Source: an optimization exercise on an open RTL-to-GDS flow (aim: small area). Production flows keep margins and buffers that such runs may drop.
In this exercise RTL edits were held to simulation tests only and were not proved equivalent to the original.
Some runs may be left out. An edit can pass the tests and still lose a function that they never use. The flow treats the clock pin as an ideal source, which a real chip does not have.

File: flow/design.v
module cic_filter #(
    parameter INPUT_WIDTH  = 5,            
    parameter R            = 16,            
    parameter N            = 15,           
    parameter M            = 1,            
    parameter INTERNAL_WIDTH = INPUT_WIDTH + N * $clog2(R*M) 
)(
    input  wire                          clk,
    input  wire                          rst_n,
    input  wire                          in_valid,
    input  wire signed [INPUT_WIDTH-1:0] in_data,
    output reg                           out_valid,
    output reg  signed [INTERNAL_WIDTH-1:0] out_data
);
    reg signed [INTERNAL_WIDTH-1:0] integrator [0:N-1];
    reg signed [INTERNAL_WIDTH-1:0] comb [0:N-1];
    reg signed [INTERNAL_WIDTH-1:0] comb_delay [0:N-1];
    reg [$clog2(R)-1:0] decim_counter;
    reg signed [INTERNAL_WIDTH-1:0] decimated_sample;
    reg decimated_valid;
    wire signed [INTERNAL_WIDTH-1:0] in_data_ext;
    assign in_data_ext = {{(INTERNAL_WIDTH-INPUT_WIDTH){in_data[INPUT_WIDTH-1]}}, in_data};
    integer i;
    always @(posedge clk or negedge rst_n) begin
        if (!rst_n) begin
            for (i = 0; i < N; i = i + 1) begin
                integrator[i] <= 0;
            end
            decim_counter <= 0;
            decimated_sample <= 0;
            decimated_valid <= 0;
        end else if (in_valid) begin
            integrator[0] <= integrator[0] + in_data_ext;
            for (i = 1; i < N; i = i + 1) begin
                integrator[i] <= integrator[i] + integrator[i-1];
            end
            if (decim_counter == R - 1) begin
                decim_counter <= 0;
                decimated_sample <= integrator[N-1];
                decimated_valid <= 1;
            end else begin
                decim_counter <= decim_counter + 1;
                decimated_valid <= 0;
            end
        end else begin
            decimated_valid <= 0;
        end
    end
    always @(posedge clk or negedge rst_n) begin
        if (!rst_n) begin
            for (i = 0; i < N; i = i + 1) begin
                comb[i] <= 0;
                comb_delay[i] <= 0;
            end
            out_valid <= 0;
            out_data <= 0;
        end else if (decimated_valid) begin
            comb[0] <= decimated_sample - comb_delay[0];
            comb_delay[0] <= decimated_sample;
            for (i = 1; i < N; i = i + 1) begin
                comb[i] <= comb[i-1] - comb_delay[i];
                comb_delay[i] <= comb[i-1];
            end
            out_data <= comb[N-1];
            out_valid <= 1;
        end else begin
            out_valid <= 0;
        end
    end
endmodule
File: flow/run.sh
#!/bin/bash
# synth_recipe.tcl (not shown) runs the flow's synth.tcl, then flattens the netlist and writes it again
# the make line also repeats each setting of config.mk as NAME=value (left out here)
make -C /OpenROAD-flow-scripts/flow DESIGN_CONFIG=/design/flow/config.mk WORK_HOME=/design/flow/orfs CLKGATE_MAP_FILE= SYNTH_SCRIPT=/design/flow/synth_recipe.tcl finish
File: flow/config.mk
export PLATFORM = sky130hd
export DESIGN_NAME = cic_filter
export DESIGN_NICKNAME = cic_filter
export VERILOG_FILES = /design/flow/design.v
export SDC_FILE = /design/flow/constraint.sdc
export NUM_CORES = 4
export LEC_CHECK = 0
export CAP_MARGIN = 20
export CORE_MARGIN = 2
export CORE_UTILIZATION = 45
export SLEW_MARGIN = 20
File: flow/constraint.sdc
create_clock -name core_clock -period 15.0 [get_ports {clk}]
set_input_delay 3.0000 -clock core_clock [delete_from_list [all_inputs] [get_ports {clk}]]
set_output_delay 3.0000 -clock core_clock [all_outputs]
set_load 0.01 [all_outputs]
**Run 1: signal wires on met1**

Scale bar: 200 um.
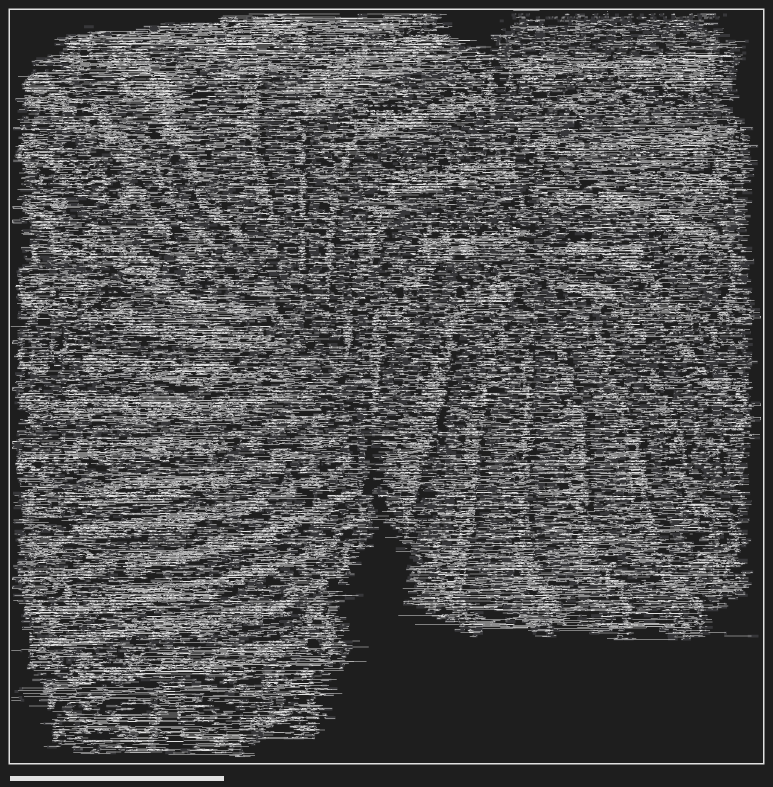
- longest straight run: 84.6 um
- share of all routed wire: 47%
- nets with wire on the layer: 24800
- main direction: horizontal
DR vias: 172000
DRT Wirelength: 536000 um
GRT met1 Usage: 0.288

**Run 1: clock tree after CTS**

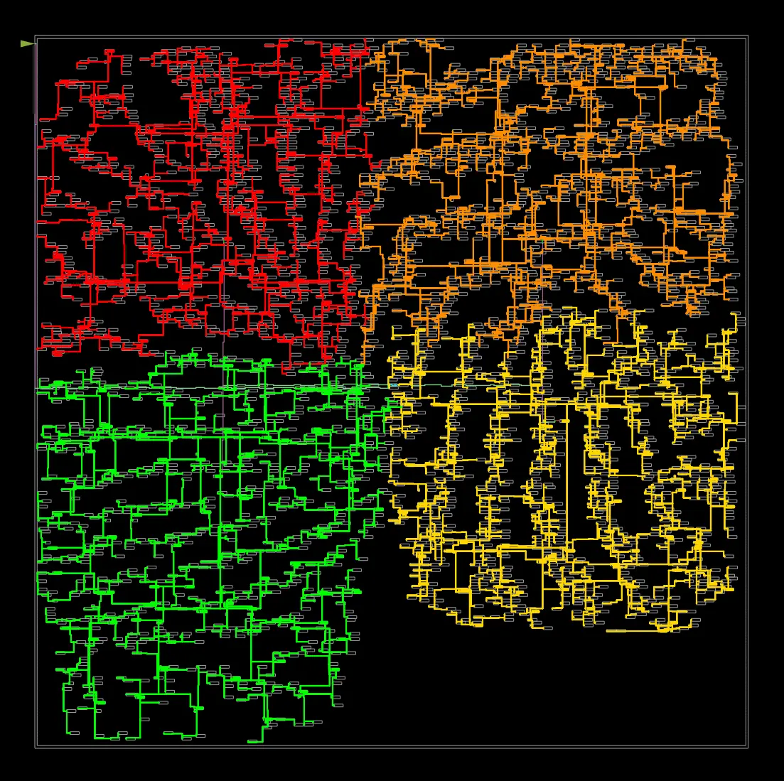
H-tree Lvls: 5
CTS Buf Count: 368
CTS sink count: 3061

==> summary.txt, run 1 <==
Logic synthesis
  – Synth cell types: 103
  – Post-synth top flop: dfrtp_1
  – Most common cell in the netlist: dfrtp_1
  – Post-synthesis cell area: 0.219 mm2
  – Cells after Synth: 24400
  – Top cell type's share of synthesized area: 0.349

Placed design
  – Placed cell count: 29900
  – Port Buffers: 73
  – Pre-CTS WS: 7.02 ns

Setup path
  – Arrival @ worst endpoint: 7.90 ns
  – Worst Path Max Fanout: 5
  – Crit-path leading delay family: compound AO/OA/AOI/OAI gates
  – Slowest cell on crit path: clkdlybuf4s50_1
  – Reg2reg setup slack: 9.72 ns
  – Crit path buf inv count: 1

Finish
  – Largest area class, layout: multi-input gates
  – Commonest non-fill, non-tap cell in the layout: dfrtp_1
  – Area of the multi-input gates: 0.133 mm2
  – ANT cells: 4
  – NonClk Buf Share: 0.00706
  – Multi-input gates: 18800

Timing
  – Slew @ Worst Pin: 1.11 ns
  – Final WS setup: 7.95 ns
  – Crit share post-route: 0.470
  – Finish-stage setup viols: 0
  – Sum Neg Setup Slack: 0 ns

Clock network
  – Clock Latency Late Sink: 0.97 ns
  – CTS root buf: clkbuf_16
  – CTS resizes: 0
  – Maximum buffer depth of the clock tree: 4
  – Post-CTS setup buffer count: 0
  – TritonCTS clock tree: done

Worst hold path
  – Hold path depth: 1

Route
  – Post-route ant nets: 0
  – M1 WL: 252000 um

Outcome
  – Status: no timing/DRC/antenna violations

GRT
  – Remaining global-route overflow: 0

Run
  – Maxcap violations: 0

Floorplanning
  – Initial Utilization: 0.452
**Run 1: signal wires by layer**

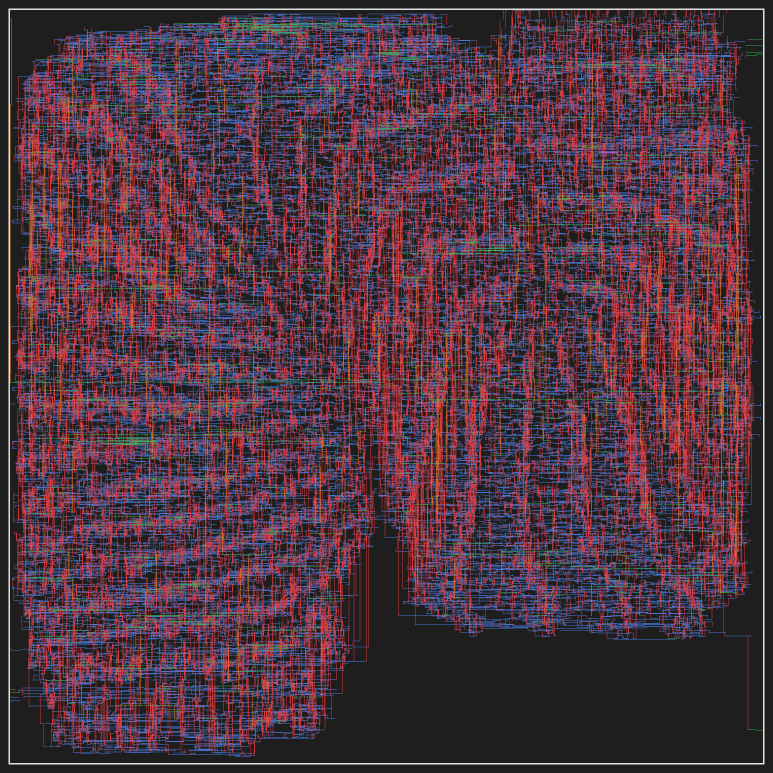
- M3: green (wire length 16400 um)
- M5: purple (wire length 13.8 um)
- M1: blue (wire length 252 mm)
- M2: red (wire length 255 mm)
- M4: orange (wire length 12800 um)
All-Layer GR Usage: 0.212
drt wl/cell: 17.5 um

--- run 2 (changed files replaced; the others as in run 1) ---
==> flow/design.v <==
module cic_filter #(
    parameter INPUT_WIDTH  = 5,
    parameter R            = 16,
    parameter N            = 15,
    parameter M            = 1,
    parameter INTERNAL_WIDTH = INPUT_WIDTH + N * $clog2(R*M)
)(
    input  wire                          clk,
    input  wire                          rst_n,
    input  wire                          in_valid,
    input  wire signed [INPUT_WIDTH-1:0] in_data,
    output reg                           out_valid,
    output wire signed [INTERNAL_WIDTH-1:0] out_data
);
    localparam W  = INTERNAL_WIDTH;    
    localparam NS = 3;                 
    localparam L  = N;                 
    localparam S0 = 22, S1 = 22, S2 = W - S0 - S1;
    function integer LO(input integer s);
        LO = (s == 0) ? 0 : (s == 1) ? S0 : S0 + S1;
    endfunction
    function integer SW(input integer s);
        SW = (s == 0) ? S0 : (s == 1) ? S1 : S2;
    endfunction
    genvar s, k;
    reg [NS-1:1] gd;          
    wire [NS-1:0] g = {gd, in_valid};
    reg [NS-1:1] gsign;       
    reg [3:0]    cnt;         
    wire ev0 = in_valid & (cnt == R-1);    
    reg [NS-1:1] ev;          
    always @(posedge clk or negedge rst_n) begin
        if (!rst_n) begin
            gd <= 0;
            gsign <= 0;
            ev <= 0;
            cnt <= 0;
        end else begin
            gd <= g[NS-2:0];
            gsign <= {gsign[NS-2:1], in_valid & in_data[INPUT_WIDTH-1]};
            ev <= {ev[NS-2:1], ev0};
            if (in_valid) cnt <= cnt + 1'b1;
        end
    end
    reg  [N*W-1:0]  integ;
    reg  [N*NS-1:0] icarry;    
    generate
        for (s = 0; s < NS; s = s + 1) begin : iseg
            for (k = 0; k < N; k = k + 1) begin : istage
                wire [SW(s)-1:0] addend;
                wire             cin;
                if (k == 0) begin : first
                    if (s == 0)
                        assign addend = {{(SW(0)-INPUT_WIDTH){in_data[INPUT_WIDTH-1]}}, in_data} & {SW(0){in_valid}};
                    else
                        assign addend = {SW(s){gsign[s]}};
                end else begin : rest
                    assign addend = integ[(k-1)*W+LO(s) +: SW(s)] & {SW(s){g[s]}};
                end
                if (s == 0) begin : c0
                    assign cin = 1'b0;
                end else begin : cn
                    assign cin = icarry[k*NS+s];
                end
                wire [SW(s):0] sum = {1'b0, integ[k*W+LO(s) +: SW(s)]} + {1'b0, addend} + cin;
                always @(posedge clk or negedge rst_n) begin
                    if (!rst_n) begin
                        integ[k*W+LO(s) +: SW(s)] <= 0;
                    end else begin
                        integ[k*W+LO(s) +: SW(s)] <= sum[SW(s)-1:0];
                    end
                end
                if (s < NS-1) begin : cout
                    always @(posedge clk or negedge rst_n) begin
                        if (!rst_n) icarry[k*NS+s+1] <= 1'b0;
                        else        icarry[k*NS+s+1] <= sum[SW(s)];
                    end
                end
            end
        end
    endgenerate
    reg [W-1:0] dlat;
    generate
        for (s = 0; s < NS; s = s + 1) begin : dseg
            wire le;
            if (s == 0) begin : l0
                assign le = ev0;
            end else begin : ln
                assign le = ev[s];
            end
            always @(posedge clk) begin
                if (le) dlat[LO(s) +: SW(s)] <= integ[(N-1)*W+LO(s) +: SW(s)];
            end
        end
    endgenerate
    reg [3:0] ph;         
    reg       dpend;      
    reg       busy;       
    reg       pdone;      
    reg [3:0] ocnt;       
    wire step0  = (ph == 0) & dpend;
    wire proc0  = (ph == 0) ? dpend : busy;
    wire last0  = (ph == L-1) & busy;
    wire pmask0 = ~pdone;
    always @(posedge clk or negedge rst_n) begin
        if (!rst_n) begin
            ph <= 0;
            dpend <= 0;
            busy <= 0;
            pdone <= 0;
            ocnt <= 0;
        end else begin
            ph <= (ph == L-1) ? 4'd0 : ph + 1'b1;
            if (ev0) dpend <= 1'b1;
            else if (ph == 0) dpend <= 1'b0;
            if (ph == 0) busy <= dpend;
            else if (ph == L-1) busy <= 1'b0;
            if (last0) pdone <= 1'b1;
            if (step0 && ocnt != L) ocnt <= ocnt + 1'b1;
        end
    end
    reg [NS-1:1] step_d, proc_d, last_d, pmask_d;
    always @(posedge clk or negedge rst_n) begin
        if (!rst_n) begin
            step_d <= 0; proc_d <= 0; last_d <= 0; pmask_d <= {(NS-1){1'b1}};
        end else begin
            step_d  <= {step_d[NS-2:1],  step0};
            proc_d  <= {proc_d[NS-2:1],  proc0};
            last_d  <= {last_d[NS-2:1],  last0};
            pmask_d <= {pmask_d[NS-2:1], pmask0};
        end
    end
    reg  [L*W-1:0] rp;    
    reg  [L*W-1:0] rq;    
    reg  [W-1:0] acc;           
    reg  [NS-1:1] ccarry;       
    wire [W-1:0] p_in, q_in;
    generate
        for (s = 0; s < NS; s = s + 1) begin : cseg
            wire st, pr, la, pm, cin;
            if (s == 0) begin : c0
                assign st = step0; assign pr = proc0; assign la = last0; assign pm = pmask0;
                assign cin = 1'b1;
            end else begin : cn
                assign st = step_d[s]; assign pr = proc_d[s]; assign la = last_d[s]; assign pm = pmask_d[s];
                assign cin = ccarry[s];
            end
            wire [SW(s)-1:0] src  = st ? dlat[LO(s) +: SW(s)] : acc[LO(s) +: SW(s)];
            wire [SW(s)-1:0] pnot = ~rp[LO(s) +: SW(s)] | {SW(s){pm}};
            wire [SW(s):0]   dif  = {1'b0, src} + {1'b0, pnot} + cin;
            assign p_in[LO(s) +: SW(s)] = pr ? src : rp[LO(s) +: SW(s)];
            assign q_in[LO(s) +: SW(s)] = la ? dif[SW(s)-1:0] :
                                          pr ? rq[W+LO(s) +: SW(s)] : rq[LO(s) +: SW(s)];
            always @(posedge clk) begin
                acc[LO(s) +: SW(s)] <= dif[SW(s)-1:0];
            end
            if (s < NS-1) begin : cout
                always @(posedge clk) ccarry[s+1] <= dif[SW(s)];
            end
        end
    endgenerate
    always @(posedge clk) begin
        rp <= {p_in, rp[L*W-1:W]};
        rq <= {q_in, rq[L*W-1:W]};
    end
    reg [S0-1:0] o0a, o0b;
    reg [S1-1:0] o1a;
    reg [NS-2:0] vpipe;    
    reg [NS-2:0] rpipe;    
    always @(posedge clk) begin
        o0a <= rq[S0-1:0];
        o0b <= o0a;
        o1a <= rq[S0 +: S1];
    end
    always @(posedge clk or negedge rst_n) begin
        if (!rst_n) begin
            vpipe <= 0; rpipe <= 0; out_valid <= 1'b0;
        end else begin
            vpipe <= {vpipe[NS-3:0], step0};
            rpipe <= {rpipe[NS-3:0], step0 & (ocnt == L)};
            out_valid <= vpipe[NS-3];
        end
    end
    wire real_r = rpipe[NS-2];
    assign out_data = {rq[S0+S1 +: S2], o1a, o0b} & {W{real_r}};
endmodule
**Run 2: signal wires by layer**

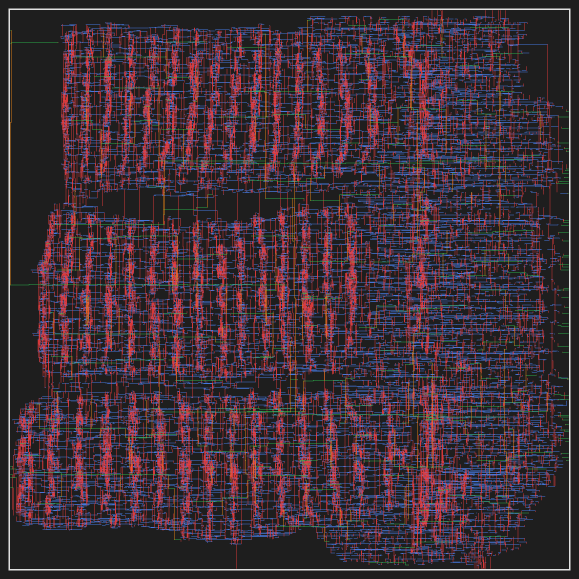
- M2: red (wire length 94.4 mm)
- M3: green (wire length 6410 um)
- M1: blue (wire length 94.7 mm)
- M4: orange (wire length 4850 um)
All-Layer GR Usage: 0.144
DR vias: 72300
DRT Wirelength: 200000 um
drt wl/cell: 13.6 um

**Run 2: cell classes on the final placement**

Fill, decap, tap and diode cells in gray.
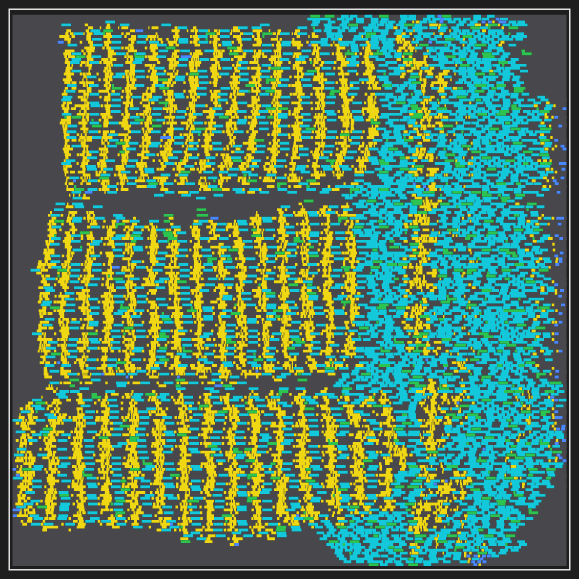
- remaining buffers and delay cells: blue (cells 100; share of their area 0.78%)
- registers: cyan (cells 3184; share of their area 52%)
- clock drivers and dummy loads: green (cells 576; share of their area 7.9%)
- remaining logic cells: yellow (cells 7275; share of their area 39%)

**Run 2: clock tree after CTS**

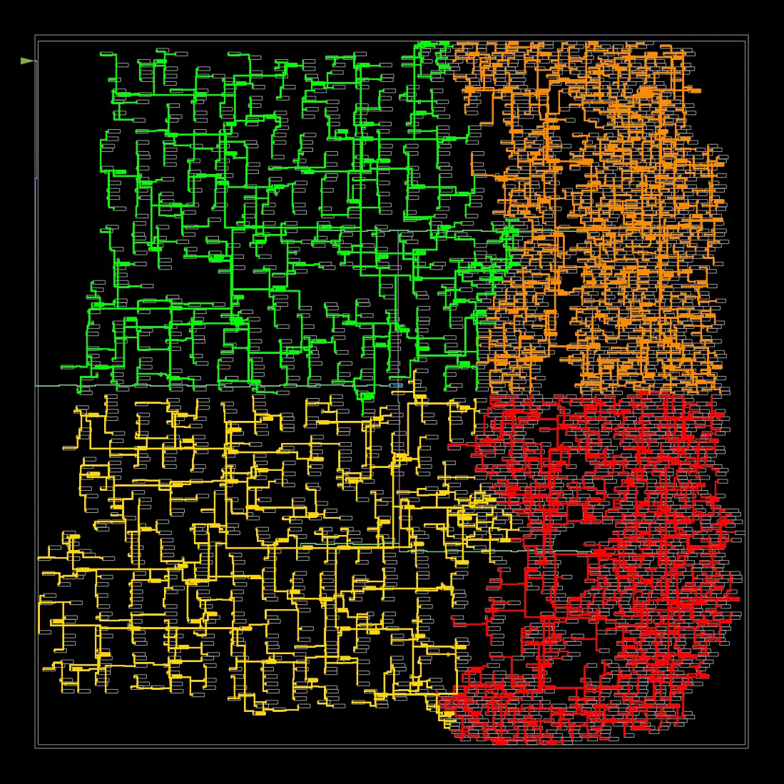
CTS root buf: clkbuf_16
CTS sink count: 3184
FFs & Latches: 3184
CTS Buf Count: 324

==> run 2 against run 1 <==
Compared with the run above:
- worst setup slack improved by 0.47 ns
- wire length down 63%
- still clean on timing, DRC and antenna
- final cell count down 52%
- clock-buffer cell count decreased by 21
- core utilization up 2.1 points
- final area shrank 42%
==> summary.txt, run 2 <==
Outcome
  – Status: no timing/DRC/antenna violations (unchanged)

Placed design
  – HPWL after DPL: 137000 um (was 402000 um)
  – Port Buffers: 73 (unchanged)
  – Pre-CTS WS: 7.51 ns (was 7.02 ns)
  – Placed cell count: 14100 (was 29900)

Route
  – M1 WL: 94700 um (was 252000 um)
  – Vias per cell: 4.92 (was 5.61)
  – Post-route ant nets: 0 (unchanged)

Timing
  – Final WS setup: 8.42 ns (was 7.95 ns)
  – Finish-stage setup viols: 0 (unchanged)
  – Crit share post-route: 0.439 (was 0.470)
  – Sum Neg Setup Slack: 0 ns (unchanged)
  – Slew @ Worst Pin: 0.978 ns (was 1.11 ns)

Setup path
  – Crit-path leading delay family: compound AO/OA/AOI/OAI gates (unchanged)
  – Slowest cell on crit path: buf_4 (was clkdlybuf4s50_1)
  – Crit path buf inv count: 2 (was 1)
  – Worst Path Max Fanout: 129 (was 5)
  – CP Launch Point: in_valid (was in_data[0])
  – Reg2reg setup slack: 9.89 ns (was 9.72 ns)

Finish
  – # clk buffers: 494 (was 515)
  – Final core occ: 0.511 (was 0.490)
  – Multi-input gates: 6990 (was 18800)
  – Largest area class, layout: registers (was multi-input gates)
  – Commonest non-fill, non-tap cell in the layout: dfxtp_1 (was dfrtp_1)
  – Top Registers: integ: 975 flops, rp: 975 flops, rq: 975 flops (was comb: 975 flops, comb_delay: 975 flops, integrator: 975 flops)
  – ANT cells: 2 (was 4)

Logic synthesis
  – Cells after Synth: 10600 (was 24400)
  – Post-synth top flop: dfxtp_1 (was dfrtp_1)
  – Synth cell types: 91 (was 103)
  – Post-synthesis cell area: 0.123 mm2 (was 0.219 mm2)
  – Top cell type's share of synthesized area: 0.339 (was 0.349)
  – Most common cell in the netlist: dfxtp_1 (was dfrtp_1)

Clock network
  – TritonCTS clock tree: done (unchanged)
  – Clock Latency Late Sink: 0.88 ns (was 0.97 ns)
  – CTS resizes: 0 (unchanged)
  – H-tree Lvls: 5 (unchanged)
  – Post-CTS setup buffer count: 0 (unchanged)

GRT
  – First-pass GRT wire length: 343000 um (was 883000 um)
  – GRT met1 Usage: 0.183 (was 0.288)
  – Remaining global-route overflow: 0 (unchanged)

Worst hold path
  – Hold path depth: 0 (was 1)
==> run 3, diff against run 2 <==
--- a/flow/design.v
+++ b/flow/design.v
@@ -62,7 +62,8 @@
                 end else begin : cn
                     assign cin = icarry[k*NS+s];
                 end
-                wire [SW(s):0] sum = {1'b0, integ[k*W+LO(s) +: SW(s)]} + {1'b0, addend} + cin;
+                wire [SW(s):0] sum;
+                cic_rca #(.WIDTH(SW(s))) add (.a(integ[k*W+LO(s) +: SW(s)]), .b(addend), .ci(cin), .s(sum));
                 always @(posedge clk or negedge rst_n) begin
                     if (!rst_n) begin
                         integ[k*W+LO(s) +: SW(s)] <= 0;
@@ -147,7 +148,8 @@
             end
             wire [SW(s)-1:0] src  = st ? dlat[LO(s) +: SW(s)] : acc[LO(s) +: SW(s)];
             wire [SW(s)-1:0] pnot = ~rp[LO(s) +: SW(s)] | {SW(s){pm}};
-            wire [SW(s):0]   dif  = {1'b0, src} + {1'b0, pnot} + cin;
+            wire [SW(s):0]   dif;
+            cic_rca #(.WIDTH(SW(s))) sub (.a(src), .b(pnot), .ci(cin), .s(dif));
             assign p_in[LO(s) +: SW(s)] = pr ? src : rp[LO(s) +: SW(s)];
             assign q_in[LO(s) +: SW(s)] = la ? dif[SW(s)-1:0] :
                                           pr ? rq[W+LO(s) +: SW(s)] : rq[LO(s) +: SW(s)];
@@ -184,3 +186,22 @@
     wire real_r = rpipe[NS-2];
     assign out_data = {rq[S0+S1 +: S2], o1a, o0b} & {W{real_r}};
 endmodule
+module cic_rca #(
+    parameter WIDTH = 8
+)(
+    input  wire [WIDTH-1:0] a,
+    input  wire [WIDTH-1:0] b,
+    input  wire             ci,
+    output wire [WIDTH:0]   s
+);
+    wire [WIDTH:0] c;
+    assign c[0] = ci;
+    genvar i;
+    generate
+        for (i = 0; i < WIDTH; i = i + 1) begin : fa
+            assign s[i]   = a[i] ^ b[i] ^ c[i];
+            assign c[i+1] = (a[i] & b[i]) | (a[i] & c[i]) | (b[i] & c[i]);
+        end
+    endgenerate
+    assign s[WIDTH] = c[WIDTH];
+endmodule
--- a/flow/config.mk
+++ b/flow/config.mk
@@ -7,5 +7,7 @@
 export LEC_CHECK = 0
 export CAP_MARGIN = 20
 export CORE_MARGIN = 2
-export CORE_UTILIZATION = 45
+export CORE_UTILIZATION = 60
+export CTS_BUF_LIST = sky130_fd_sc_hd__clkbuf_8
+export CTS_CLUSTER_SIZE = 32
 export SLEW_MARGIN = 20
**Run 3: signal wires by layer**

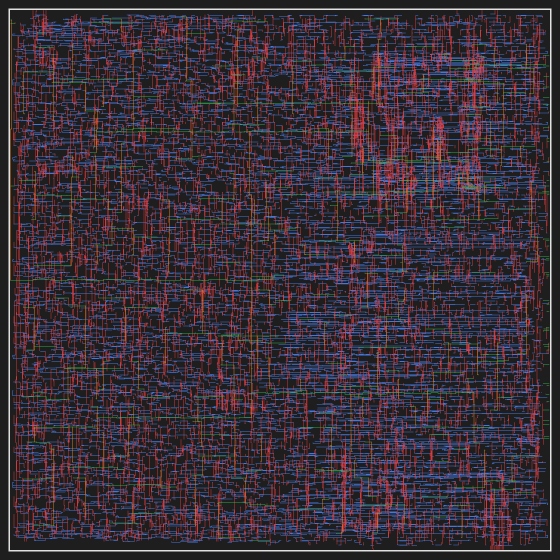
- M1: blue (wire length 67.4 mm)
- M4: orange (wire length 3760 um)
- M2: red (wire length 54.5 mm)
- M3: green (wire length 5070 um)

**Run 3: cell classes on the final placement**

Fill, decap, tap and diode cells in gray.
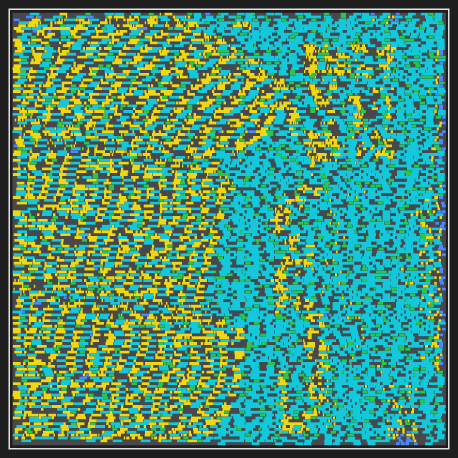
- registers: cyan (cells 3184; share of their area 62%)
- clock drivers and dummy loads: green (cells 847; share of their area 8.7%)
- remaining logic cells: yellow (cells 2950; share of their area 28%)
- remaining buffers and delay cells: blue (cells 105; share of their area 0.96%)
final core occ: 0.679
core region area: 0.169 mm2
row count: 151
Final Cell Area: 0.115 mm2
Seq/total area: 0.606

**Run 3: signal wires on met1**

Scale bar: 100 um.
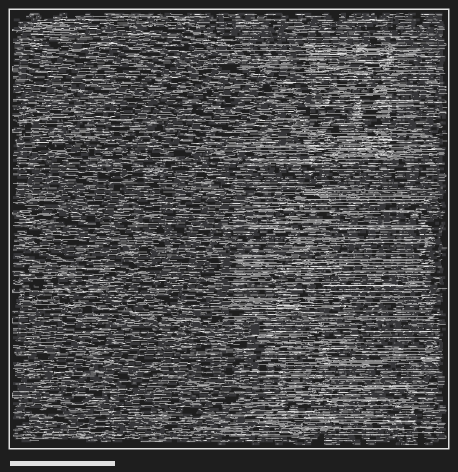
- nets with wire on the layer: 7292
- main direction: horizontal
DR vias: 42900
DRT Wirelength: 131000 um
GRT met1 Usage: 0.265

==> run 3 against run 2 <==
Compared with the run above:
- register-to-register slack lost 7.0 ns
- synthesized cell count shrank 41%
- die area shrank 38%
- sequential share of layout area grew 10 points
- final cell count shrank 37%
- clock-buffer cell count grew 132
- sequential cell count is the same
- critical path type is now register to register
- first-iteration DRC count shrank 22%
==> summary.txt, run 3 <==
Route
  – M1 WL: 67400 um (was 94700 um)
  – Vias per cell: 4.60 (was 4.92)
  – Drt wl/cell: 14.0 um (was 13.6 um)

Clock network
  – CTS root buf: clkbuf_8 (was clkbuf_16)
  – Maximum buffer depth of the clock tree: 4 (unchanged)
  – CTS resizes: 0 (unchanged)
  – Post-CTS setup buffer count: 0 (unchanged)
  – H-tree Lvls: 5 (unchanged)
  – TritonCTS clock tree: done (unchanged)
  – Clock Latency Late Sink: 1.06 ns (was 0.88 ns)

Finish
  – FFs & Latches: 3184 (unchanged)
  – Top Registers: integ: 975 flops, rp: 975 flops, rq: 975 flops (unchanged)
  – Largest area class, layout: registers (unchanged)
  – # clk buffers: 626 (was 494)
  – Commonest non-fill, non-tap cell in the layout: dfxtp_1 (unchanged)
  – Area of the multi-input gates: 0.0302 mm2 (was 0.0517 mm2)
  – Multi-input gates: 2580 (was 6990)

Placed design
  – Port Buffers: 73 (unchanged)
  – Placed cell count: 8455 (was 14100)
  – Pre-CTS WS: 1.97 ns (was 7.51 ns)

Timing
  – Slew @ Worst Pin: 1.06 ns (was 0.978 ns)
  – Finish-stage setup viols: 0 (unchanged)
  – Sum Neg Setup Slack: 0 ns (unchanged)
  – Final WS setup: 2.90 ns (was 8.42 ns)

Logic synthesis
  – Post-synthesis cell area: 0.102 mm2 (was 0.123 mm2)
  – Most common cell in the netlist: dfxtp_1 (unchanged)
  – Cells after Synth: 6310 (was 10600)

Floorplanning
  – Initial Utilization: 0.602 (was 0.453)

Worst hold path
  – Hold path depth: 0 (unchanged)

Run
  – Maxcap violations: 0 (unchanged)

GRT
  – Remaining global-route overflow: 0 (unchanged)
  – First-pass GRT wire length: 231000 um (was 343000 um)

Setup path
  – Reg2reg setup slack: 2.90 ns (was 9.89 ns)
  – Worst Path Max Fanout: 24 (was 129)
  – Crit path buf inv count: 3 (was 2)
  – CP Launch Point: ph[0] (was in_valid)

Outcome
  – Status: no timing/DRC/antenna violations (unchanged)
==> run 4, diff against run 3 <==
--- a/flow/config.mk
+++ b/flow/config.mk
@@ -7,7 +7,5 @@
 export LEC_CHECK = 0
 export CAP_MARGIN = 20
 export CORE_MARGIN = 2
-export CORE_UTILIZATION = 60
-export CTS_BUF_LIST = sky130_fd_sc_hd__clkbuf_8
-export CTS_CLUSTER_SIZE = 32
+export CORE_UTILIZATION = 45
 export SLEW_MARGIN = 20
**Run 4: cell classes on the final placement**

Fill, decap, tap and diode cells in gray.
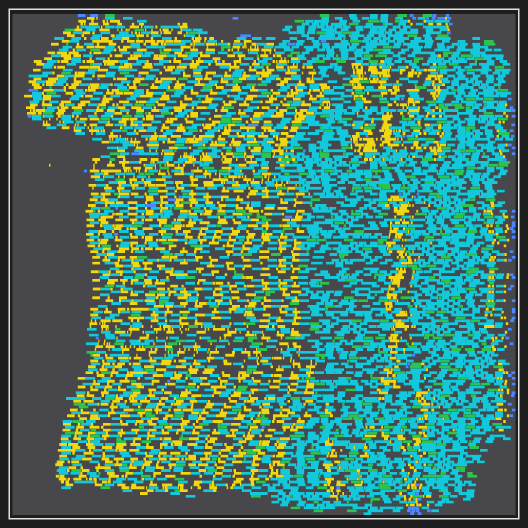
- registers: cyan (cells 3184; share of their area 62%)
- clock drivers and dummy loads: green (cells 555; share of their area 9.4%)
- remaining buffers and delay cells: blue (cells 104; share of their area 0.98%)
- remaining logic cells: yellow (cells 2950; share of their area 28%)
Seq/total area: 0.596
row count: 174

**Run 4: clock tree after CTS**

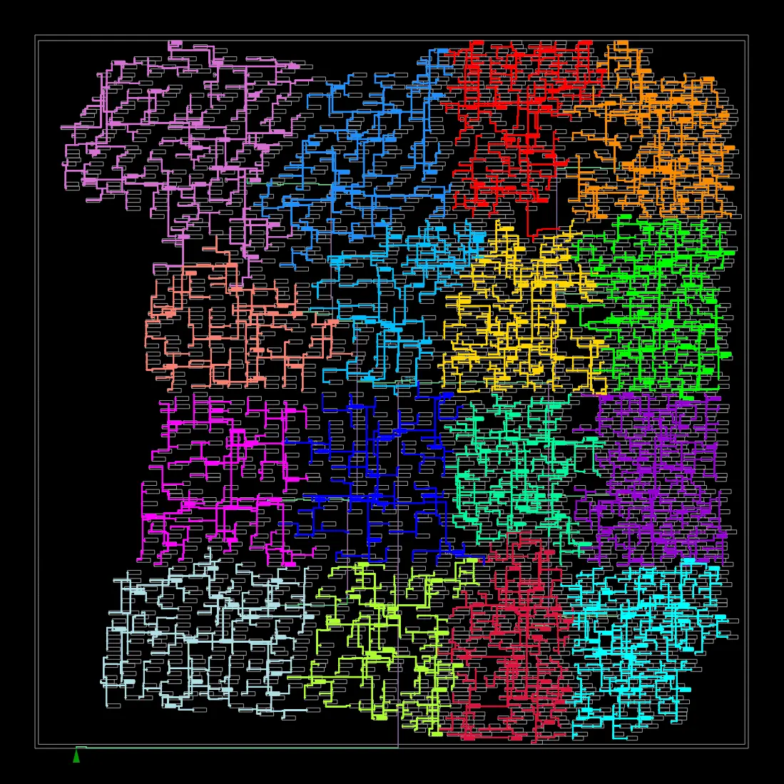

**Run 4: signal wires by layer**

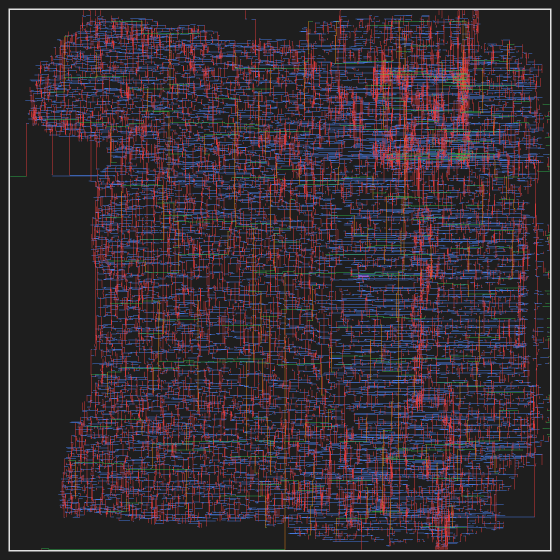
- M5: purple (wire length 7.40 um)
- M4: orange (wire length 3600 um)
- M2: red (wire length 57.0 mm)
- M3: green (wire length 5470 um)
- M1: blue (wire length 66.2 mm)

==> run 4 against run 3 <==
Compared with the run above:
- worst setup slack lost 1.1 ns
- sequential share of layout area shrank 0.99 points
- highest routed layer is now met5
- via count shrank 1.1%
- clock-buffer cell count shrank 153
- hold slack gained 0.021 ns
- critical endpoint unchanged
- maximum frequency shrank 8.1%
- first-iteration DRC count shrank 1.5%
- critical path depth shrank 1
- still clean on timing, DRC and antenna
- final cell count grew 5.2%
- wire length grew 1.2%
==> summary.txt, run 4 <==
Clock network
  – CTS root buf: clkbuf_16 (was clkbuf_8)
  – CTS Buf Count: 324 (was 481)
  – CTS sink count: 3184 (unchanged)
  – Post-CTS setup buffer count: 0 (unchanged)
  – Maximum buffer depth of the clock tree: 4 (unchanged)
  – TritonCTS clock tree: done (unchanged)
  – CTS resizes: 0 (unchanged)
  – Clock Latency Late Sink: 0.91 ns (was 1.06 ns)

Floorplanning
  – Core region area: 0.225 mm2 (was 0.169 mm2)
  – Initial Utilization: 0.453 (was 0.602)

Setup path
  – CP Launch Point: ph[1] (was ph[0])
  – Crit-path leading delay family: adder cells (unchanged)
  – Crit path buf inv count: 3 (unchanged)
  – Worst Path Max Fanout: 70 (was 24)

GRT
  – First-pass GRT wire length: 235000 um (was 231000 um)
  – GRT met1 Usage: 0.192 (was 0.265)

Logic synthesis
  – Cells after Synth: 6310 (unchanged)
  – Top cell type's share of synthesized area: 0.409 (unchanged)
  – Synth cell types: 43 (unchanged)
  – Post-synth top flop: dfxtp_1 (unchanged)
  – Most common cell in the netlist: dfxtp_1 (unchanged)

Finish
  – Multi-input gates: 2580 (unchanged)
  – Top Registers: integ: 975 flops, rp: 975 flops, rq: 975 flops (unchanged)
  – # clk buffers: 473 (was 626)
  – ANT cells: 4 (unchanged)
  – Final Cell Area: 0.117 mm2 (was 0.115 mm2)

Route
  – M1 WL: 66200 um (was 67400 um)
  – Vias per cell: 4.33 (was 4.60)
  – DR vias: 42400 (was 42900)

Timing
  – Crit share post-route: 0.877 (was 0.807)
  – Final WS setup: 1.84 ns (was 2.90 ns)
  – Finish-stage setup viols: 0 (unchanged)
  – Sum Neg Setup Slack: 0 ns (unchanged)

Placed design
  – Port Buffers: 73 (unchanged)
  – Pre-CTS WS: 1.58 ns (was 1.97 ns)
  – HPWL after DPL: 83400 um (was 80300 um)

Outcome
  – Status: no timing/DRC/antenna violations (unchanged)
## Run 5: files that changed since run 4, shown whole
removed: flow/run.sh
==> flow/design.v <==
module cic_filter #(
    parameter INPUT_WIDTH  = 5,
    parameter R            = 16,
    parameter N            = 15,
    parameter M            = 1,
    parameter INTERNAL_WIDTH = INPUT_WIDTH + N * $clog2(R*M)
)(
    input  wire                          clk,
    input  wire                          rst_n,
    input  wire                          in_valid,
    input  wire signed [INPUT_WIDTH-1:0] in_data,
    output reg                           out_valid,
    output wire signed [INTERNAL_WIDTH-1:0] out_data
);
    localparam W  = INTERNAL_WIDTH;    
    localparam NS = 3;                 
    localparam L  = N;                 
    localparam S0 = 22, S1 = 22, S2 = W - S0 - S1;
    function integer LO(input integer s);
        LO = (s == 0) ? 0 : (s == 1) ? S0 : S0 + S1;
    endfunction
    function integer SW(input integer s);
        SW = (s == 0) ? S0 : (s == 1) ? S1 : S2;
    endfunction
    genvar s, k;
    reg  [INPUT_WIDTH-1:0] xr;       
    reg  [NS-1:0] g;                 
    reg  [NS-1:0] gn;                
    reg  [NS-1:1] gsign;             
    reg  [3:0]    cnt;               
    wire ev0 = g[0] & (cnt == R-1);  
    reg  [NS-1:1] ev;                
    always @(posedge clk or negedge rst_n) begin
        if (!rst_n) begin
            xr <= 0;
            g <= 0;
            gn <= {NS{1'b1}};
            gsign <= 0;
            ev <= 0;
            cnt <= 0;
        end else begin
            xr <= in_valid ? in_data : {INPUT_WIDTH{1'b0}};
            g <= {g[NS-2:0], in_valid};
            gn <= {gn[NS-2:0], ~in_valid};
            gsign <= {gsign[NS-2:1], xr[INPUT_WIDTH-1]};
            ev <= {ev[NS-2:1], ev0};
            if (g[0]) cnt <= cnt + 1'b1;
        end
    end
    reg  [N*W-1:0]  integ;
    reg  [N*NS-1:0] icarry;    
    generate
        for (s = 0; s < NS; s = s + 1) begin : iseg
            for (k = 0; k < N; k = k + 1) begin : istage
                wire [SW(s)-1:0] addend;
                wire             cin;
                if (k == 0) begin : first
                    if (s == 0)
                        assign addend = {{(SW(0)-INPUT_WIDTH){xr[INPUT_WIDTH-1]}}, xr};
                    else
                        assign addend = {SW(s){gsign[s]}};
                end else begin : rest
                    assign addend = ~(integ[(k-1)*W+LO(s) +: SW(s)] | {SW(s){gn[s]}});
                end
                if (s == 0) begin : c0
                    assign cin = (k == 0) ? 1'b0 : g[0];
                end else begin : cn
                    assign cin = icarry[k*NS+s];
                end
                wire [SW(s):0] sum;
                cic_rca #(.WIDTH(SW(s))) add (.a(integ[k*W+LO(s) +: SW(s)]), .b(addend), .ci(cin), .s(sum));
                always @(posedge clk or negedge rst_n) begin
                    if (!rst_n) begin
                        integ[k*W+LO(s) +: SW(s)] <= 0;
                    end else begin
                        integ[k*W+LO(s) +: SW(s)] <= sum[SW(s)-1:0];
                    end
                end
                if (s < NS-1) begin : cout
                    always @(posedge clk or negedge rst_n) begin
                        if (!rst_n) icarry[k*NS+s+1] <= 1'b0;
                        else        icarry[k*NS+s+1] <= sum[SW(s)];
                    end
                end
            end
        end
    endgenerate
    reg [W-1:0] dlat;
    generate
        for (s = 0; s < NS; s = s + 1) begin : dseg
            wire le;
            if (s == 0) begin : l0
                assign le = ev0;
            end else begin : ln
                assign le = ev[s];
            end
            always @(posedge clk) begin
                if (le) dlat[LO(s) +: SW(s)] <= integ[(N-1)*W+LO(s) +: SW(s)];
            end
        end
    endgenerate
    reg [3:0] ph;         
    reg       dpend;      
    reg       busy;       
    reg       pdone;      
    reg [3:0] ocnt;       
    wire step0  = (ph == 0) & dpend;
    wire proc0  = (ph == 0) ? dpend : busy;
    wire last0  = (ph == L-1) & busy;
    wire pmask0 = ~pdone;
    always @(posedge clk or negedge rst_n) begin
        if (!rst_n) begin
            ph <= 0;
            dpend <= 0;
            busy <= 0;
            pdone <= 0;
            ocnt <= 0;
        end else begin
            ph <= (ph == L-1) ? 4'd0 : ph + 1'b1;
            if (ev0) dpend <= 1'b1;
            else if (ph == 0) dpend <= 1'b0;
            if (ph == 0) busy <= dpend;
            else if (ph == L-1) busy <= 1'b0;
            if (last0) pdone <= 1'b1;
            if (step0 && ocnt != L) ocnt <= ocnt + 1'b1;
        end
    end
    reg [NS-1:1] step_d, proc_d, last_d, pmask_d;
    always @(posedge clk or negedge rst_n) begin
        if (!rst_n) begin
            step_d <= 0; proc_d <= 0; last_d <= 0; pmask_d <= {(NS-1){1'b1}};
        end else begin
            step_d  <= {step_d[NS-2:1],  step0};
            proc_d  <= {proc_d[NS-2:1],  proc0};
            last_d  <= {last_d[NS-2:1],  last0};
            pmask_d <= {pmask_d[NS-2:1], pmask0};
        end
    end
    reg  [L*W-1:0] rp;    
    reg  [L*W-1:0] rq;    
    reg  [W-1:0] acc;           
    reg  [NS-1:1] ccarry;       
    wire [W-1:0] p_in;          
    wire [W-1:0] q_in;          
    wire [W-1:0] q_new;         
    generate
        for (s = 0; s < NS; s = s + 1) begin : cseg
            wire st, pr, la, pm, cin;
            if (s == 0) begin : c0
                assign st = step0; assign pr = proc0; assign la = last0; assign pm = pmask0;
                assign cin = 1'b1;
            end else begin : cn
                assign st = step_d[s]; assign pr = proc_d[s]; assign la = last_d[s]; assign pm = pmask_d[s];
                assign cin = ccarry[s];
            end
            wire [SW(s)-1:0] src  = st ? dlat[LO(s) +: SW(s)] : acc[LO(s) +: SW(s)];
            wire [SW(s)-1:0] pnot = ~rp[LO(s) +: SW(s)] | {SW(s){pm}};
            wire [SW(s):0]   dif;
            cic_rca #(.WIDTH(SW(s))) sub (.a(src), .b(pnot), .ci(cin), .s(dif));
            assign p_in[LO(s) +: SW(s)] = pr ? src : rp[LO(s) +: SW(s)];
            wire [SW(s)-1:0] qshift = proc0 ? rq[W+LO(s) +: SW(s)] : rq[LO(s) +: SW(s)];
            if (s == 0) begin : q0
                assign q_in[LO(s) +: SW(s)]  = la ? dif[SW(s)-1:0] : qshift;
                assign q_new[LO(s) +: SW(s)] = {SW(s){1'b0}};
            end else begin : qn
                assign q_in[LO(s) +: SW(s)]  = qshift;
                assign q_new[LO(s) +: SW(s)] = la ? dif[SW(s)-1:0] : rq[(L-s)*W+LO(s) +: SW(s)];
            end
            always @(posedge clk) begin
                acc[LO(s) +: SW(s)] <= dif[SW(s)-1:0];
            end
            if (s < NS-1) begin : cout
                always @(posedge clk) ccarry[s+1] <= dif[SW(s)];
            end
        end
    endgenerate
    always @(posedge clk) begin
        rp <= {p_in, rp[L*W-1:W]};
    end
    generate
        for (k = 0; k < L; k = k + 1) begin : qpos
            for (s = 0; s < NS; s = s + 1) begin : qseg
                always @(posedge clk) begin
                    if (k == L-1)
                        rq[k*W+LO(s) +: SW(s)] <= q_in[LO(s) +: SW(s)];
                    else if (s > 0 && k == L-1-s)
                        rq[k*W+LO(s) +: SW(s)] <= q_new[LO(s) +: SW(s)];
                    else
                        rq[k*W+LO(s) +: SW(s)] <= rq[(k+1)*W+LO(s) +: SW(s)];
                end
            end
        end
    endgenerate
    wire step0_next = (ph == L-1) & (dpend | ev0);
    reg  real_r;     
    always @(posedge clk or negedge rst_n) begin
        if (!rst_n) begin
            out_valid <= 1'b0; real_r <= 1'b0;
        end else begin
            out_valid <= step0_next;
            real_r <= step0_next & (ocnt == L);
        end
    end
    assign out_data = rq[W-1:0] & {W{real_r}};
endmodule
module cic_rca #(
    parameter WIDTH = 8
)(
    input  wire [WIDTH-1:0] a,
    input  wire [WIDTH-1:0] b,
    input  wire             ci,
    output wire [WIDTH:0]   s
);
    wire [WIDTH:0] c;
    assign c[0] = ci;
    genvar i;
    generate
        for (i = 0; i < WIDTH; i = i + 1) begin : fa
            assign s[i]   = a[i] ^ b[i] ^ c[i];
            assign c[i+1] = (a[i] & b[i]) | (a[i] & c[i]) | (b[i] & c[i]);
        end
    endgenerate
    assign s[WIDTH] = c[WIDTH];
endmodule
==> flow/flow/run.sh <==
#!/bin/bash
# The standard layout, with clock tree synthesis set to larger sink clusters
# and no dummy loads. Each tool's output is in the ORFS logs under orfs/logs.
export CTS_ARGS="-sink_clustering_enable -repair_clock_nets -dont_use_dummy_load -buf_list sky130_fd_sc_hd__clkbuf_16 -sink_clustering_size 30 -sink_clustering_max_diameter 100"
bash standard.sh > standard.log 2>&1
==> flow/standard.sh <==
#!/bin/bash
# synth_recipe.tcl (not shown) runs the flow's synth.tcl, then flattens the netlist and writes it again
# the make line also repeats each setting of config.mk as NAME=value (left out here)
make -C /OpenROAD-flow-scripts/flow DESIGN_CONFIG=/design/flow/config.mk WORK_HOME=/design/flow/orfs CLKGATE_MAP_FILE= SYNTH_SCRIPT=/design/flow/synth_recipe.tcl "${@:-finish}"
==> flow/config.mk <==
export PLATFORM = sky130hd
export DESIGN_NAME = cic_filter
export DESIGN_NICKNAME = cic_filter
export VERILOG_FILES = /design/flow/design.v
export SDC_FILE = /design/flow/constraint.sdc
export NUM_CORES = 4
export LEC_CHECK = 0
export CAP_MARGIN = 20
export CORE_MARGIN = 2
export CORE_UTILIZATION = 60
export CTS_BUF_LIST = sky130_fd_sc_hd__clkbuf_16
export SLEW_MARGIN = 20
**Run 5: cell classes on the final placement**

Fill, decap, tap and diode cells in gray.
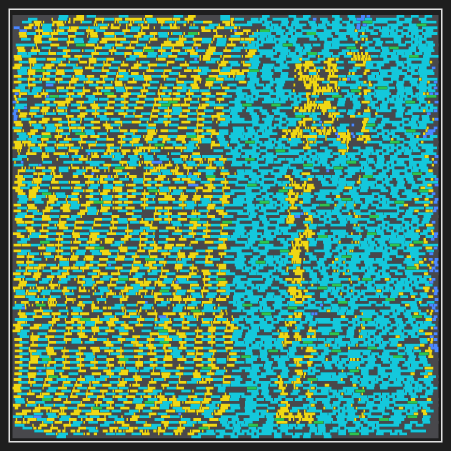
- clock-net drivers: green (cells 114; share of their area 2.8%)
- remaining buffers and delay cells: blue (cells 111; share of their area 1.1%)
- remaining logic cells: yellow (cells 2940; share of their area 29%)
- registers: cyan (cells 3125; share of their area 67%)

**Run 5: a small window of the routed layout**

Scale bar: 10 um. Region (185, 267) to (225, 307) um. Cells in gray, sequential cells in the stronger gray; small squares are vias.
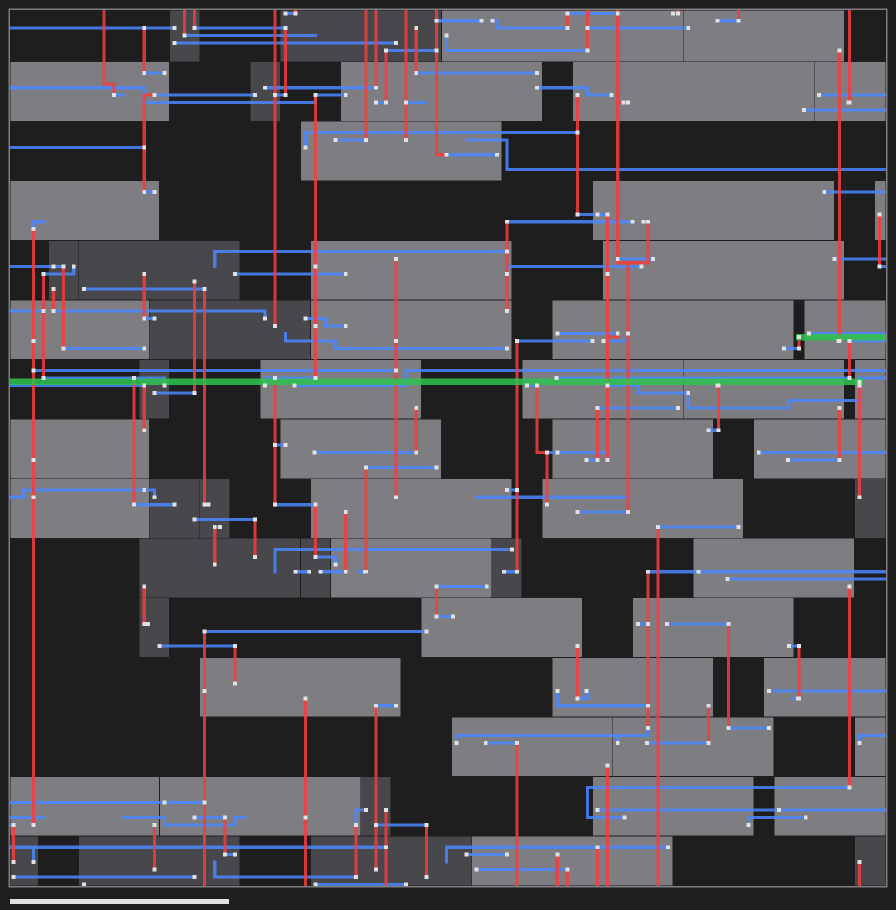
- M2: red
- M1: blue
- M3: green
- most frequent: dfxtp_1 (18), dfrtp_1 (15)
- sequential cells in the window: 38
- cells with their middle in the window: 55
- netlist names of flops here include: rp (18), integ (12), dlat (5)

**Run 5: clock tree after CTS**

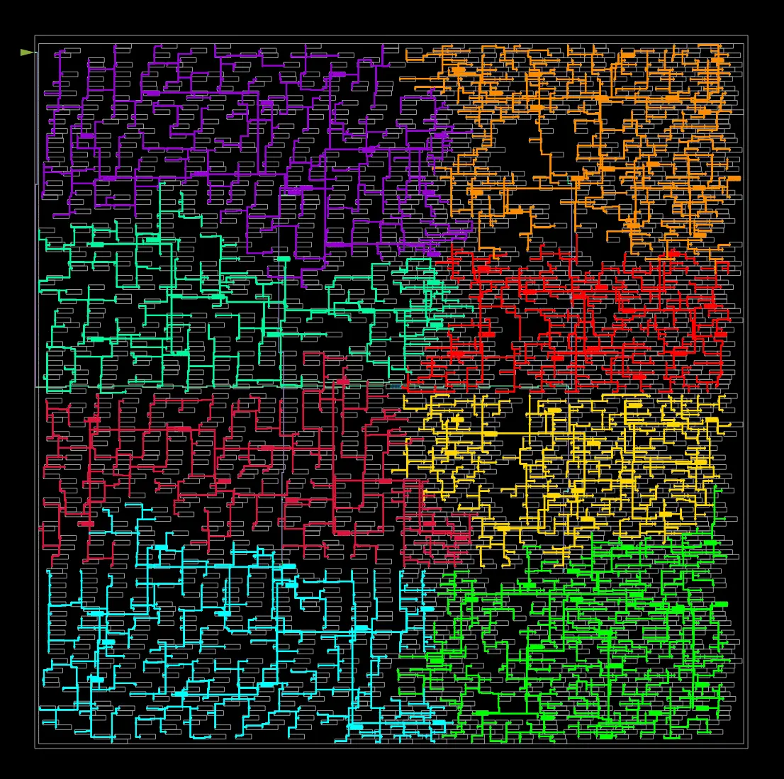
CTS Buf Count: 114
CTS sink count: 3125
FFs & Latches: 3125
H-tree Lvls: 3

==> run 5 against run 4 <==
Compared with the run above:
- clock-buffer cell count down 359
- critical path depth fell by 2
- non-clock buffer count rose by 7
- die area is 27% lower
- critical endpoint unchanged
- largest cell class unchanged
==> summary.txt, run 5 <==
GRT
  – Remaining global-route overflow: 0 (unchanged)
  – First-pass GRT wire length: 214000 um (was 235000 um)

Placed design
  – Placed cell count: 8349 (was 9226)
  – Pre-CTS WS: 2.78 ns (was 1.58 ns)
  – HPWL after DPL: 80900 um (was 83400 um)
  – Port Buffers: 73 (unchanged)

Floorplanning
  – Core region area: 0.163 mm2 (was 0.225 mm2)
  – Row count: 148 (was 174)
  – Initial Utilization: 0.606 (was 0.453)

Finish
  – Area of the multi-input gates: 0.0284 mm2 (was 0.0302 mm2)
  – Seq/total area: 0.653 (was 0.596)
  – Commonest non-fill, non-tap cell in the layout: dfxtp_1 (unchanged)
  – Final core occ: 0.643 (was 0.519)
  – Top Registers: integ: 975 flops, rp: 975 flops, rq: 975 flops (unchanged)
  – Multi-input gates: 2571 (was 2580)
  – Largest area class, layout: registers (unchanged)

Route
  – Drt wl/cell: 14.3 um (was 13.5 um)
  – M1 WL: 64400 um (was 66200 um)

Outcome
  – Status: no timing/DRC/antenna violations (unchanged)

Logic synthesis
  – Post-synthesis cell area: 0.0989 mm2 (was 0.102 mm2)
  – Most common cell in the netlist: dfxtp_1 (unchanged)
  – Cells after Synth: 6245 (was 6310)

Timing
  – Crit share post-route: 0.812 (was 0.877)
  – Sum Neg Setup Slack: 0 ns (unchanged)
  – Finish-stage setup viols: 0 (unchanged)
  – Slew @ Worst Pin: 1.09 ns (was 1.06 ns)

Setup path
  – Worst Path Max Fanout: 48 (was 70)
  – Arrival @ worst endpoint: 12.79 ns (was 13.94 ns)
  – CP Launch Point: ph[1] (unchanged)

Clock network
  – Clock Latency Late Sink: 0.78 ns (was 0.91 ns)
  – CTS resizes: 0 (unchanged)

Worst hold path
  – Hold path depth: 0 (unchanged)
==> run 6, diff against run 5 <==
==> flow/flow/run.sh (replaced) <==
#!/bin/bash
# The standard layout (standard.sh), with two changes:
#  - clock tree synthesis uses larger sink clusters and adds no dummy loads;
#  - the port buffers are the smallest buffer cell.
# Each tool's full output is in the ORFS logs under orfs/logs; make's own
# output is in standard.log.
export CTS_ARGS="-sink_clustering_enable -repair_clock_nets -dont_use_dummy_load -buf_list sky130_fd_sc_hd__clkbuf_16 -sink_clustering_size 30 -sink_clustering_max_diameter 100"
export BUFFER_PORTS_ARGS="-buffer_cell sky130_fd_sc_hd__buf_1"
bash standard.sh > standard.log 2>&1
**Run 6: signal wires by layer**

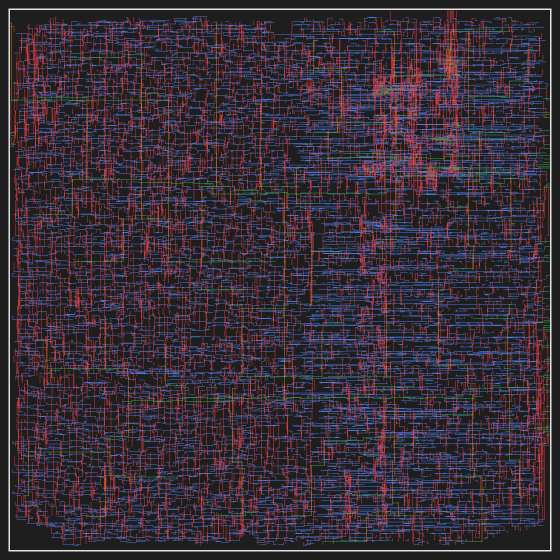
- M2: red (wire length 50.9 mm)
- M3: green (wire length 3420 um)
- M4: orange (wire length 2560 um)
- M1: blue (wire length 65.1 mm)

**Run 6: signal wires on met1**

Scale bar: 100 um.
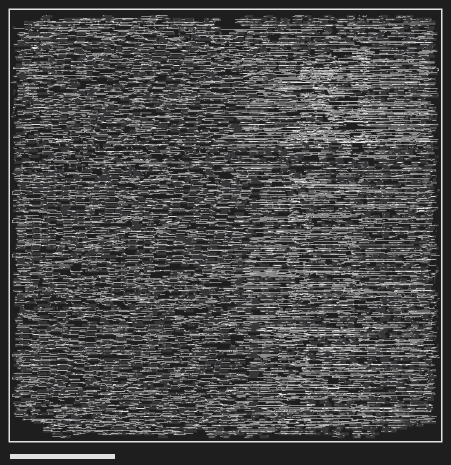
- share of all routed wire: 53%
- wire length on this layer: 65.1 mm
- nets with wire on the layer: 6890
- longest straight run: 83.7 um
- main direction: horizontal
GRT met1 Usage: 0.268
DR vias: 39700
DRT Wirelength: 122000 um

**Run 6: a small window of the routed layout**

Scale bar: 10 um. Region (185, 267) to (225, 307) um. Cells in gray, sequential cells in the stronger gray; small squares are vias.
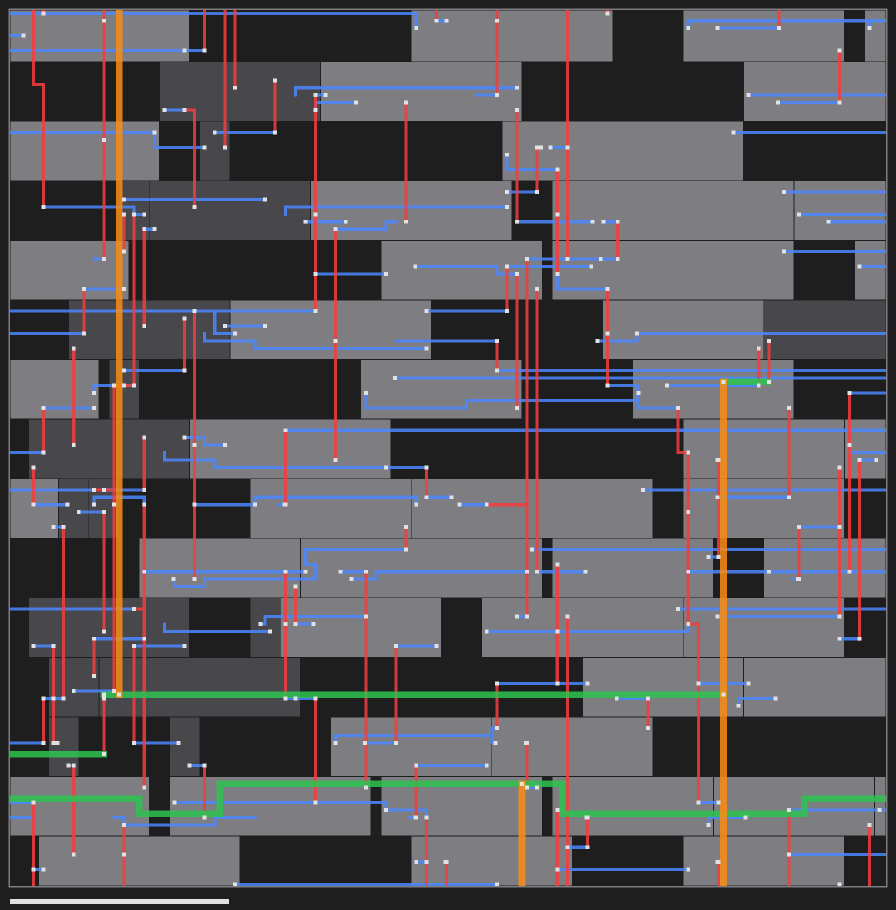
- M4: orange
- M1: blue
- M3: green
- M2: red
- sequential cells in the window: 41
- most frequent: dfxtp_1 (24), dfrtp_1 (12)
- cells with their middle in the window: 57
- netlist names of flops here include: rp (24), integ (10), dlat (5)

==> run 6 against run 5 <==
Compared with the run above:
- still clean
- die area unchanged
- final cell count unchanged
- maximum frequency increased by 0.53%
- register-to-register slack improved by 0.06 ns
- critical path type unchanged
- highest routed layer unchanged
==> summary.txt, run 6 <==
Logic synthesis
  – Most common cell in the netlist: dfxtp_1 (unchanged)
  – Synth cell types: 46 (unchanged)
  – Top cell type's share of synthesized area: 0.408 (unchanged)
  – Post-synthesis cell area: 0.0989 mm2 (unchanged)
  – Yosys top cell by area: dfxtp_1 (unchanged)
  – Cells after Synth: 6245 (unchanged)
  – Post-synth top flop: dfxtp_1 (unchanged)

Setup path
  – Crit path buf inv count: 2 (unchanged)
  – Arrival @ worst endpoint: 12.76 ns (was 12.79 ns)
  – Reg2reg setup slack: 2.88 ns (was 2.81 ns)
  – Crit-path leading delay family: adder cells (unchanged)
  – CP Launch Point: ph[0] (was ph[1])

Finish
  – Largest area class, layout: registers (unchanged)
  – Final Cell Area: 0.104 mm2 (was 0.105 mm2)
  – NonClk Buf Share: 0.00630 (was 0.0107)
  – Multi-input gates: 2571 (unchanged)
  – # clk buffers: 114 (unchanged)
  – Final core occ: 0.640 (was 0.643)
  – Commonest non-fill, non-tap cell in the layout: dfxtp_1 (unchanged)
  – FFs & Latches: 3125 (unchanged)
  – Top Registers: integ: 975 flops, rp: 975 flops, rq: 975 flops (unchanged)
  – Seq/total area: 0.655 (was 0.653)

Route
  – Post-route ant nets: 0 (unchanged)
  – Drt wl/cell: 14.4 um (was 14.3 um)
  – Vias per cell: 4.69 (about the same)

Clock network
  – Post-CTS setup buffer count: 0 (unchanged)
  – TritonCTS clock tree: done (unchanged)
  – CTS root buf: clkbuf_16 (unchanged)
  – CTS resizes: 0 (unchanged)
  – CTS Buf Count: 114 (unchanged)
  – Clock Latency Late Sink: 0.79 ns (was 0.78 ns)

Placed design
  – HPWL after DPL: 80900 um (about the same)
  – Placed cell count: 8349 (unchanged)
  – Port Buffers: 73 (unchanged)

GRT
  – GR peak layer: met1 (unchanged)
  – Remaining global-route overflow: 0 (unchanged)
  – All-Layer GR Usage: 0.159 (was 0.157)
  – First-pass GRT wire length: 216000 um (was 214000 um)

Timing
  – Slew @ Worst Pin: 1.10 ns (was 1.09 ns)
  – Sum Neg Setup Slack: 0 ns (unchanged)
  – Final WS setup: 2.88 ns (was 2.81 ns)

Floorplanning
  – Initial Utilization: 0.606 (unchanged)
  – Core region area: 0.163 mm2 (unchanged)

Run
  – Maxcap violations: 0 (unchanged)

Outcome
  – Status: no timing/DRC/antenna violations (unchanged)
==> run 7, diff against run 6 <==
==> flow/flow/run.sh (replaced) <==
#!/bin/bash
# The standard layout, with clock tree synthesis set to larger sink clusters
# and no dummy loads. Each tool's output is in the ORFS logs under orfs/logs.
export CTS_ARGS="-sink_clustering_enable -repair_clock_nets -dont_use_dummy_load -buf_list sky130_fd_sc_hd__clkbuf_8 -sink_clustering_size 16 -sink_clustering_max_diameter 80"
bash standard.sh > standard.log 2>&1
--- a/flow/config.mk
+++ b/flow/config.mk
@@ -8,5 +8,5 @@
 export CAP_MARGIN = 20
 export CORE_MARGIN = 2
 export CORE_UTILIZATION = 60
-export CTS_BUF_LIST = sky130_fd_sc_hd__clkbuf_16
+export CTS_BUF_LIST = sky130_fd_sc_hd__clkbuf_8
 export SLEW_MARGIN = 20
**Run 7: signal wires by layer**

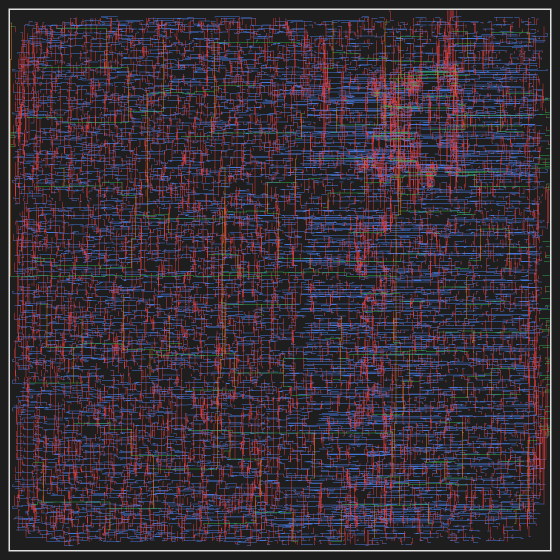
- M1: blue (wire length 64.9 mm)
- M2: red (wire length 51.5 mm)
- M4: orange (wire length 2620 um)
- M3: green (wire length 4530 um)

**Run 7: a small window of the routed layout**

Scale bar: 10 um. Region (185, 267) to (225, 307) um. Cells in gray, sequential cells in the stronger gray; small squares are vias.
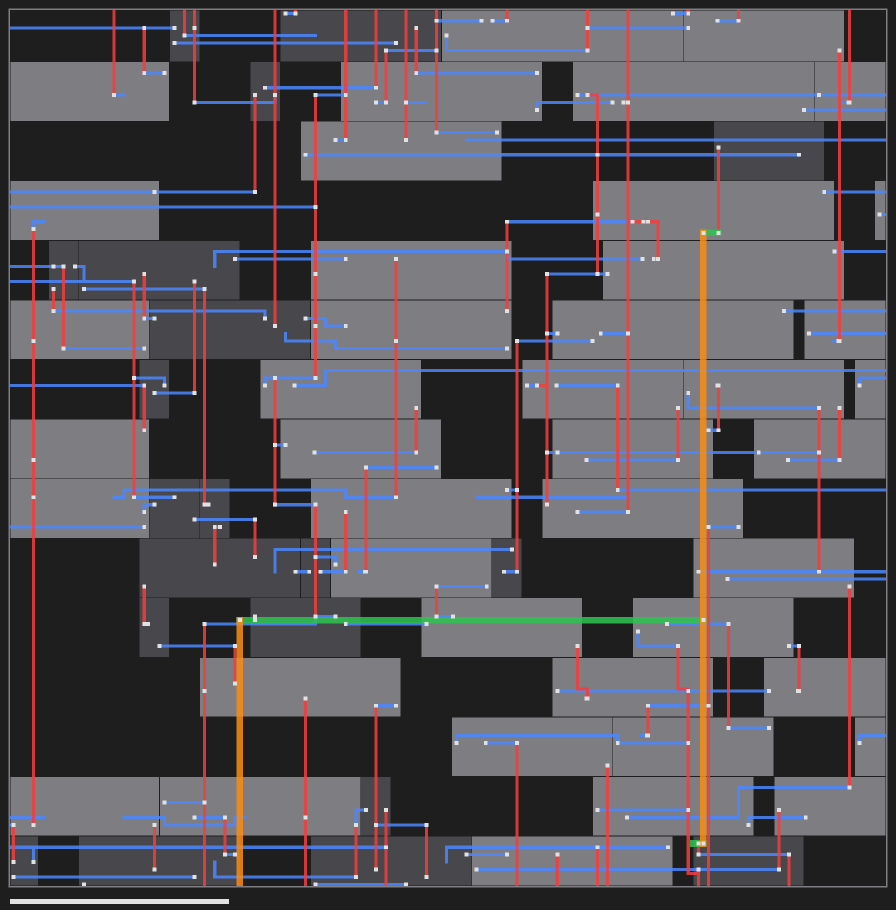
- M3: green
- M1: blue
- M4: orange
- M2: red
- cells with their middle in the window: 58
- most frequent: dfxtp_1 (18), dfrtp_1 (15)
- netlist names of flops here include: rp (18), integ (12), dlat (5)
- sequential cells in the window: 38

**Run 7: clock tree after CTS**

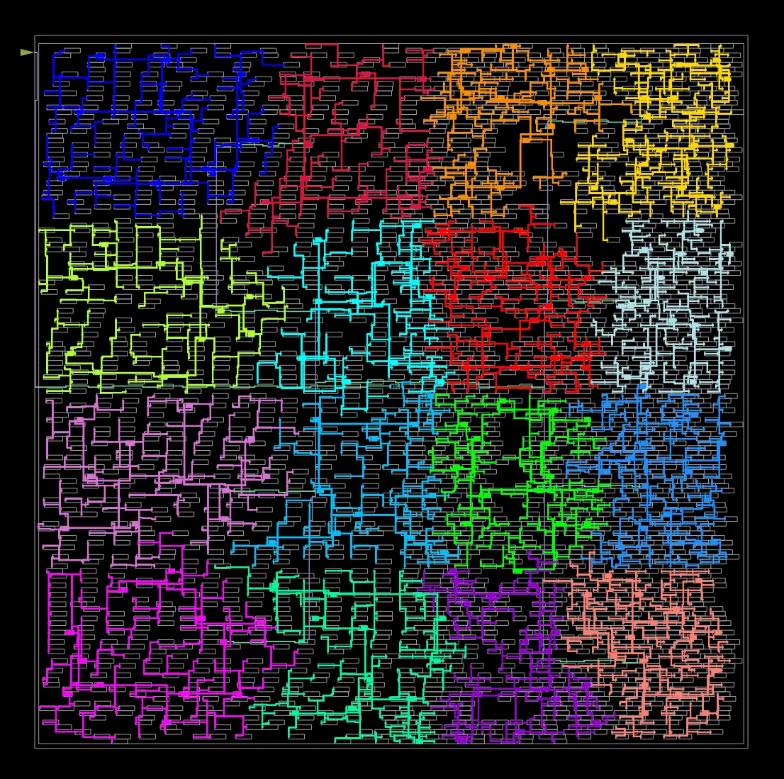
CTS Buf Count: 214
CTS root buf: clkbuf_8
H-tree Lvls: 4

==> run 7 against run 6 <==
Compared with the run above:
- still clean on timing, DRC and antenna
- final area increased by 0.53%
- critical path type unchanged
==> summary.txt, run 7 <==
Finish
  – Final core occ: 0.644 (was 0.640)
  – # clk buffers: 214 (was 114)
  – Final Cell Area: 0.105 mm2 (was 0.104 mm2)
  – Top Registers: integ: 975 flops, rp: 975 flops, rq: 975 flops (unchanged)
  – NonClk Buf Share: 0.0107 (was 0.00630)
  – ANT cells: 1 (was 2)

Timing
  – Finish-stage setup viols: 0 (unchanged)
  – Slew @ Worst Pin: 1.22 ns (was 1.10 ns)

Setup path
  – CP Launch Point: ph[0] (unchanged)
  – Crit path buf inv count: 2 (unchanged)
  – Slowest cell on crit path: dfrtp_1 (unchanged)

Logic synthesis
  – Synth cell types: 46 (unchanged)
  – Post-synthesis cell area: 0.0989 mm2 (unchanged)
  – Most common cell in the netlist: dfxtp_1 (unchanged)
  – Top cell type's share of synthesized area: 0.408 (unchanged)

Floorplanning
  – Row count: 148 (unchanged)
  – Core region area: 0.163 mm2 (unchanged)
  – Initial Utilization: 0.606 (unchanged)

GRT
  – Remaining global-route overflow: 0 (unchanged)
  – All-Layer GR Usage: 0.161 (was 0.159)
  – First-pass GRT wire length: 217000 um (was 216000 um)
  – GR peak layer: met1 (unchanged)

Clock network
  – TritonCTS clock tree: done (unchanged)
  – CTS resizes: 0 (unchanged)
  – Maximum buffer depth of the clock tree: 3 (unchanged)

Placed design
  – HPWL after DPL: 80900 um (about the same)
  – Placed cell count: 8349 (unchanged)

Run
  – Maxcap violations: 0 (unchanged)

Outcome
  – Status: no timing/DRC/antenna violations (unchanged)

Worst hold path
  – Hold path depth: 0 (unchanged)
==> run 8, diff against run 7 <==
--- a/flow/design.v
+++ b/flow/design.v
@@ -102,38 +102,35 @@
     reg [3:0] ph;         
     reg       dpend;      
     reg       busy;       
-    reg       pdone;      
-    reg [3:0] ocnt;       
+    reg       started;    
     wire step0  = (ph == 0) & dpend;
     wire proc0  = (ph == 0) ? dpend : busy;
     wire last0  = (ph == L-1) & busy;
-    wire pmask0 = ~pdone;
+    wire pre0   = ~started;
     always @(posedge clk or negedge rst_n) begin
         if (!rst_n) begin
             ph <= 0;
             dpend <= 0;
             busy <= 0;
-            pdone <= 0;
-            ocnt <= 0;
+            started <= 0;
         end else begin
             ph <= (ph == L-1) ? 4'd0 : ph + 1'b1;
             if (ev0) dpend <= 1'b1;
             else if (ph == 0) dpend <= 1'b0;
             if (ph == 0) busy <= dpend;
             else if (ph == L-1) busy <= 1'b0;
-            if (last0) pdone <= 1'b1;
-            if (step0 && ocnt != L) ocnt <= ocnt + 1'b1;
-        end
-    end
-    reg [NS-1:1] step_d, proc_d, last_d, pmask_d;
+            if (step0) started <= 1'b1;
+        end
+    end
+    reg [NS-1:1] step_d, proc_d, last_d, pre_d;
     always @(posedge clk or negedge rst_n) begin
         if (!rst_n) begin
-            step_d <= 0; proc_d <= 0; last_d <= 0; pmask_d <= {(NS-1){1'b1}};
+            step_d <= 0; proc_d <= 0; last_d <= 0; pre_d <= {(NS-1){1'b1}};
         end else begin
             step_d  <= {step_d[NS-2:1],  step0};
             proc_d  <= {proc_d[NS-2:1],  proc0};
             last_d  <= {last_d[NS-2:1],  last0};
-            pmask_d <= {pmask_d[NS-2:1], pmask0};
+            pre_d   <= {pre_d[NS-2:1],   pre0};
         end
     end
     reg  [L*W-1:0] rp;    
@@ -145,20 +142,21 @@
     wire [W-1:0] q_new;         
     generate
         for (s = 0; s < NS; s = s + 1) begin : cseg
-            wire st, pr, la, pm, cin;
+            wire st, pr, la, pz, cin;
             if (s == 0) begin : c0
-                assign st = step0; assign pr = proc0; assign la = last0; assign pm = pmask0;
+                assign st = step0; assign pr = proc0; assign la = last0; assign pz = pre0;
                 assign cin = 1'b1;
             end else begin : cn
-                assign st = step_d[s]; assign pr = proc_d[s]; assign la = last_d[s]; assign pm = pmask_d[s];
+                assign st = step_d[s]; assign pr = proc_d[s]; assign la = last_d[s]; assign pz = pre_d[s];
                 assign cin = ccarry[s];
             end
             wire [SW(s)-1:0] src  = st ? dlat[LO(s) +: SW(s)] : acc[LO(s) +: SW(s)];
-            wire [SW(s)-1:0] pnot = ~rp[LO(s) +: SW(s)] | {SW(s){pm}};
+            wire [SW(s)-1:0] pnot = ~rp[LO(s) +: SW(s)];
             wire [SW(s):0]   dif;
             cic_rca #(.WIDTH(SW(s))) sub (.a(src), .b(pnot), .ci(cin), .s(dif));
-            assign p_in[LO(s) +: SW(s)] = pr ? src : rp[LO(s) +: SW(s)];
-            wire [SW(s)-1:0] qshift = proc0 ? rq[W+LO(s) +: SW(s)] : rq[LO(s) +: SW(s)];
+            assign p_in[LO(s) +: SW(s)] = pr ? src : pz ? {SW(s){1'b0}} : rp[LO(s) +: SW(s)];
+            wire [SW(s)-1:0] qshift = proc0 ? rq[W+LO(s) +: SW(s)] :
+                                      pre0  ? {SW(s){1'b0}} : rq[LO(s) +: SW(s)];
             if (s == 0) begin : q0
                 assign q_in[LO(s) +: SW(s)]  = la ? dif[SW(s)-1:0] : qshift;
                 assign q_new[LO(s) +: SW(s)] = {SW(s){1'b0}};
@@ -192,16 +190,11 @@
         end
     endgenerate
     wire step0_next = (ph == L-1) & (dpend | ev0);
-    reg  real_r;     
-    always @(posedge clk or negedge rst_n) begin
-        if (!rst_n) begin
-            out_valid <= 1'b0; real_r <= 1'b0;
-        end else begin
-            out_valid <= step0_next;
-            real_r <= step0_next & (ocnt == L);
-        end
-    end
-    assign out_data = rq[W-1:0] & {W{real_r}};
+    always @(posedge clk or negedge rst_n) begin
+        if (!rst_n) out_valid <= 1'b0;
+        else        out_valid <= step0_next;
+    end
+    assign out_data = rq[W-1:0];
 endmodule
 module cic_rca #(
     parameter WIDTH = 8
==> flow/flow/run.sh (replaced) <==
#!/bin/bash
# The standard layout (standard.sh), with two changes:
#  - clock tree synthesis uses larger sink clusters and adds no dummy loads;
#  - the port buffers are the smallest buffer cell.
# Each tool's full output is in the ORFS logs under orfs/logs; make's own
# output is in standard.log.
export CTS_ARGS="-sink_clustering_enable -repair_clock_nets -dont_use_dummy_load -buf_list sky130_fd_sc_hd__clkbuf_16 -sink_clustering_size 30 -sink_clustering_max_diameter 100"
export BUFFER_PORTS_ARGS="-buffer_cell sky130_fd_sc_hd__buf_1"
bash standard.sh > standard.log 2>&1
--- a/flow/config.mk
+++ b/flow/config.mk
@@ -8,5 +8,5 @@
 export CAP_MARGIN = 20
 export CORE_MARGIN = 2
 export CORE_UTILIZATION = 60
-export CTS_BUF_LIST = sky130_fd_sc_hd__clkbuf_8
+export CTS_BUF_LIST = sky130_fd_sc_hd__clkbuf_16
 export SLEW_MARGIN = 20
**Run 8: clock tree after CTS**

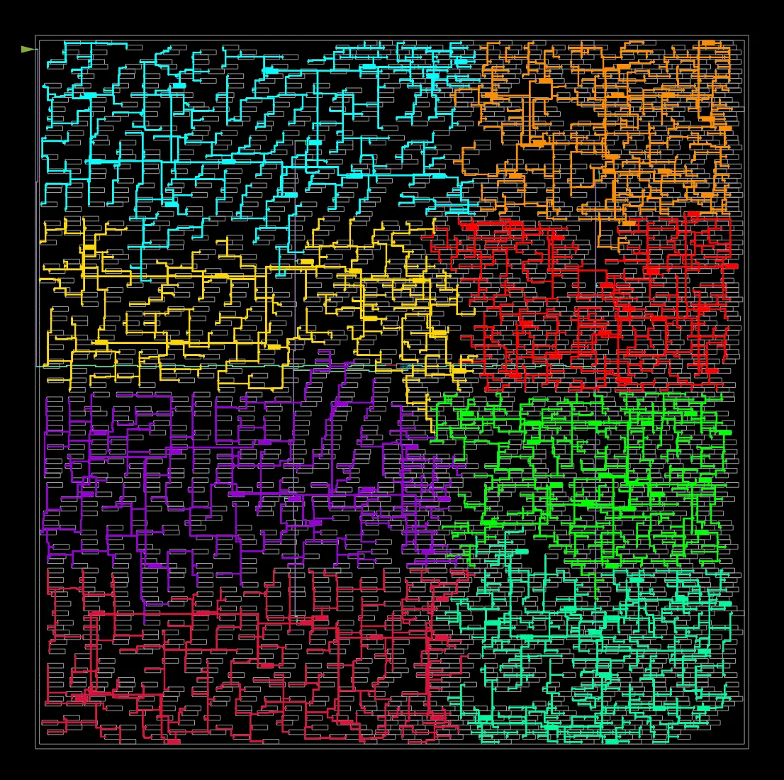
H-tree Lvls: 3
CTS root buf: clkbuf_16

**Run 8: signal wires by layer**

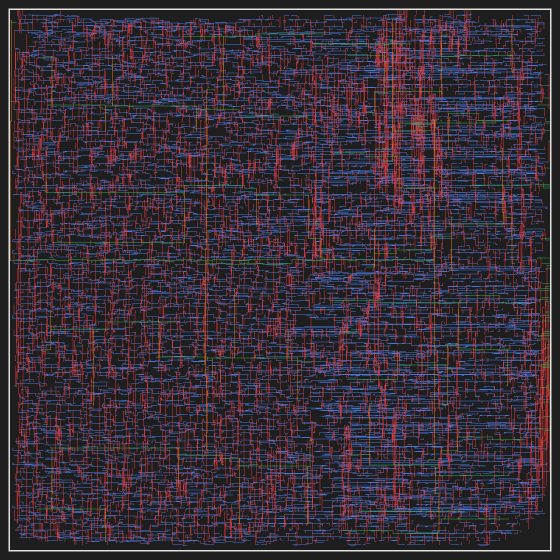
- M1: blue (wire length 64.6 mm)
- M4: orange (wire length 2150 um)
- M3: green (wire length 3120 um)
- M2: red (wire length 51.9 mm)
DR vias: 38800
All-Layer GR Usage: 0.160
drt wl/cell: 14.6 um
DRT Wirelength: 122000 um

**Run 8: a small window of the routed layout**

Scale bar: 10 um. Region (184, 266) to (224, 306) um. Cells in gray, sequential cells in the stronger gray; small squares are vias.
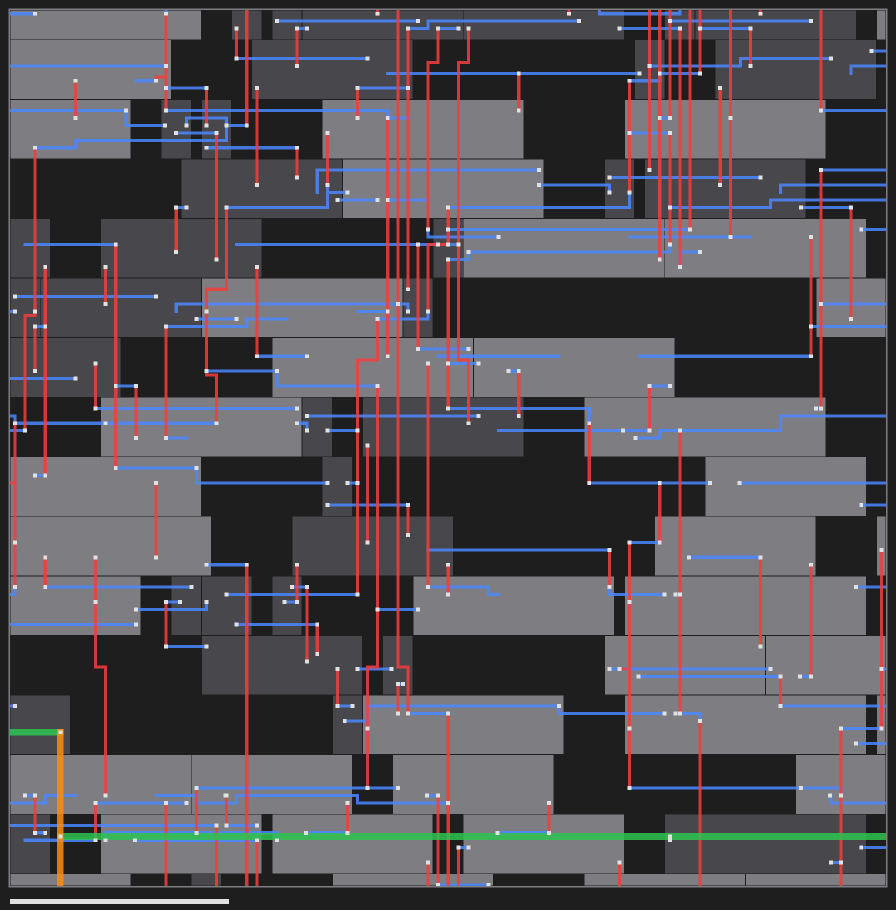
- M1: blue
- M2: red
- M4: orange
- M3: green
- netlist names of flops here include: integ (16), rp (5), rq (5)
- most frequent: dfrtp_1 (17), fa_1 (10), dfxtp_1 (10)
- cells with their middle in the window: 55
- sequential cells in the window: 30

==> run 8 against run 7 <==
Compared with the run above:
- still clean on timing, DRC and antenna
- hold slack improved by 0.0015 ns
- die area fell by 0.88%
- wire length fell by 1.4%
- synthesized cell count fell by 0.83%
- via count fell by 3.4%
- critical endpoint is now integ[476]
==> summary.txt, run 8 <==
Setup path
  – Reg2reg setup slack: 3.59 ns (was 2.81 ns)
  – Crit path buf inv count: 5 (was 2)
  – CP Launch Point: gn[0] (was ph[0])
  – Slowest cell on crit path: dfstp_4 (was dfrtp_1)
  – Arrival @ worst endpoint: 12.07 ns (was 13.04 ns)
  – Crit-path leading delay family: adder cells (unchanged)
  – Worst Path Max Fanout: 99 (was 48)

Finish
  – FFs & Latches: 3120 (was 3125)
  – Commonest non-fill, non-tap cell in the layout: dfxtp_1 (unchanged)
  – ANT cells: 0 (was 1)
  – Multi-input gates: 2477 (was 2571)
  – # clk buffers: 113 (was 214)
  – Seq/total area: 0.662 (was 0.652)
  – Top Registers: integ: 975 flops, rp: 975 flops, rq: 975 flops (unchanged)
  – Final core occ: 0.635 (was 0.644)
  – Final Cell Area: 0.103 mm2 (was 0.105 mm2)
  – NonClk Buf Share: 0.00621 (was 0.0107)
  – Largest area class, layout: registers (unchanged)

Timing
  – Crit share post-route: 0.761 (was 0.813)
  – Sum Neg Setup Slack: 0 ns (unchanged)
  – Finish-stage setup viols: 0 (unchanged)
  – Final WS setup: 3.59 ns (was 2.81 ns)

Placed design
  – Pre-CTS WS: 3.48 ns (was 2.78 ns)
  – Port Buffers: 73 (unchanged)
  – Placed cell count: 8252 (was 8349)

GRT
  – Routing usage on met2: 0.225 (was 0.219)
  – GRT met1 Usage: 0.270 (was 0.266)
  – First-pass GRT wire length: 216000 um (was 217000 um)
  – GR peak layer: met1 (unchanged)

Clock network
  – Post-CTS setup buffer count: 0 (unchanged)
  – TritonCTS clock tree: done (unchanged)
  – Maximum buffer depth of the clock tree: 3 (unchanged)
  – Clock Latency Late Sink: 0.75 ns (was 0.96 ns)

Logic synthesis
  – Cells after Synth: 6193 (was 6245)
  – Synth cell types: 37 (was 46)
  – Yosys top cell by area: dfxtp_1 (unchanged)
  – Most common cell in the netlist: dfxtp_1 (unchanged)
  – Asr flop ratio synth: 0.333 (was 0.334)
  – Post-synth top flop: dfxtp_1 (unchanged)

Floorplanning
  – Row count: 148 (unchanged)
  – Core region area: 0.162 mm2 (was 0.163 mm2)
  – Initial Utilization: 0.603 (was 0.606)

Worst hold path
  – Hold path depth: 0 (unchanged)

Outcome
  – Status: no timing/DRC/antenna violations (unchanged)

Run
  – Maxcap violations: 0 (unchanged)

Route
  – M1 WL: 64600 um (was 64900 um)
  – Vias per cell: 4.64 (was 4.69)
==> run 9, diff against run 8 <==
--- a/flow/config.mk
+++ b/flow/config.mk
@@ -7,6 +7,7 @@
 export LEC_CHECK = 0
 export CAP_MARGIN = 20
 export CORE_MARGIN = 2
-export CORE_UTILIZATION = 60
+export CORE_UTILIZATION = 70
 export CTS_BUF_LIST = sky130_fd_sc_hd__clkbuf_16
+export PLACE_DENSITY = 0.72
 export SLEW_MARGIN = 20
**Run 9: clock tree after CTS**

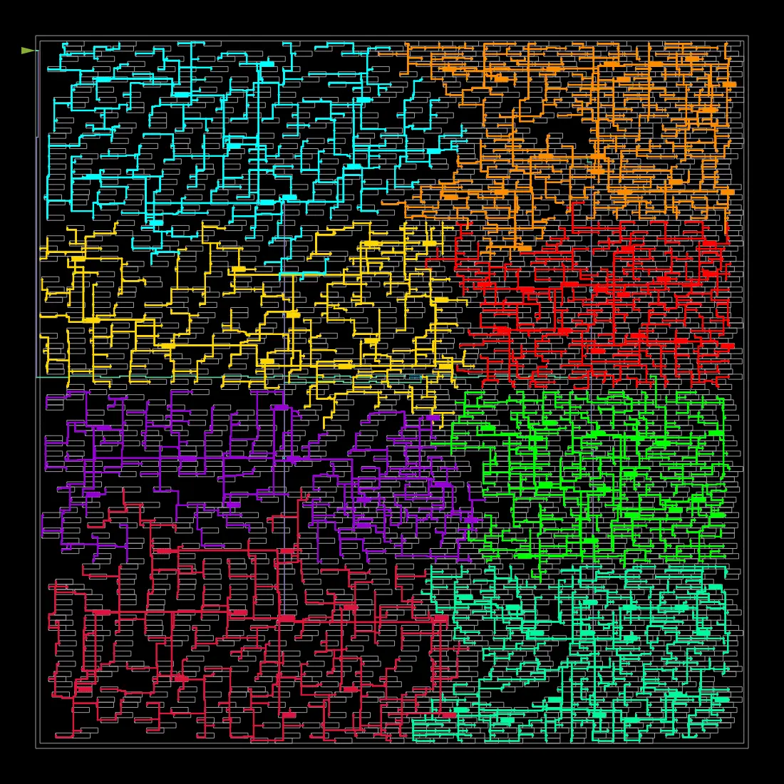
FFs & Latches: 3120
CTS sink count: 3120
CTS Buf Count: 113

**Run 9: cell classes on the final placement**

Fill, decap, tap and diode cells in gray.
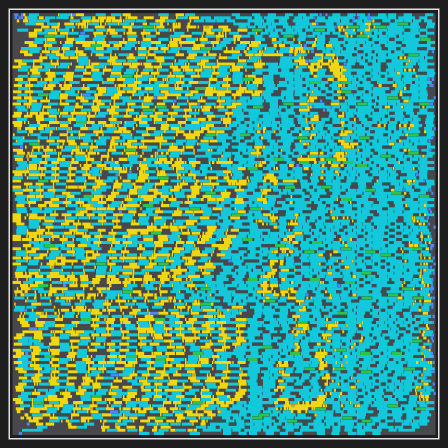
- remaining buffers and delay cells: blue (cells 103; share of their area 0.57%)
- remaining logic cells: yellow (cells 2852; share of their area 29%)
- clock-net drivers: green (cells 113; share of their area 2.8%)
- registers: cyan (cells 3120; share of their area 68%)
core region area: 0.139 mm2
Final Cell Area: 0.103 mm2
Seq/total area: 0.665
row count: 137

**Run 9: signal wires by layer**

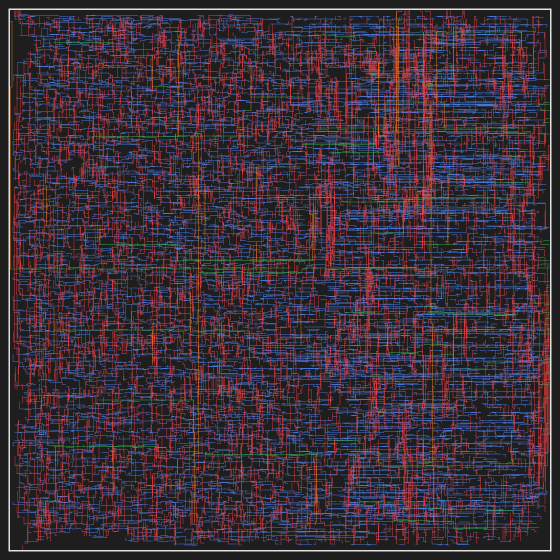
- M1: blue (wire length 62.9 mm)
- M3: green (wire length 3210 um)
- M4: orange (wire length 2190 um)
- M2: red (wire length 55.3 mm)

==> run 9 against run 8 <==
Compared with the run above:
- still clean on timing, DRC and antenna
- sequential cell count unchanged
- via count up 0.94%
- first-iteration DRC count up 7.2%
- maximum frequency up 0.59%
==> summary.txt, run 9 <==
Outcome
  – Status: no timing/DRC/antenna violations (unchanged)

Logic synthesis
  – Asr flop ratio synth: 0.333 (unchanged)
  – Most common cell in the netlist: dfxtp_1 (unchanged)
  – Yosys top cell by area: dfxtp_1 (unchanged)
  – Top cell type's share of synthesized area: 0.412 (unchanged)
  – Post-synth top flop: dfxtp_1 (unchanged)
  – Post-synthesis cell area: 0.0980 mm2 (unchanged)
  – Cells after Synth: 6193 (unchanged)
  – Synth cell types: 37 (unchanged)

Setup path
  – Worst Path Max Fanout: 119 (was 99)
  – Crit-path leading delay family: adder cells (unchanged)
  – CP Launch Point: gn[0] (unchanged)
  – Reg2reg setup slack: 3.66 ns (was 3.59 ns)
  – Slowest cell on crit path: dfstp_4 (unchanged)
  – Arrival @ worst endpoint: 12.01 ns (was 12.07 ns)
  – Crit path buf inv count: 4 (was 5)

Clock network
  – CTS root buf: clkbuf_16 (unchanged)
  – Clock Latency Late Sink: 0.77 ns (was 0.75 ns)
  – TritonCTS clock tree: done (unchanged)
  – H-tree Lvls: 3 (unchanged)
  – CTS resizes: 0 (unchanged)
  – Maximum buffer depth of the clock tree: 3 (unchanged)
  – Post-CTS setup buffer count: 0 (unchanged)

Worst hold path
  – Hold path depth: 0 (unchanged)

GRT
  – First-pass GRT wire length: 217000 um (was 216000 um)
  – All-Layer GR Usage: 0.191 (was 0.160)
  – GR peak layer: met1 (unchanged)
  – Routing usage on met2: 0.278 (was 0.225)

Run
  – Maxcap violations: 0 (unchanged)

Finish
  – Final core occ: 0.738 (was 0.635)
  – Largest area class, layout: registers (unchanged)
  – # clk buffers: 113 (unchanged)
  – Multi-input gates: 2477 (unchanged)
  – ANT cells: 3 (was 0)

Placed design
  – Placed cell count: 7951 (was 8252)
  – HPWL after DPL: 83300 um (was 80500 um)
  – Port Buffers: 73 (unchanged)
  – Pre-CTS WS: 3.52 ns (was 3.48 ns)

Timing
  – Final WS setup: 3.66 ns (was 3.59 ns)
  – Sum Neg Setup Slack: 0 ns (unchanged)
  – Crit share post-route: 0.756 (was 0.761)
  – Finish-stage setup viols: 0 (unchanged)
  – Slew @ Worst Pin: 1.06 ns (was 1.07 ns)

Route
  – M1 WL: 62900 um (was 64600 um)
  – Post-route ant nets: 0 (unchanged)
  – DRT Wirelength: 124000 um (was 122000 um)
  – Drt wl/cell: 15.3 um (was 14.6 um)
  – DR vias: 39200 (was 38800)

Floorplanning
  – Initial Utilization: 0.704 (was 0.603)
==> run 10, diff against run 9 <==
==> flow/flow/run.sh (replaced) <==
#!/bin/bash
# The standard layout (standard.sh), with two changes:
#  - clock tree synthesis uses larger sink clusters and adds no dummy loads;
#  - the port buffers are the smallest buffer cell.
# Each tool's full output is in the ORFS logs under orfs/logs; make's own
# output is in standard.log.
export CTS_ARGS="-sink_clustering_enable -repair_clock_nets -dont_use_dummy_load -buf_list sky130_fd_sc_hd__clkbuf_16 -sink_clustering_size 30 -sink_clustering_max_diameter 80"
export BUFFER_PORTS_ARGS="-buffer_cell sky130_fd_sc_hd__buf_1"
bash standard.sh > standard.log 2>&1
--- a/flow/config.mk
+++ b/flow/config.mk
@@ -7,7 +7,7 @@
 export LEC_CHECK = 0
 export CAP_MARGIN = 20
 export CORE_MARGIN = 2
-export CORE_UTILIZATION = 70
+export CORE_UTILIZATION = 75
 export CTS_BUF_LIST = sky130_fd_sc_hd__clkbuf_16
-export PLACE_DENSITY = 0.72
+export PLACE_DENSITY = 0.8
 export SLEW_MARGIN = 20
**Run 10: signal wires by layer**

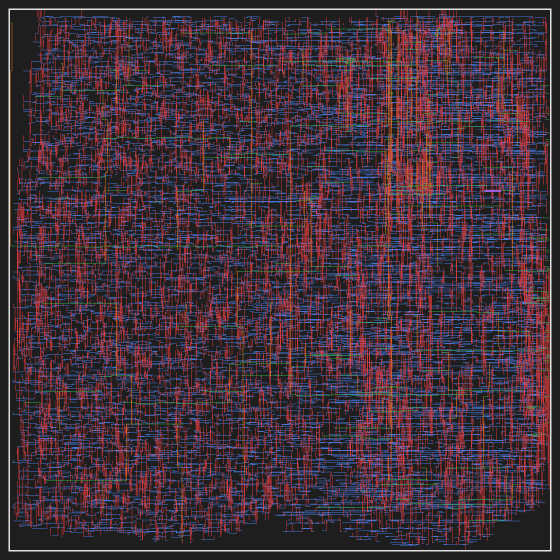
- M3: green (wire length 3770 um)
- M1: blue (wire length 64.0 mm)
- M4: orange (wire length 3190 um)
- M5: purple (wire length 9.20 um)
- M2: red (wire length 69.6 mm)
All-Layer GR Usage: 0.230
DR vias: 40500

**Run 10: clock tree after CTS**

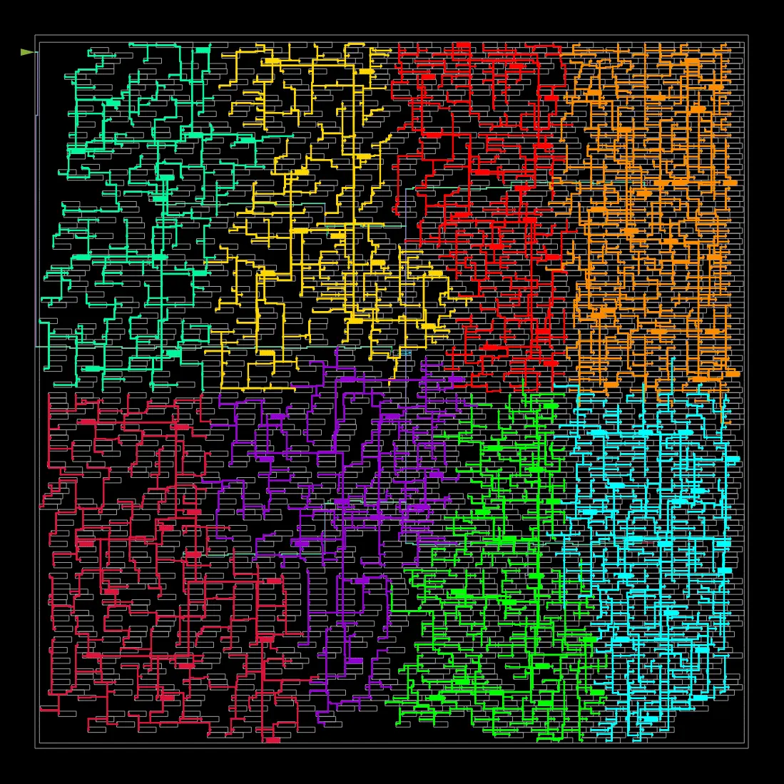
CTS Buf Count: 120

**Run 10: cell classes on the final placement**

Fill, decap, tap and diode cells in gray.
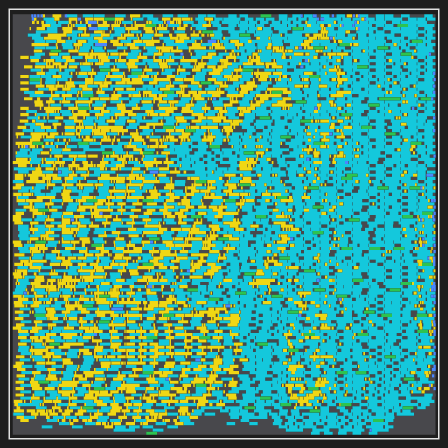
- remaining buffers and delay cells: blue (cells 106; share of their area 0.62%)
- remaining logic cells: yellow (cells 2852; share of their area 28%)
- registers: cyan (cells 3120; share of their area 68%)
- clock-net drivers: green (cells 120; share of their area 3.0%)
Final Cell Area: 0.103 mm2
Seq/total area: 0.665
core region area: 0.130 mm2

==> run 10 against run 9 <==
Compared with the run above:
- die area shrank 6.6%
- final area about the same
- critical path depth rose by 2
- hold slack lost 0.015 ns
- worst setup slack lost 0.29 ns
- register-to-register slack got worse by 0.29 ns
==> summary.txt, run 10 <==
Logic synthesis
  – Post-synthesis cell area: 0.0980 mm2 (unchanged)
  – Top cell type's share of synthesized area: 0.412 (unchanged)
  – Asr flop ratio synth: 0.333 (unchanged)
  – Yosys top cell by area: dfxtp_1 (unchanged)

Timing
  – Sum Neg Setup Slack: 0 ns (unchanged)
  – Finish-stage setup viols: 0 (unchanged)
  – Crit share post-route: 0.775 (was 0.756)
  – Final WS setup: 3.37 ns (was 3.66 ns)

Finish
  – NonClk Buf Share: 0.00610 (was 0.00554)
  – Final core occ: 0.793 (was 0.738)
  – Multi-input gates: 2477 (unchanged)
  – # clk buffers: 120 (was 113)
  – Top Registers: integ: 975 flops, rp: 975 flops, rq: 975 flops (unchanged)

Route
  – Post-route ant nets: 0 (unchanged)
  – M1 WL: 64000 um (was 62900 um)

Placed design
  – Port Buffers: 73 (unchanged)
  – HPWL after DPL: 90000 um (was 83300 um)

Clock network
  – CTS root buf: clkbuf_16 (unchanged)
  – Clock Latency Late Sink: 0.81 ns (was 0.77 ns)
  – TritonCTS clock tree: done (unchanged)
  – Post-CTS setup buffer count: 0 (unchanged)

Setup path
  – Reg2reg setup slack: 3.37 ns (was 3.66 ns)
  – Arrival @ worst endpoint: 12.30 ns (was 12.01 ns)

GRT
  – Remaining global-route overflow: 0 (unchanged)

Run
  – Maxcap violations: 0 (unchanged)

Outcome
  – Status: no timing/DRC/antenna violations (unchanged)
==> run 11, diff against run 10 <==
==> flow/flow/run.sh (replaced) <==
#!/bin/bash
# The standard layout (standard.sh), with two changes:
#  - clock tree synthesis uses larger sink clusters and adds no dummy loads;
#  - the port buffers are the smallest buffer cell.
# Each tool's full output is in the ORFS logs under orfs/logs; make's own
# output is in standard.log.
export CTS_ARGS="-sink_clustering_enable -repair_clock_nets -dont_use_dummy_load -buf_list sky130_fd_sc_hd__clkbuf_8 -sink_clustering_size 20 -sink_clustering_max_diameter 60"
export BUFFER_PORTS_ARGS="-buffer_cell sky130_fd_sc_hd__buf_1"
bash standard.sh > standard.log 2>&1
--- a/flow/config.mk
+++ b/flow/config.mk
@@ -7,7 +7,9 @@
 export LEC_CHECK = 0
 export CAP_MARGIN = 20
 export CORE_MARGIN = 2
-export CORE_UTILIZATION = 75
-export CTS_BUF_LIST = sky130_fd_sc_hd__clkbuf_16
-export PLACE_DENSITY = 0.8
+export CORE_UTILIZATION = 70
+export CTS_BUF_LIST = sky130_fd_sc_hd__clkbuf_8
+export GPL_ROUTABILITY_DRIVEN = 0
+export GPL_TIMING_DRIVEN = 0
+export PLACE_DENSITY = 0.72
 export SLEW_MARGIN = 20
**Run 11: clock tree after CTS**

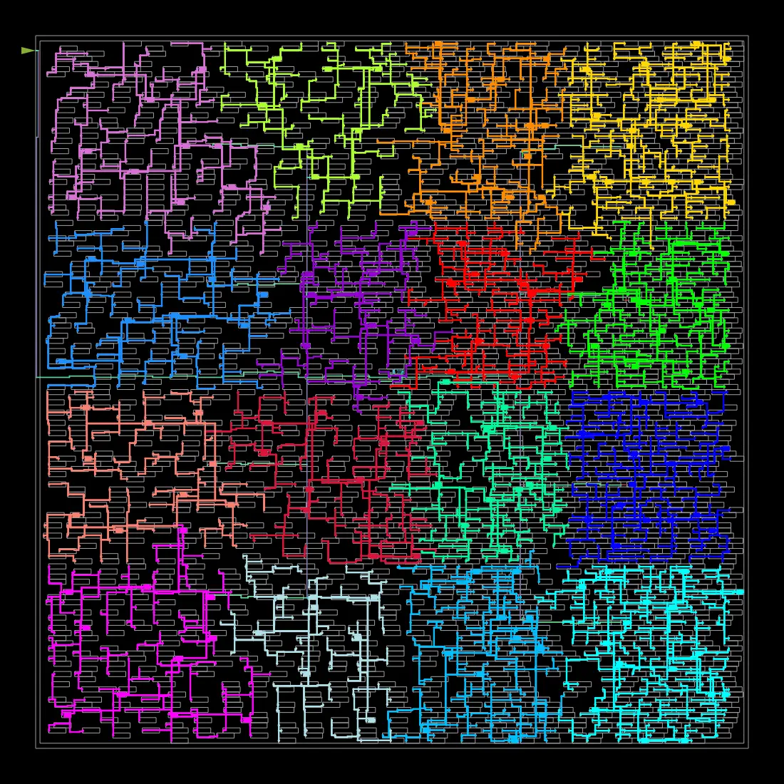
CTS Buf Count: 188
CTS root buf: clkbuf_8
H-tree Lvls: 4

**Run 11: signal wires by layer**

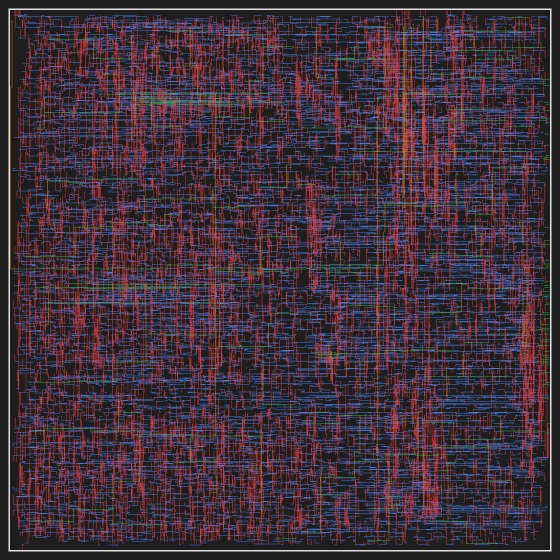
- M1: blue (wire length 67.0 mm)
- M3: green (wire length 4430 um)
- M2: red (wire length 65.2 mm)
- M4: orange (wire length 3160 um)

**Run 11: signal wires on met1**

Scale bar: 100 um.
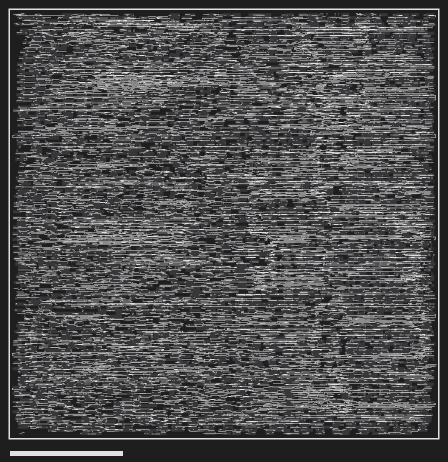
- share of all routed wire: 48%
- main direction: horizontal
- wire length on this layer: 67.0 mm
- longest straight run: 106 um
- nets with wire on the layer: 7219
DR vias: 40900
DRT Wirelength: 140000 um
GRT met1 Usage: 0.332

==> run 11 against run 10 <==
Compared with the run above:
- still clean
- maximum frequency is 1.3% lower
- via count up 1.0%
- hold slack better by 0.0045 ns
- register-to-register slack got worse by 0.16 ns
- clock skew shrank 0.032 ns
- wire length shrank 0.50%
- worst setup slack worse by 0.16 ns
- clock-buffer cell count increased by 68
- sequential cell count stayed put
- critical path type unchanged
- critical endpoint is now integ[238]
- largest cell class unchanged
==> summary.txt, run 11 <==
Clock network
  – TritonCTS clock tree: done (unchanged)
  – Maximum buffer depth of the clock tree: 3 (unchanged)
  – Post-CTS setup buffer count: 0 (unchanged)
  – CTS sink count: 3120 (unchanged)
  – Clock Latency Late Sink: 0.95 ns (was 0.81 ns)

Worst hold path
  – Hold path depth: 0 (unchanged)
  – Hold Path Origin: rp[904] (was rp[334])

Run
  – Maxcap violations: 0 (unchanged)

Setup path
  – CP Launch Point: gn[1] (unchanged)
  – Reg2reg setup slack: 3.21 ns (was 3.37 ns)
  – Crit path buf inv count: 7 (was 5)
  – Worst Path Max Fanout: 10 (was 85)
  – Arrival @ worst endpoint: 12.61 ns (was 12.30 ns)

Route
  – Drt wl/cell: 16.7 um (was 17.7 um)
  – M1 WL: 67000 um (was 64000 um)
  – Post-route ant nets: 0 (unchanged)

Finish
  – FFs & Latches: 3120 (unchanged)
  – Multi-input gates: 2477 (unchanged)
  – NonClk Buf Share: 0.0212 (was 0.00610)
  – ANT cells: 2 (was 0)
  – Final Cell Area: 0.104 mm2 (was 0.103 mm2)
  – Area of the multi-input gates: 0.0272 mm2 (about the same)
  – Largest area class, layout: registers (unchanged)
  – Seq/total area: 0.656 (was 0.665)
  – Commonest non-fill, non-tap cell in the layout: dfxtp_1 (unchanged)
  – # clk buffers: 188 (was 120)
  – Final core occ: 0.748 (was 0.793)
  – Top Registers: integ: 975 flops, rp: 975 flops, rq: 975 flops (unchanged)

GRT
  – Routing usage on met2: 0.330 (was 0.369)
  – Remaining global-route overflow: 0 (unchanged)
  – GR peak layer: met1 (was met2)

Floorplanning
  – Initial Utilization: 0.704 (was 0.756)
  – Core region area: 0.139 mm2 (was 0.130 mm2)

Timing
  – Slew @ Worst Pin: 0.980 ns (was 1.09 ns)
  – Crit share post-route: 0.786 (was 0.775)
  – Finish-stage setup viols: 0 (unchanged)
  – Sum Neg Setup Slack: 0 ns (unchanged)

Logic synthesis
  – Most common cell in the netlist: dfxtp_1 (unchanged)
  – Cells after Synth: 6193 (unchanged)
  – Asr flop ratio synth: 0.333 (unchanged)
  – Post-synthesis cell area: 0.0980 mm2 (unchanged)
  – Yosys top cell by area: dfxtp_1 (unchanged)
  – Top cell type's share of synthesized area: 0.412 (unchanged)

Outcome
  – Status: no timing/DRC/antenna violations (unchanged)

Placed design
  – HPWL after DPL: 106000 um (was 90000 um)
  – Port Buffers: 73 (unchanged)
  – Placed cell count: 8180 (was 7818)
  – Pre-CTS WS: 3.13 ns (was 3.43 ns)
==> run 12, diff against run 11 <==
--- a/flow/config.mk
+++ b/flow/config.mk
@@ -9,7 +9,5 @@
 export CORE_MARGIN = 2
 export CORE_UTILIZATION = 70
 export CTS_BUF_LIST = sky130_fd_sc_hd__clkbuf_8
-export GPL_ROUTABILITY_DRIVEN = 0
-export GPL_TIMING_DRIVEN = 0
 export PLACE_DENSITY = 0.72
 export SLEW_MARGIN = 20
**Run 12: signal wires by layer**

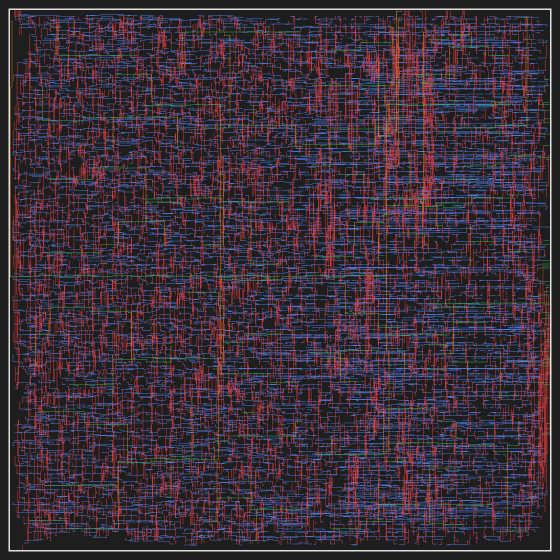
- M3: green (wire length 3730 um)
- M2: red (wire length 54.8 mm)
- M4: orange (wire length 2550 um)
- M1: blue (wire length 62.4 mm)

**Run 12: clock tree after CTS**

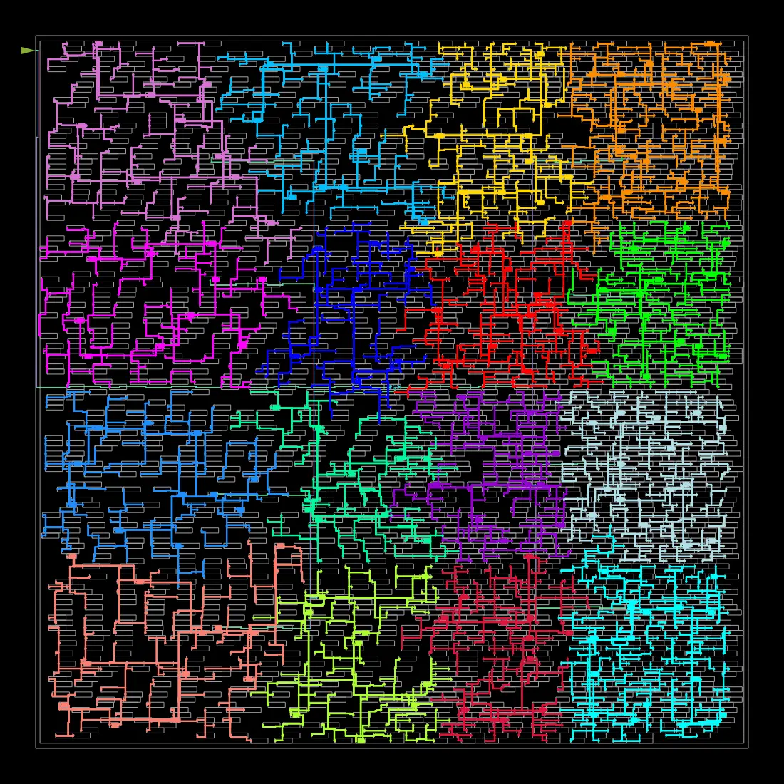
CTS Buf Count: 187

**Run 12: signal wires on met1**

Scale bar: 100 um.
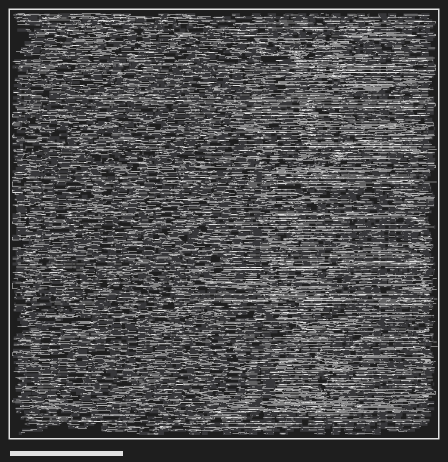
- nets with wire on the layer: 6934
- main direction: horizontal
- share of all routed wire: 51%
- longest straight run: 87.4 um

==> run 12 against run 11 <==
Compared with the run above:
- critical endpoint is now integ[151]
- first-iteration DRC count rose by 41%
- non-clock buffer count decreased by 229
- final cell count is 2.7% lower
- clock skew decreased by 0.0031 ns
- final area is 1.6% lower
- critical path depth decreased by 4
- wire length down 12%
==> summary.txt, run 12 <==
Outcome
  – Status: no timing/DRC/antenna violations (unchanged)

Route
  – DRT Wirelength: 123000 um (was 140000 um)
  – Post-route ant nets: 0 (unchanged)
  – Vias per cell: 4.87 (was 4.89)
  – Drt wl/cell: 15.2 um (was 16.7 um)

Logic synthesis
  – Cells after Synth: 6193 (unchanged)
  – Yosys top cell by area: dfxtp_1 (unchanged)
  – Top cell type's share of synthesized area: 0.412 (unchanged)
  – Asr flop ratio synth: 0.333 (unchanged)
  – Most common cell in the netlist: dfxtp_1 (unchanged)
  – Synth cell types: 37 (unchanged)
  – Post-synthesis cell area: 0.0980 mm2 (unchanged)
  – Post-synth top flop: dfxtp_1 (unchanged)

Setup path
  – Crit path buf inv count: 4 (was 7)
  – Reg2reg setup slack: 3.61 ns (was 3.21 ns)
  – Crit-path leading delay family: adder cells (unchanged)

Placed design
  – Port Buffers: 73 (unchanged)

Floorplanning
  – Initial Utilization: 0.704 (unchanged)
  – Row count: 137 (unchanged)
  – Core region area: 0.139 mm2 (unchanged)

Clock network
  – CTS root buf: clkbuf_8 (unchanged)
  – TritonCTS clock tree: done (unchanged)
  – H-tree Lvls: 4 (unchanged)
  – CTS resizes: 0 (unchanged)
  – Maximum buffer depth of the clock tree: 3 (unchanged)

Finish
  – FFs & Latches: 3120 (unchanged)
  – Commonest non-fill, non-tap cell in the layout: dfxtp_1 (unchanged)
  – Largest area class, layout: registers (unchanged)
  – NonClk Buf Share: 0.00556 (was 0.0212)
  – Top Registers: integ: 975 flops, rp: 975 flops, rq: 975 flops (unchanged)
  – # clk buffers: 187 (was 188)
  – Seq/total area: 0.667 (was 0.656)
  – Area of the multi-input gates: 0.0272 mm2 (about the same)

GRT
  – First-pass GRT wire length: 217000 um (was 238000 um)
  – All-Layer GR Usage: 0.192 (was 0.216)
  – Remaining global-route overflow: 0 (unchanged)
  – GRT met1 Usage: 0.314 (was 0.332)

Timing
  – Finish-stage setup viols: 0 (unchanged)
  – Crit share post-route: 0.759 (was 0.786)
  – Slew @ Worst Pin: 1.07 ns (was 0.980 ns)
  – Sum Neg Setup Slack: 0 ns (unchanged)

Worst hold path
  – Hold Path Origin: rq[766] (was rp[904])
==> run 13, diff against run 12 <==
--- a/flow/design.v
+++ b/flow/design.v
@@ -47,7 +47,9 @@
             if (g[0]) cnt <= cnt + 1'b1;
         end
     end
-    reg  [N*W-1:0]  integ;
+    localparam [N*W-1:0] IMASK = 975'h60000280000800003000014000040000180000a0000200000c00005000010000060000280000800003000014000040000180000a0000200000c00005000010000060000280000800003000014000040000180000a0000200000c00005000010000060000280000800003000014000040000180000600000;
+    reg  [N*W-1:0]  istore;
+    wire [N*W-1:0]  integ = istore ^ IMASK;
     reg  [N*NS-1:0] icarry;    
     generate
         for (s = 0; s < NS; s = s + 1) begin : iseg
@@ -71,9 +73,9 @@
                 cic_rca #(.WIDTH(SW(s))) add (.a(integ[k*W+LO(s) +: SW(s)]), .b(addend), .ci(cin), .s(sum));
                 always @(posedge clk or negedge rst_n) begin
                     if (!rst_n) begin
-                        integ[k*W+LO(s) +: SW(s)] <= 0;
+                        istore[k*W+LO(s) +: SW(s)] <= IMASK[k*W+LO(s) +: SW(s)];
                     end else begin
-                        integ[k*W+LO(s) +: SW(s)] <= sum[SW(s)-1:0];
+                        istore[k*W+LO(s) +: SW(s)] <= sum[SW(s)-1:0] ^ IMASK[k*W+LO(s) +: SW(s)];
                     end
                 end
                 if (s < NS-1) begin : cout
@@ -150,7 +152,7 @@
                 assign st = step_d[s]; assign pr = proc_d[s]; assign la = last_d[s]; assign pz = pre_d[s];
                 assign cin = ccarry[s];
             end
-            wire [SW(s)-1:0] src  = st ? dlat[LO(s) +: SW(s)] : acc[LO(s) +: SW(s)];
+            wire [SW(s)-1:0] src  = st ? dlat[LO(s) +: SW(s)] : ~acc[LO(s) +: SW(s)];
             wire [SW(s)-1:0] pnot = ~rp[LO(s) +: SW(s)];
             wire [SW(s):0]   dif;
             cic_rca #(.WIDTH(SW(s))) sub (.a(src), .b(pnot), .ci(cin), .s(dif));
@@ -165,7 +167,7 @@
                 assign q_new[LO(s) +: SW(s)] = la ? dif[SW(s)-1:0] : rq[(L-s)*W+LO(s) +: SW(s)];
             end
             always @(posedge clk) begin
-                acc[LO(s) +: SW(s)] <= dif[SW(s)-1:0];
+                acc[LO(s) +: SW(s)] <= ~dif[SW(s)-1:0];
             end
             if (s < NS-1) begin : cout
                 always @(posedge clk) ccarry[s+1] <= dif[SW(s)];
**Run 13: a small window of the routed layout**

Scale bar: 10 um. Region (169, 244) to (209, 284) um. Cells in gray, sequential cells in the stronger gray; small squares are vias.
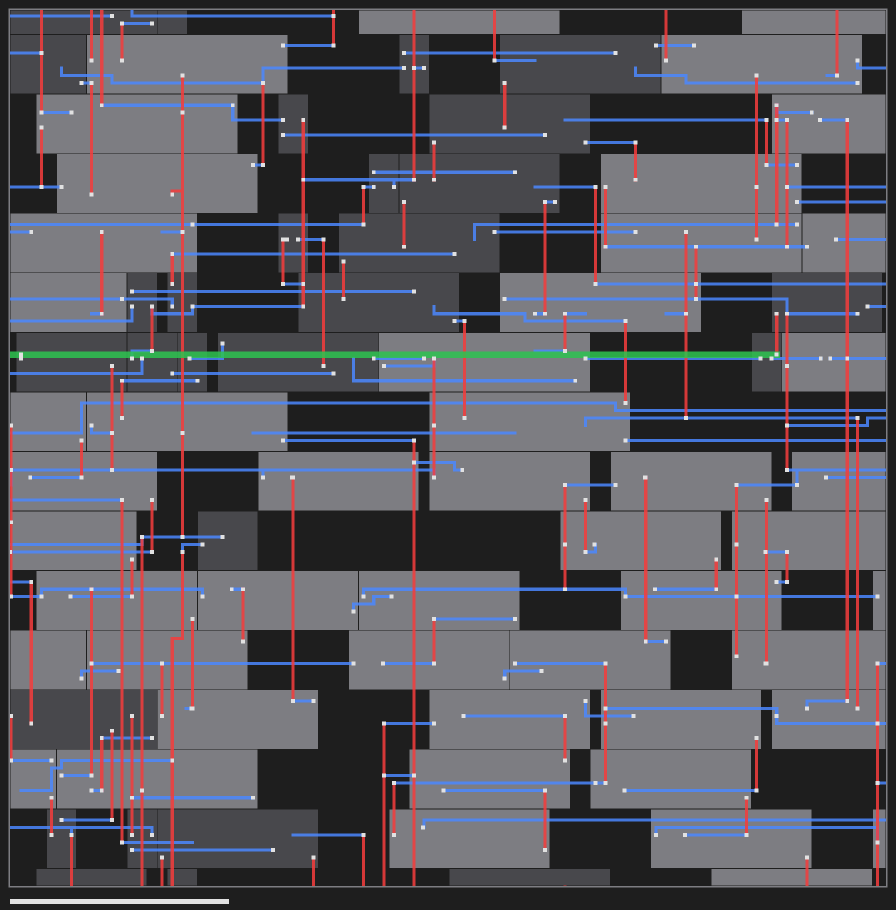
- M1: blue
- M2: red
- M3: green
- sequential cells in the window: 38
- netlist names of flops here include: rp (24), istore (12)
- cells with their middle in the window: 60
- most frequent: dfxtp_1 (24), dfrtp_1 (13), fa_1 (8)

**Run 13: signal wires on met1**

Scale bar: 100 um.
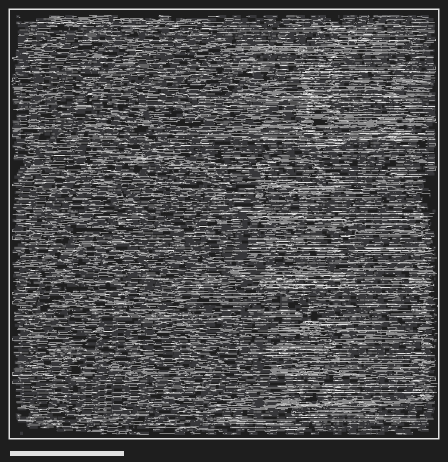
- wire length on this layer: 62.4 mm
- longest straight run: 80.0 um

**Run 13: clock tree after CTS**

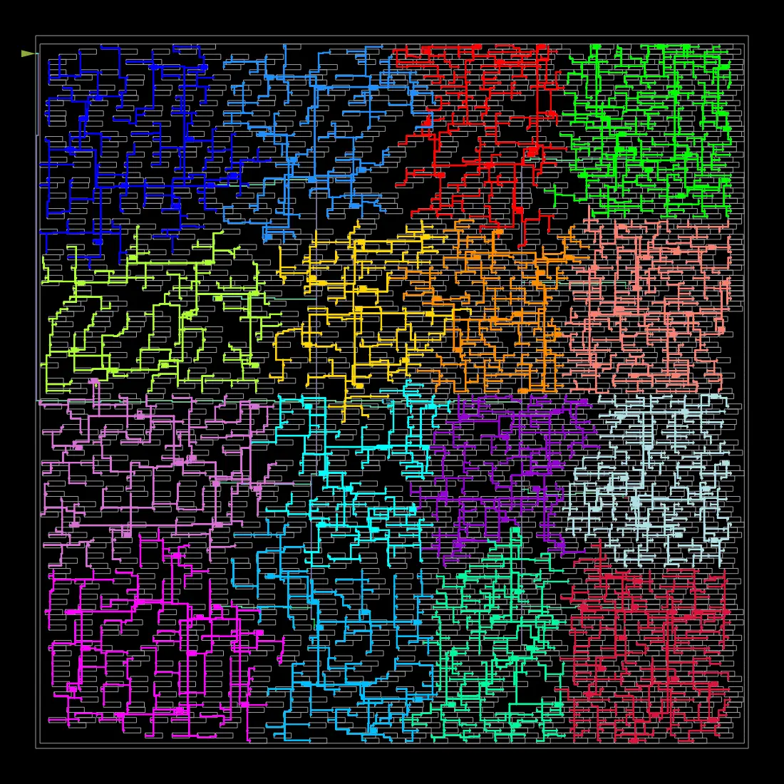
CTS Buf Count: 189

==> run 13 against run 12 <==
Compared with the run above:
- still clean
- core utilization up 0.29 points
- clock skew fell by 0.0056 ns
- area after synthesis shrank 0.60%
- die area down 0.59%
- hold slack lost 0.0042 ns
- largest cell class unchanged
==> summary.txt, run 13 <==
Outcome
  – Status: no timing/DRC/antenna violations (unchanged)

Logic synthesis
  – Synth cell types: 36 (was 37)
  – Asr flop ratio synth: 0.333 (unchanged)

Setup path
  – Crit path buf inv count: 5 (was 4)
  – Worst Path Max Fanout: 156 (was 119)
  – Crit-path leading delay family: adder cells (unchanged)
  – CP Launch Point: gn[1] (was gn[0])
  – Slowest cell on crit path: dfstp_4 (unchanged)

Placed design
  – HPWL after DPL: 82800 um (was 83300 um)
  – Port Buffers: 73 (unchanged)
  – Pre-CTS WS: 3.50 ns (was 3.52 ns)

Finish
  – # clk buffers: 189 (was 187)
  – NonClk Buf Share: 0.00641 (was 0.00556)
  – FFs & Latches: 3120 (unchanged)
  – Top Registers: istore: 975 flops, rp: 975 flops, rq: 975 flops (was integ: 975 flops, rp: 975 flops, rq: 975 flops)
  – Largest area class, layout: registers (unchanged)
  – ANT cells: 2 (unchanged)

Route
  – Vias per cell: 4.98 (was 4.87)
  – Drt wl/cell: 15.6 um (was 15.2 um)
  – M1 WL: 62400 um (about the same)
  – DRT Wirelength: 124000 um (was 123000 um)

Clock network
  – Post-CTS setup buffer count: 0 (unchanged)
  – TritonCTS clock tree: done (unchanged)
  – CTS sink count: 3120 (unchanged)

GRT
  – All-Layer GR Usage: 0.193 (was 0.192)

Run
  – Maxcap violations: 0 (unchanged)

Timing
  – Crit share post-route: 0.762 (was 0.759)
  – Finish-stage setup viols: 0 (unchanged)

Floorplanning
  – Core region area: 0.138 mm2 (was 0.139 mm2)

Worst hold path
  – Hold Path Origin: rp[138] (was rq[766])

==> screenshots <==
Signal wires on met1.
picture 1
Scale bar: 100 um.
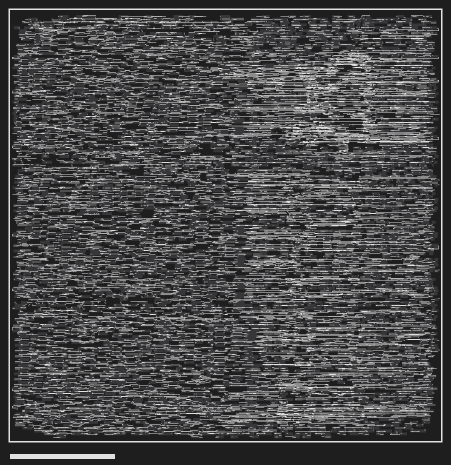
picture 2
Scale bar: 100 um.
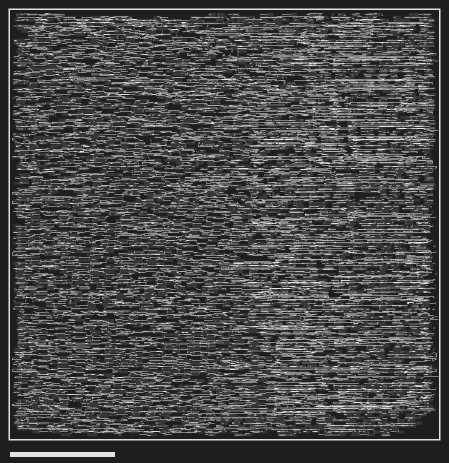
picture 3
Scale bar: 200 um.
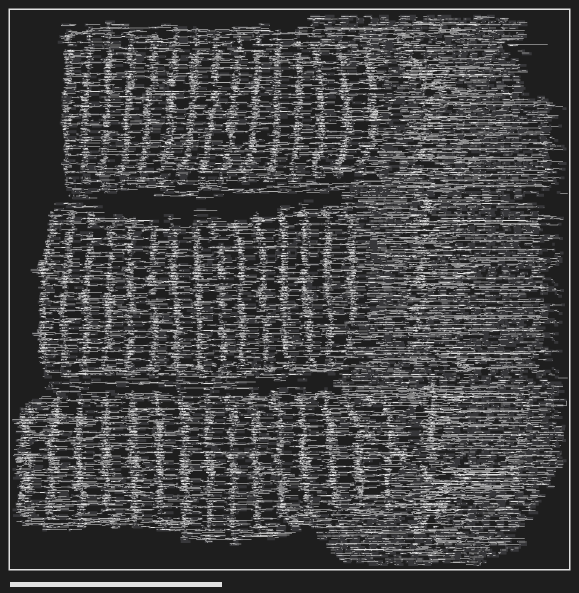
picture 4
Scale bar: 100 um.
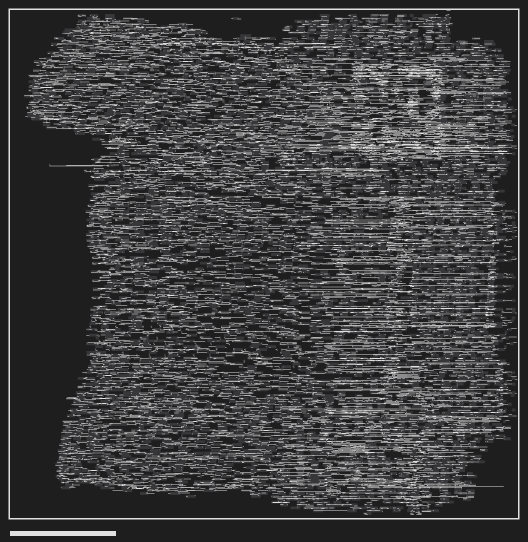
For run 5, see picture 1.
For run 8, see picture 2.
For run 2, see picture 3.
For run 4, see picture 4.


==> gallery <==
Cell classes on the final placement.
Fill, decap, tap and diode cells in gray.
(a)
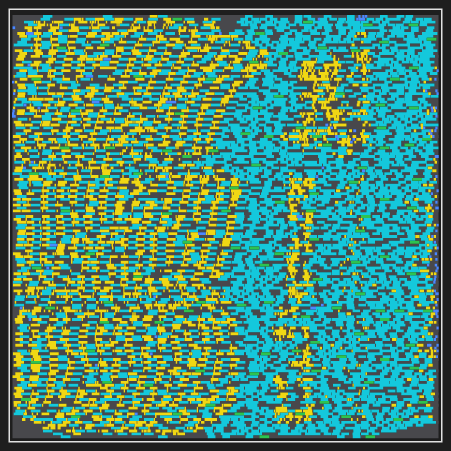
(b)
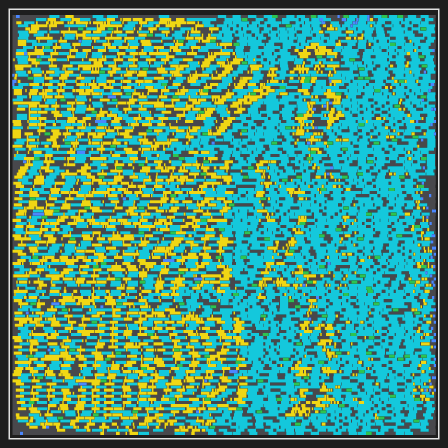
(c)
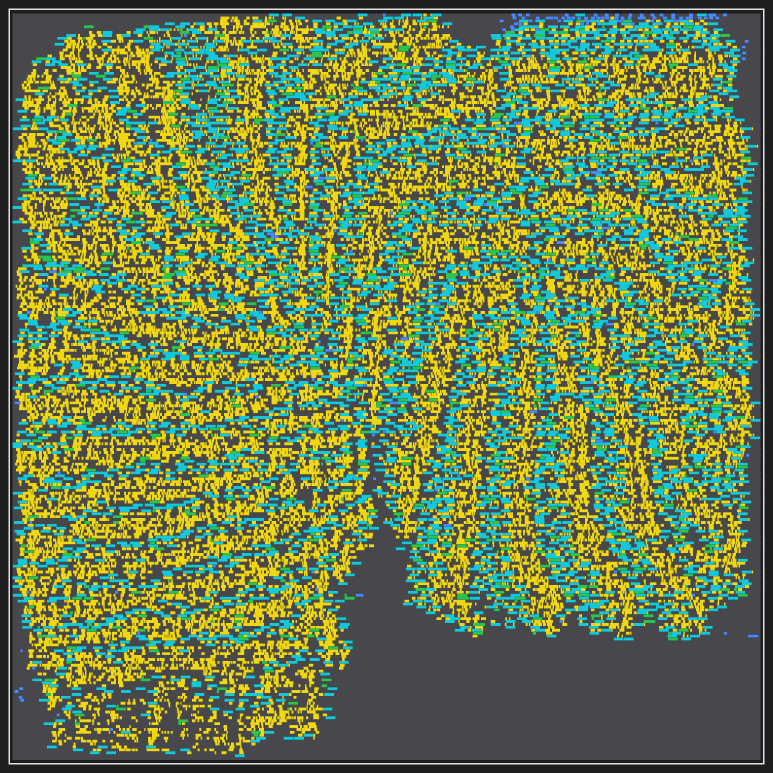
(d)
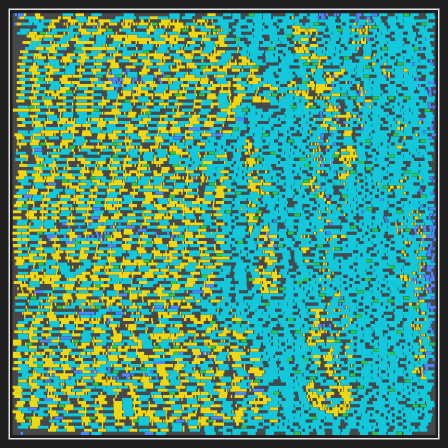
- run 11 = (d)
- run 6 = (a)
- run 1 = (c)
- run 13 = (b)
Of these, most cells: (c)

Key to (b):
- remaining buffers and delay cells: blue (cells 105; share of their area 0.66%)
- registers: cyan (cells 3120; share of their area 69%)
- clock-net drivers: green (cells 189; share of their area 2.6%)
- remaining logic cells: yellow (cells 2723; share of their area 28%)

## static timing again, ports no longer ideal
No port has a modelled driver above. Below, the same layouts with a new extraction and two added sets of constraints.
Step 1: set_driving_cell puts a clkbuf_16 on clk and a buf_2 on each other input, an assumption about the parent block.
Step 2 moves the port delays by t, midway between the first and last clock arrival at a register: inputs arrive t later, outputs are due t later. That takes back most of the time a late clock gives input paths.
Three values: ideal ports, drivers, drivers and shift; two values: the first two.
| run | t (ns) | setup slack, ns | slew at the worst register clock pin (ns) |
|---|---|---|---|
| run 1 | 1.062 | 7.947 / 8.041 / 6.978 | 0.07 / 0.07 |
| run 2 | 0.938 | 8.417 / 8.456 / 7.518 | 0.06 / 0.06 |
| run 3 | 1.086 | 2.900 / 2.900 / 1.926 | 0.07 / 0.07 |
| run 4 | 0.962 | 1.840 / 1.840 / 1.840 | 0.07 / 0.07 |
| run 5 | 0.802 | 2.813 / 2.813 / 2.813 | 0.11 / 0.11 |
| run 6 | 0.803 | 2.878 / 2.878 / 2.878 | 0.11 / 0.11 |
| run 7 | 0.983 | 2.811 / 2.811 / 2.811 | 0.11 / 0.11 |
| run 8 | 0.801 | 3.590 / 3.590 / 3.590 | 0.11 / 0.11 |
| run 9 | 0.800 | 3.657 / 3.657 / 3.657 | 0.11 / 0.11 |
| run 10 | 0.821 | 3.370 / 3.370 / 3.370 | 0.11 / 0.11 |
| run 11 | 0.958 | 3.213 / 3.213 / 3.213 | 0.12 / 0.12 |
| run 12 | 0.946 | 3.614 / 3.614 / 3.614 | 0.12 / 0.12 |
| run 13 | 0.953 | 3.567 / 3.567 / 3.567 | 0.12 / 0.12 |
After both steps every run listed still meets setup and hold. For run 3, which loses most, drivers alone change the setup slack by 0.000 ns; drivers and shift together by -0.974 ns.
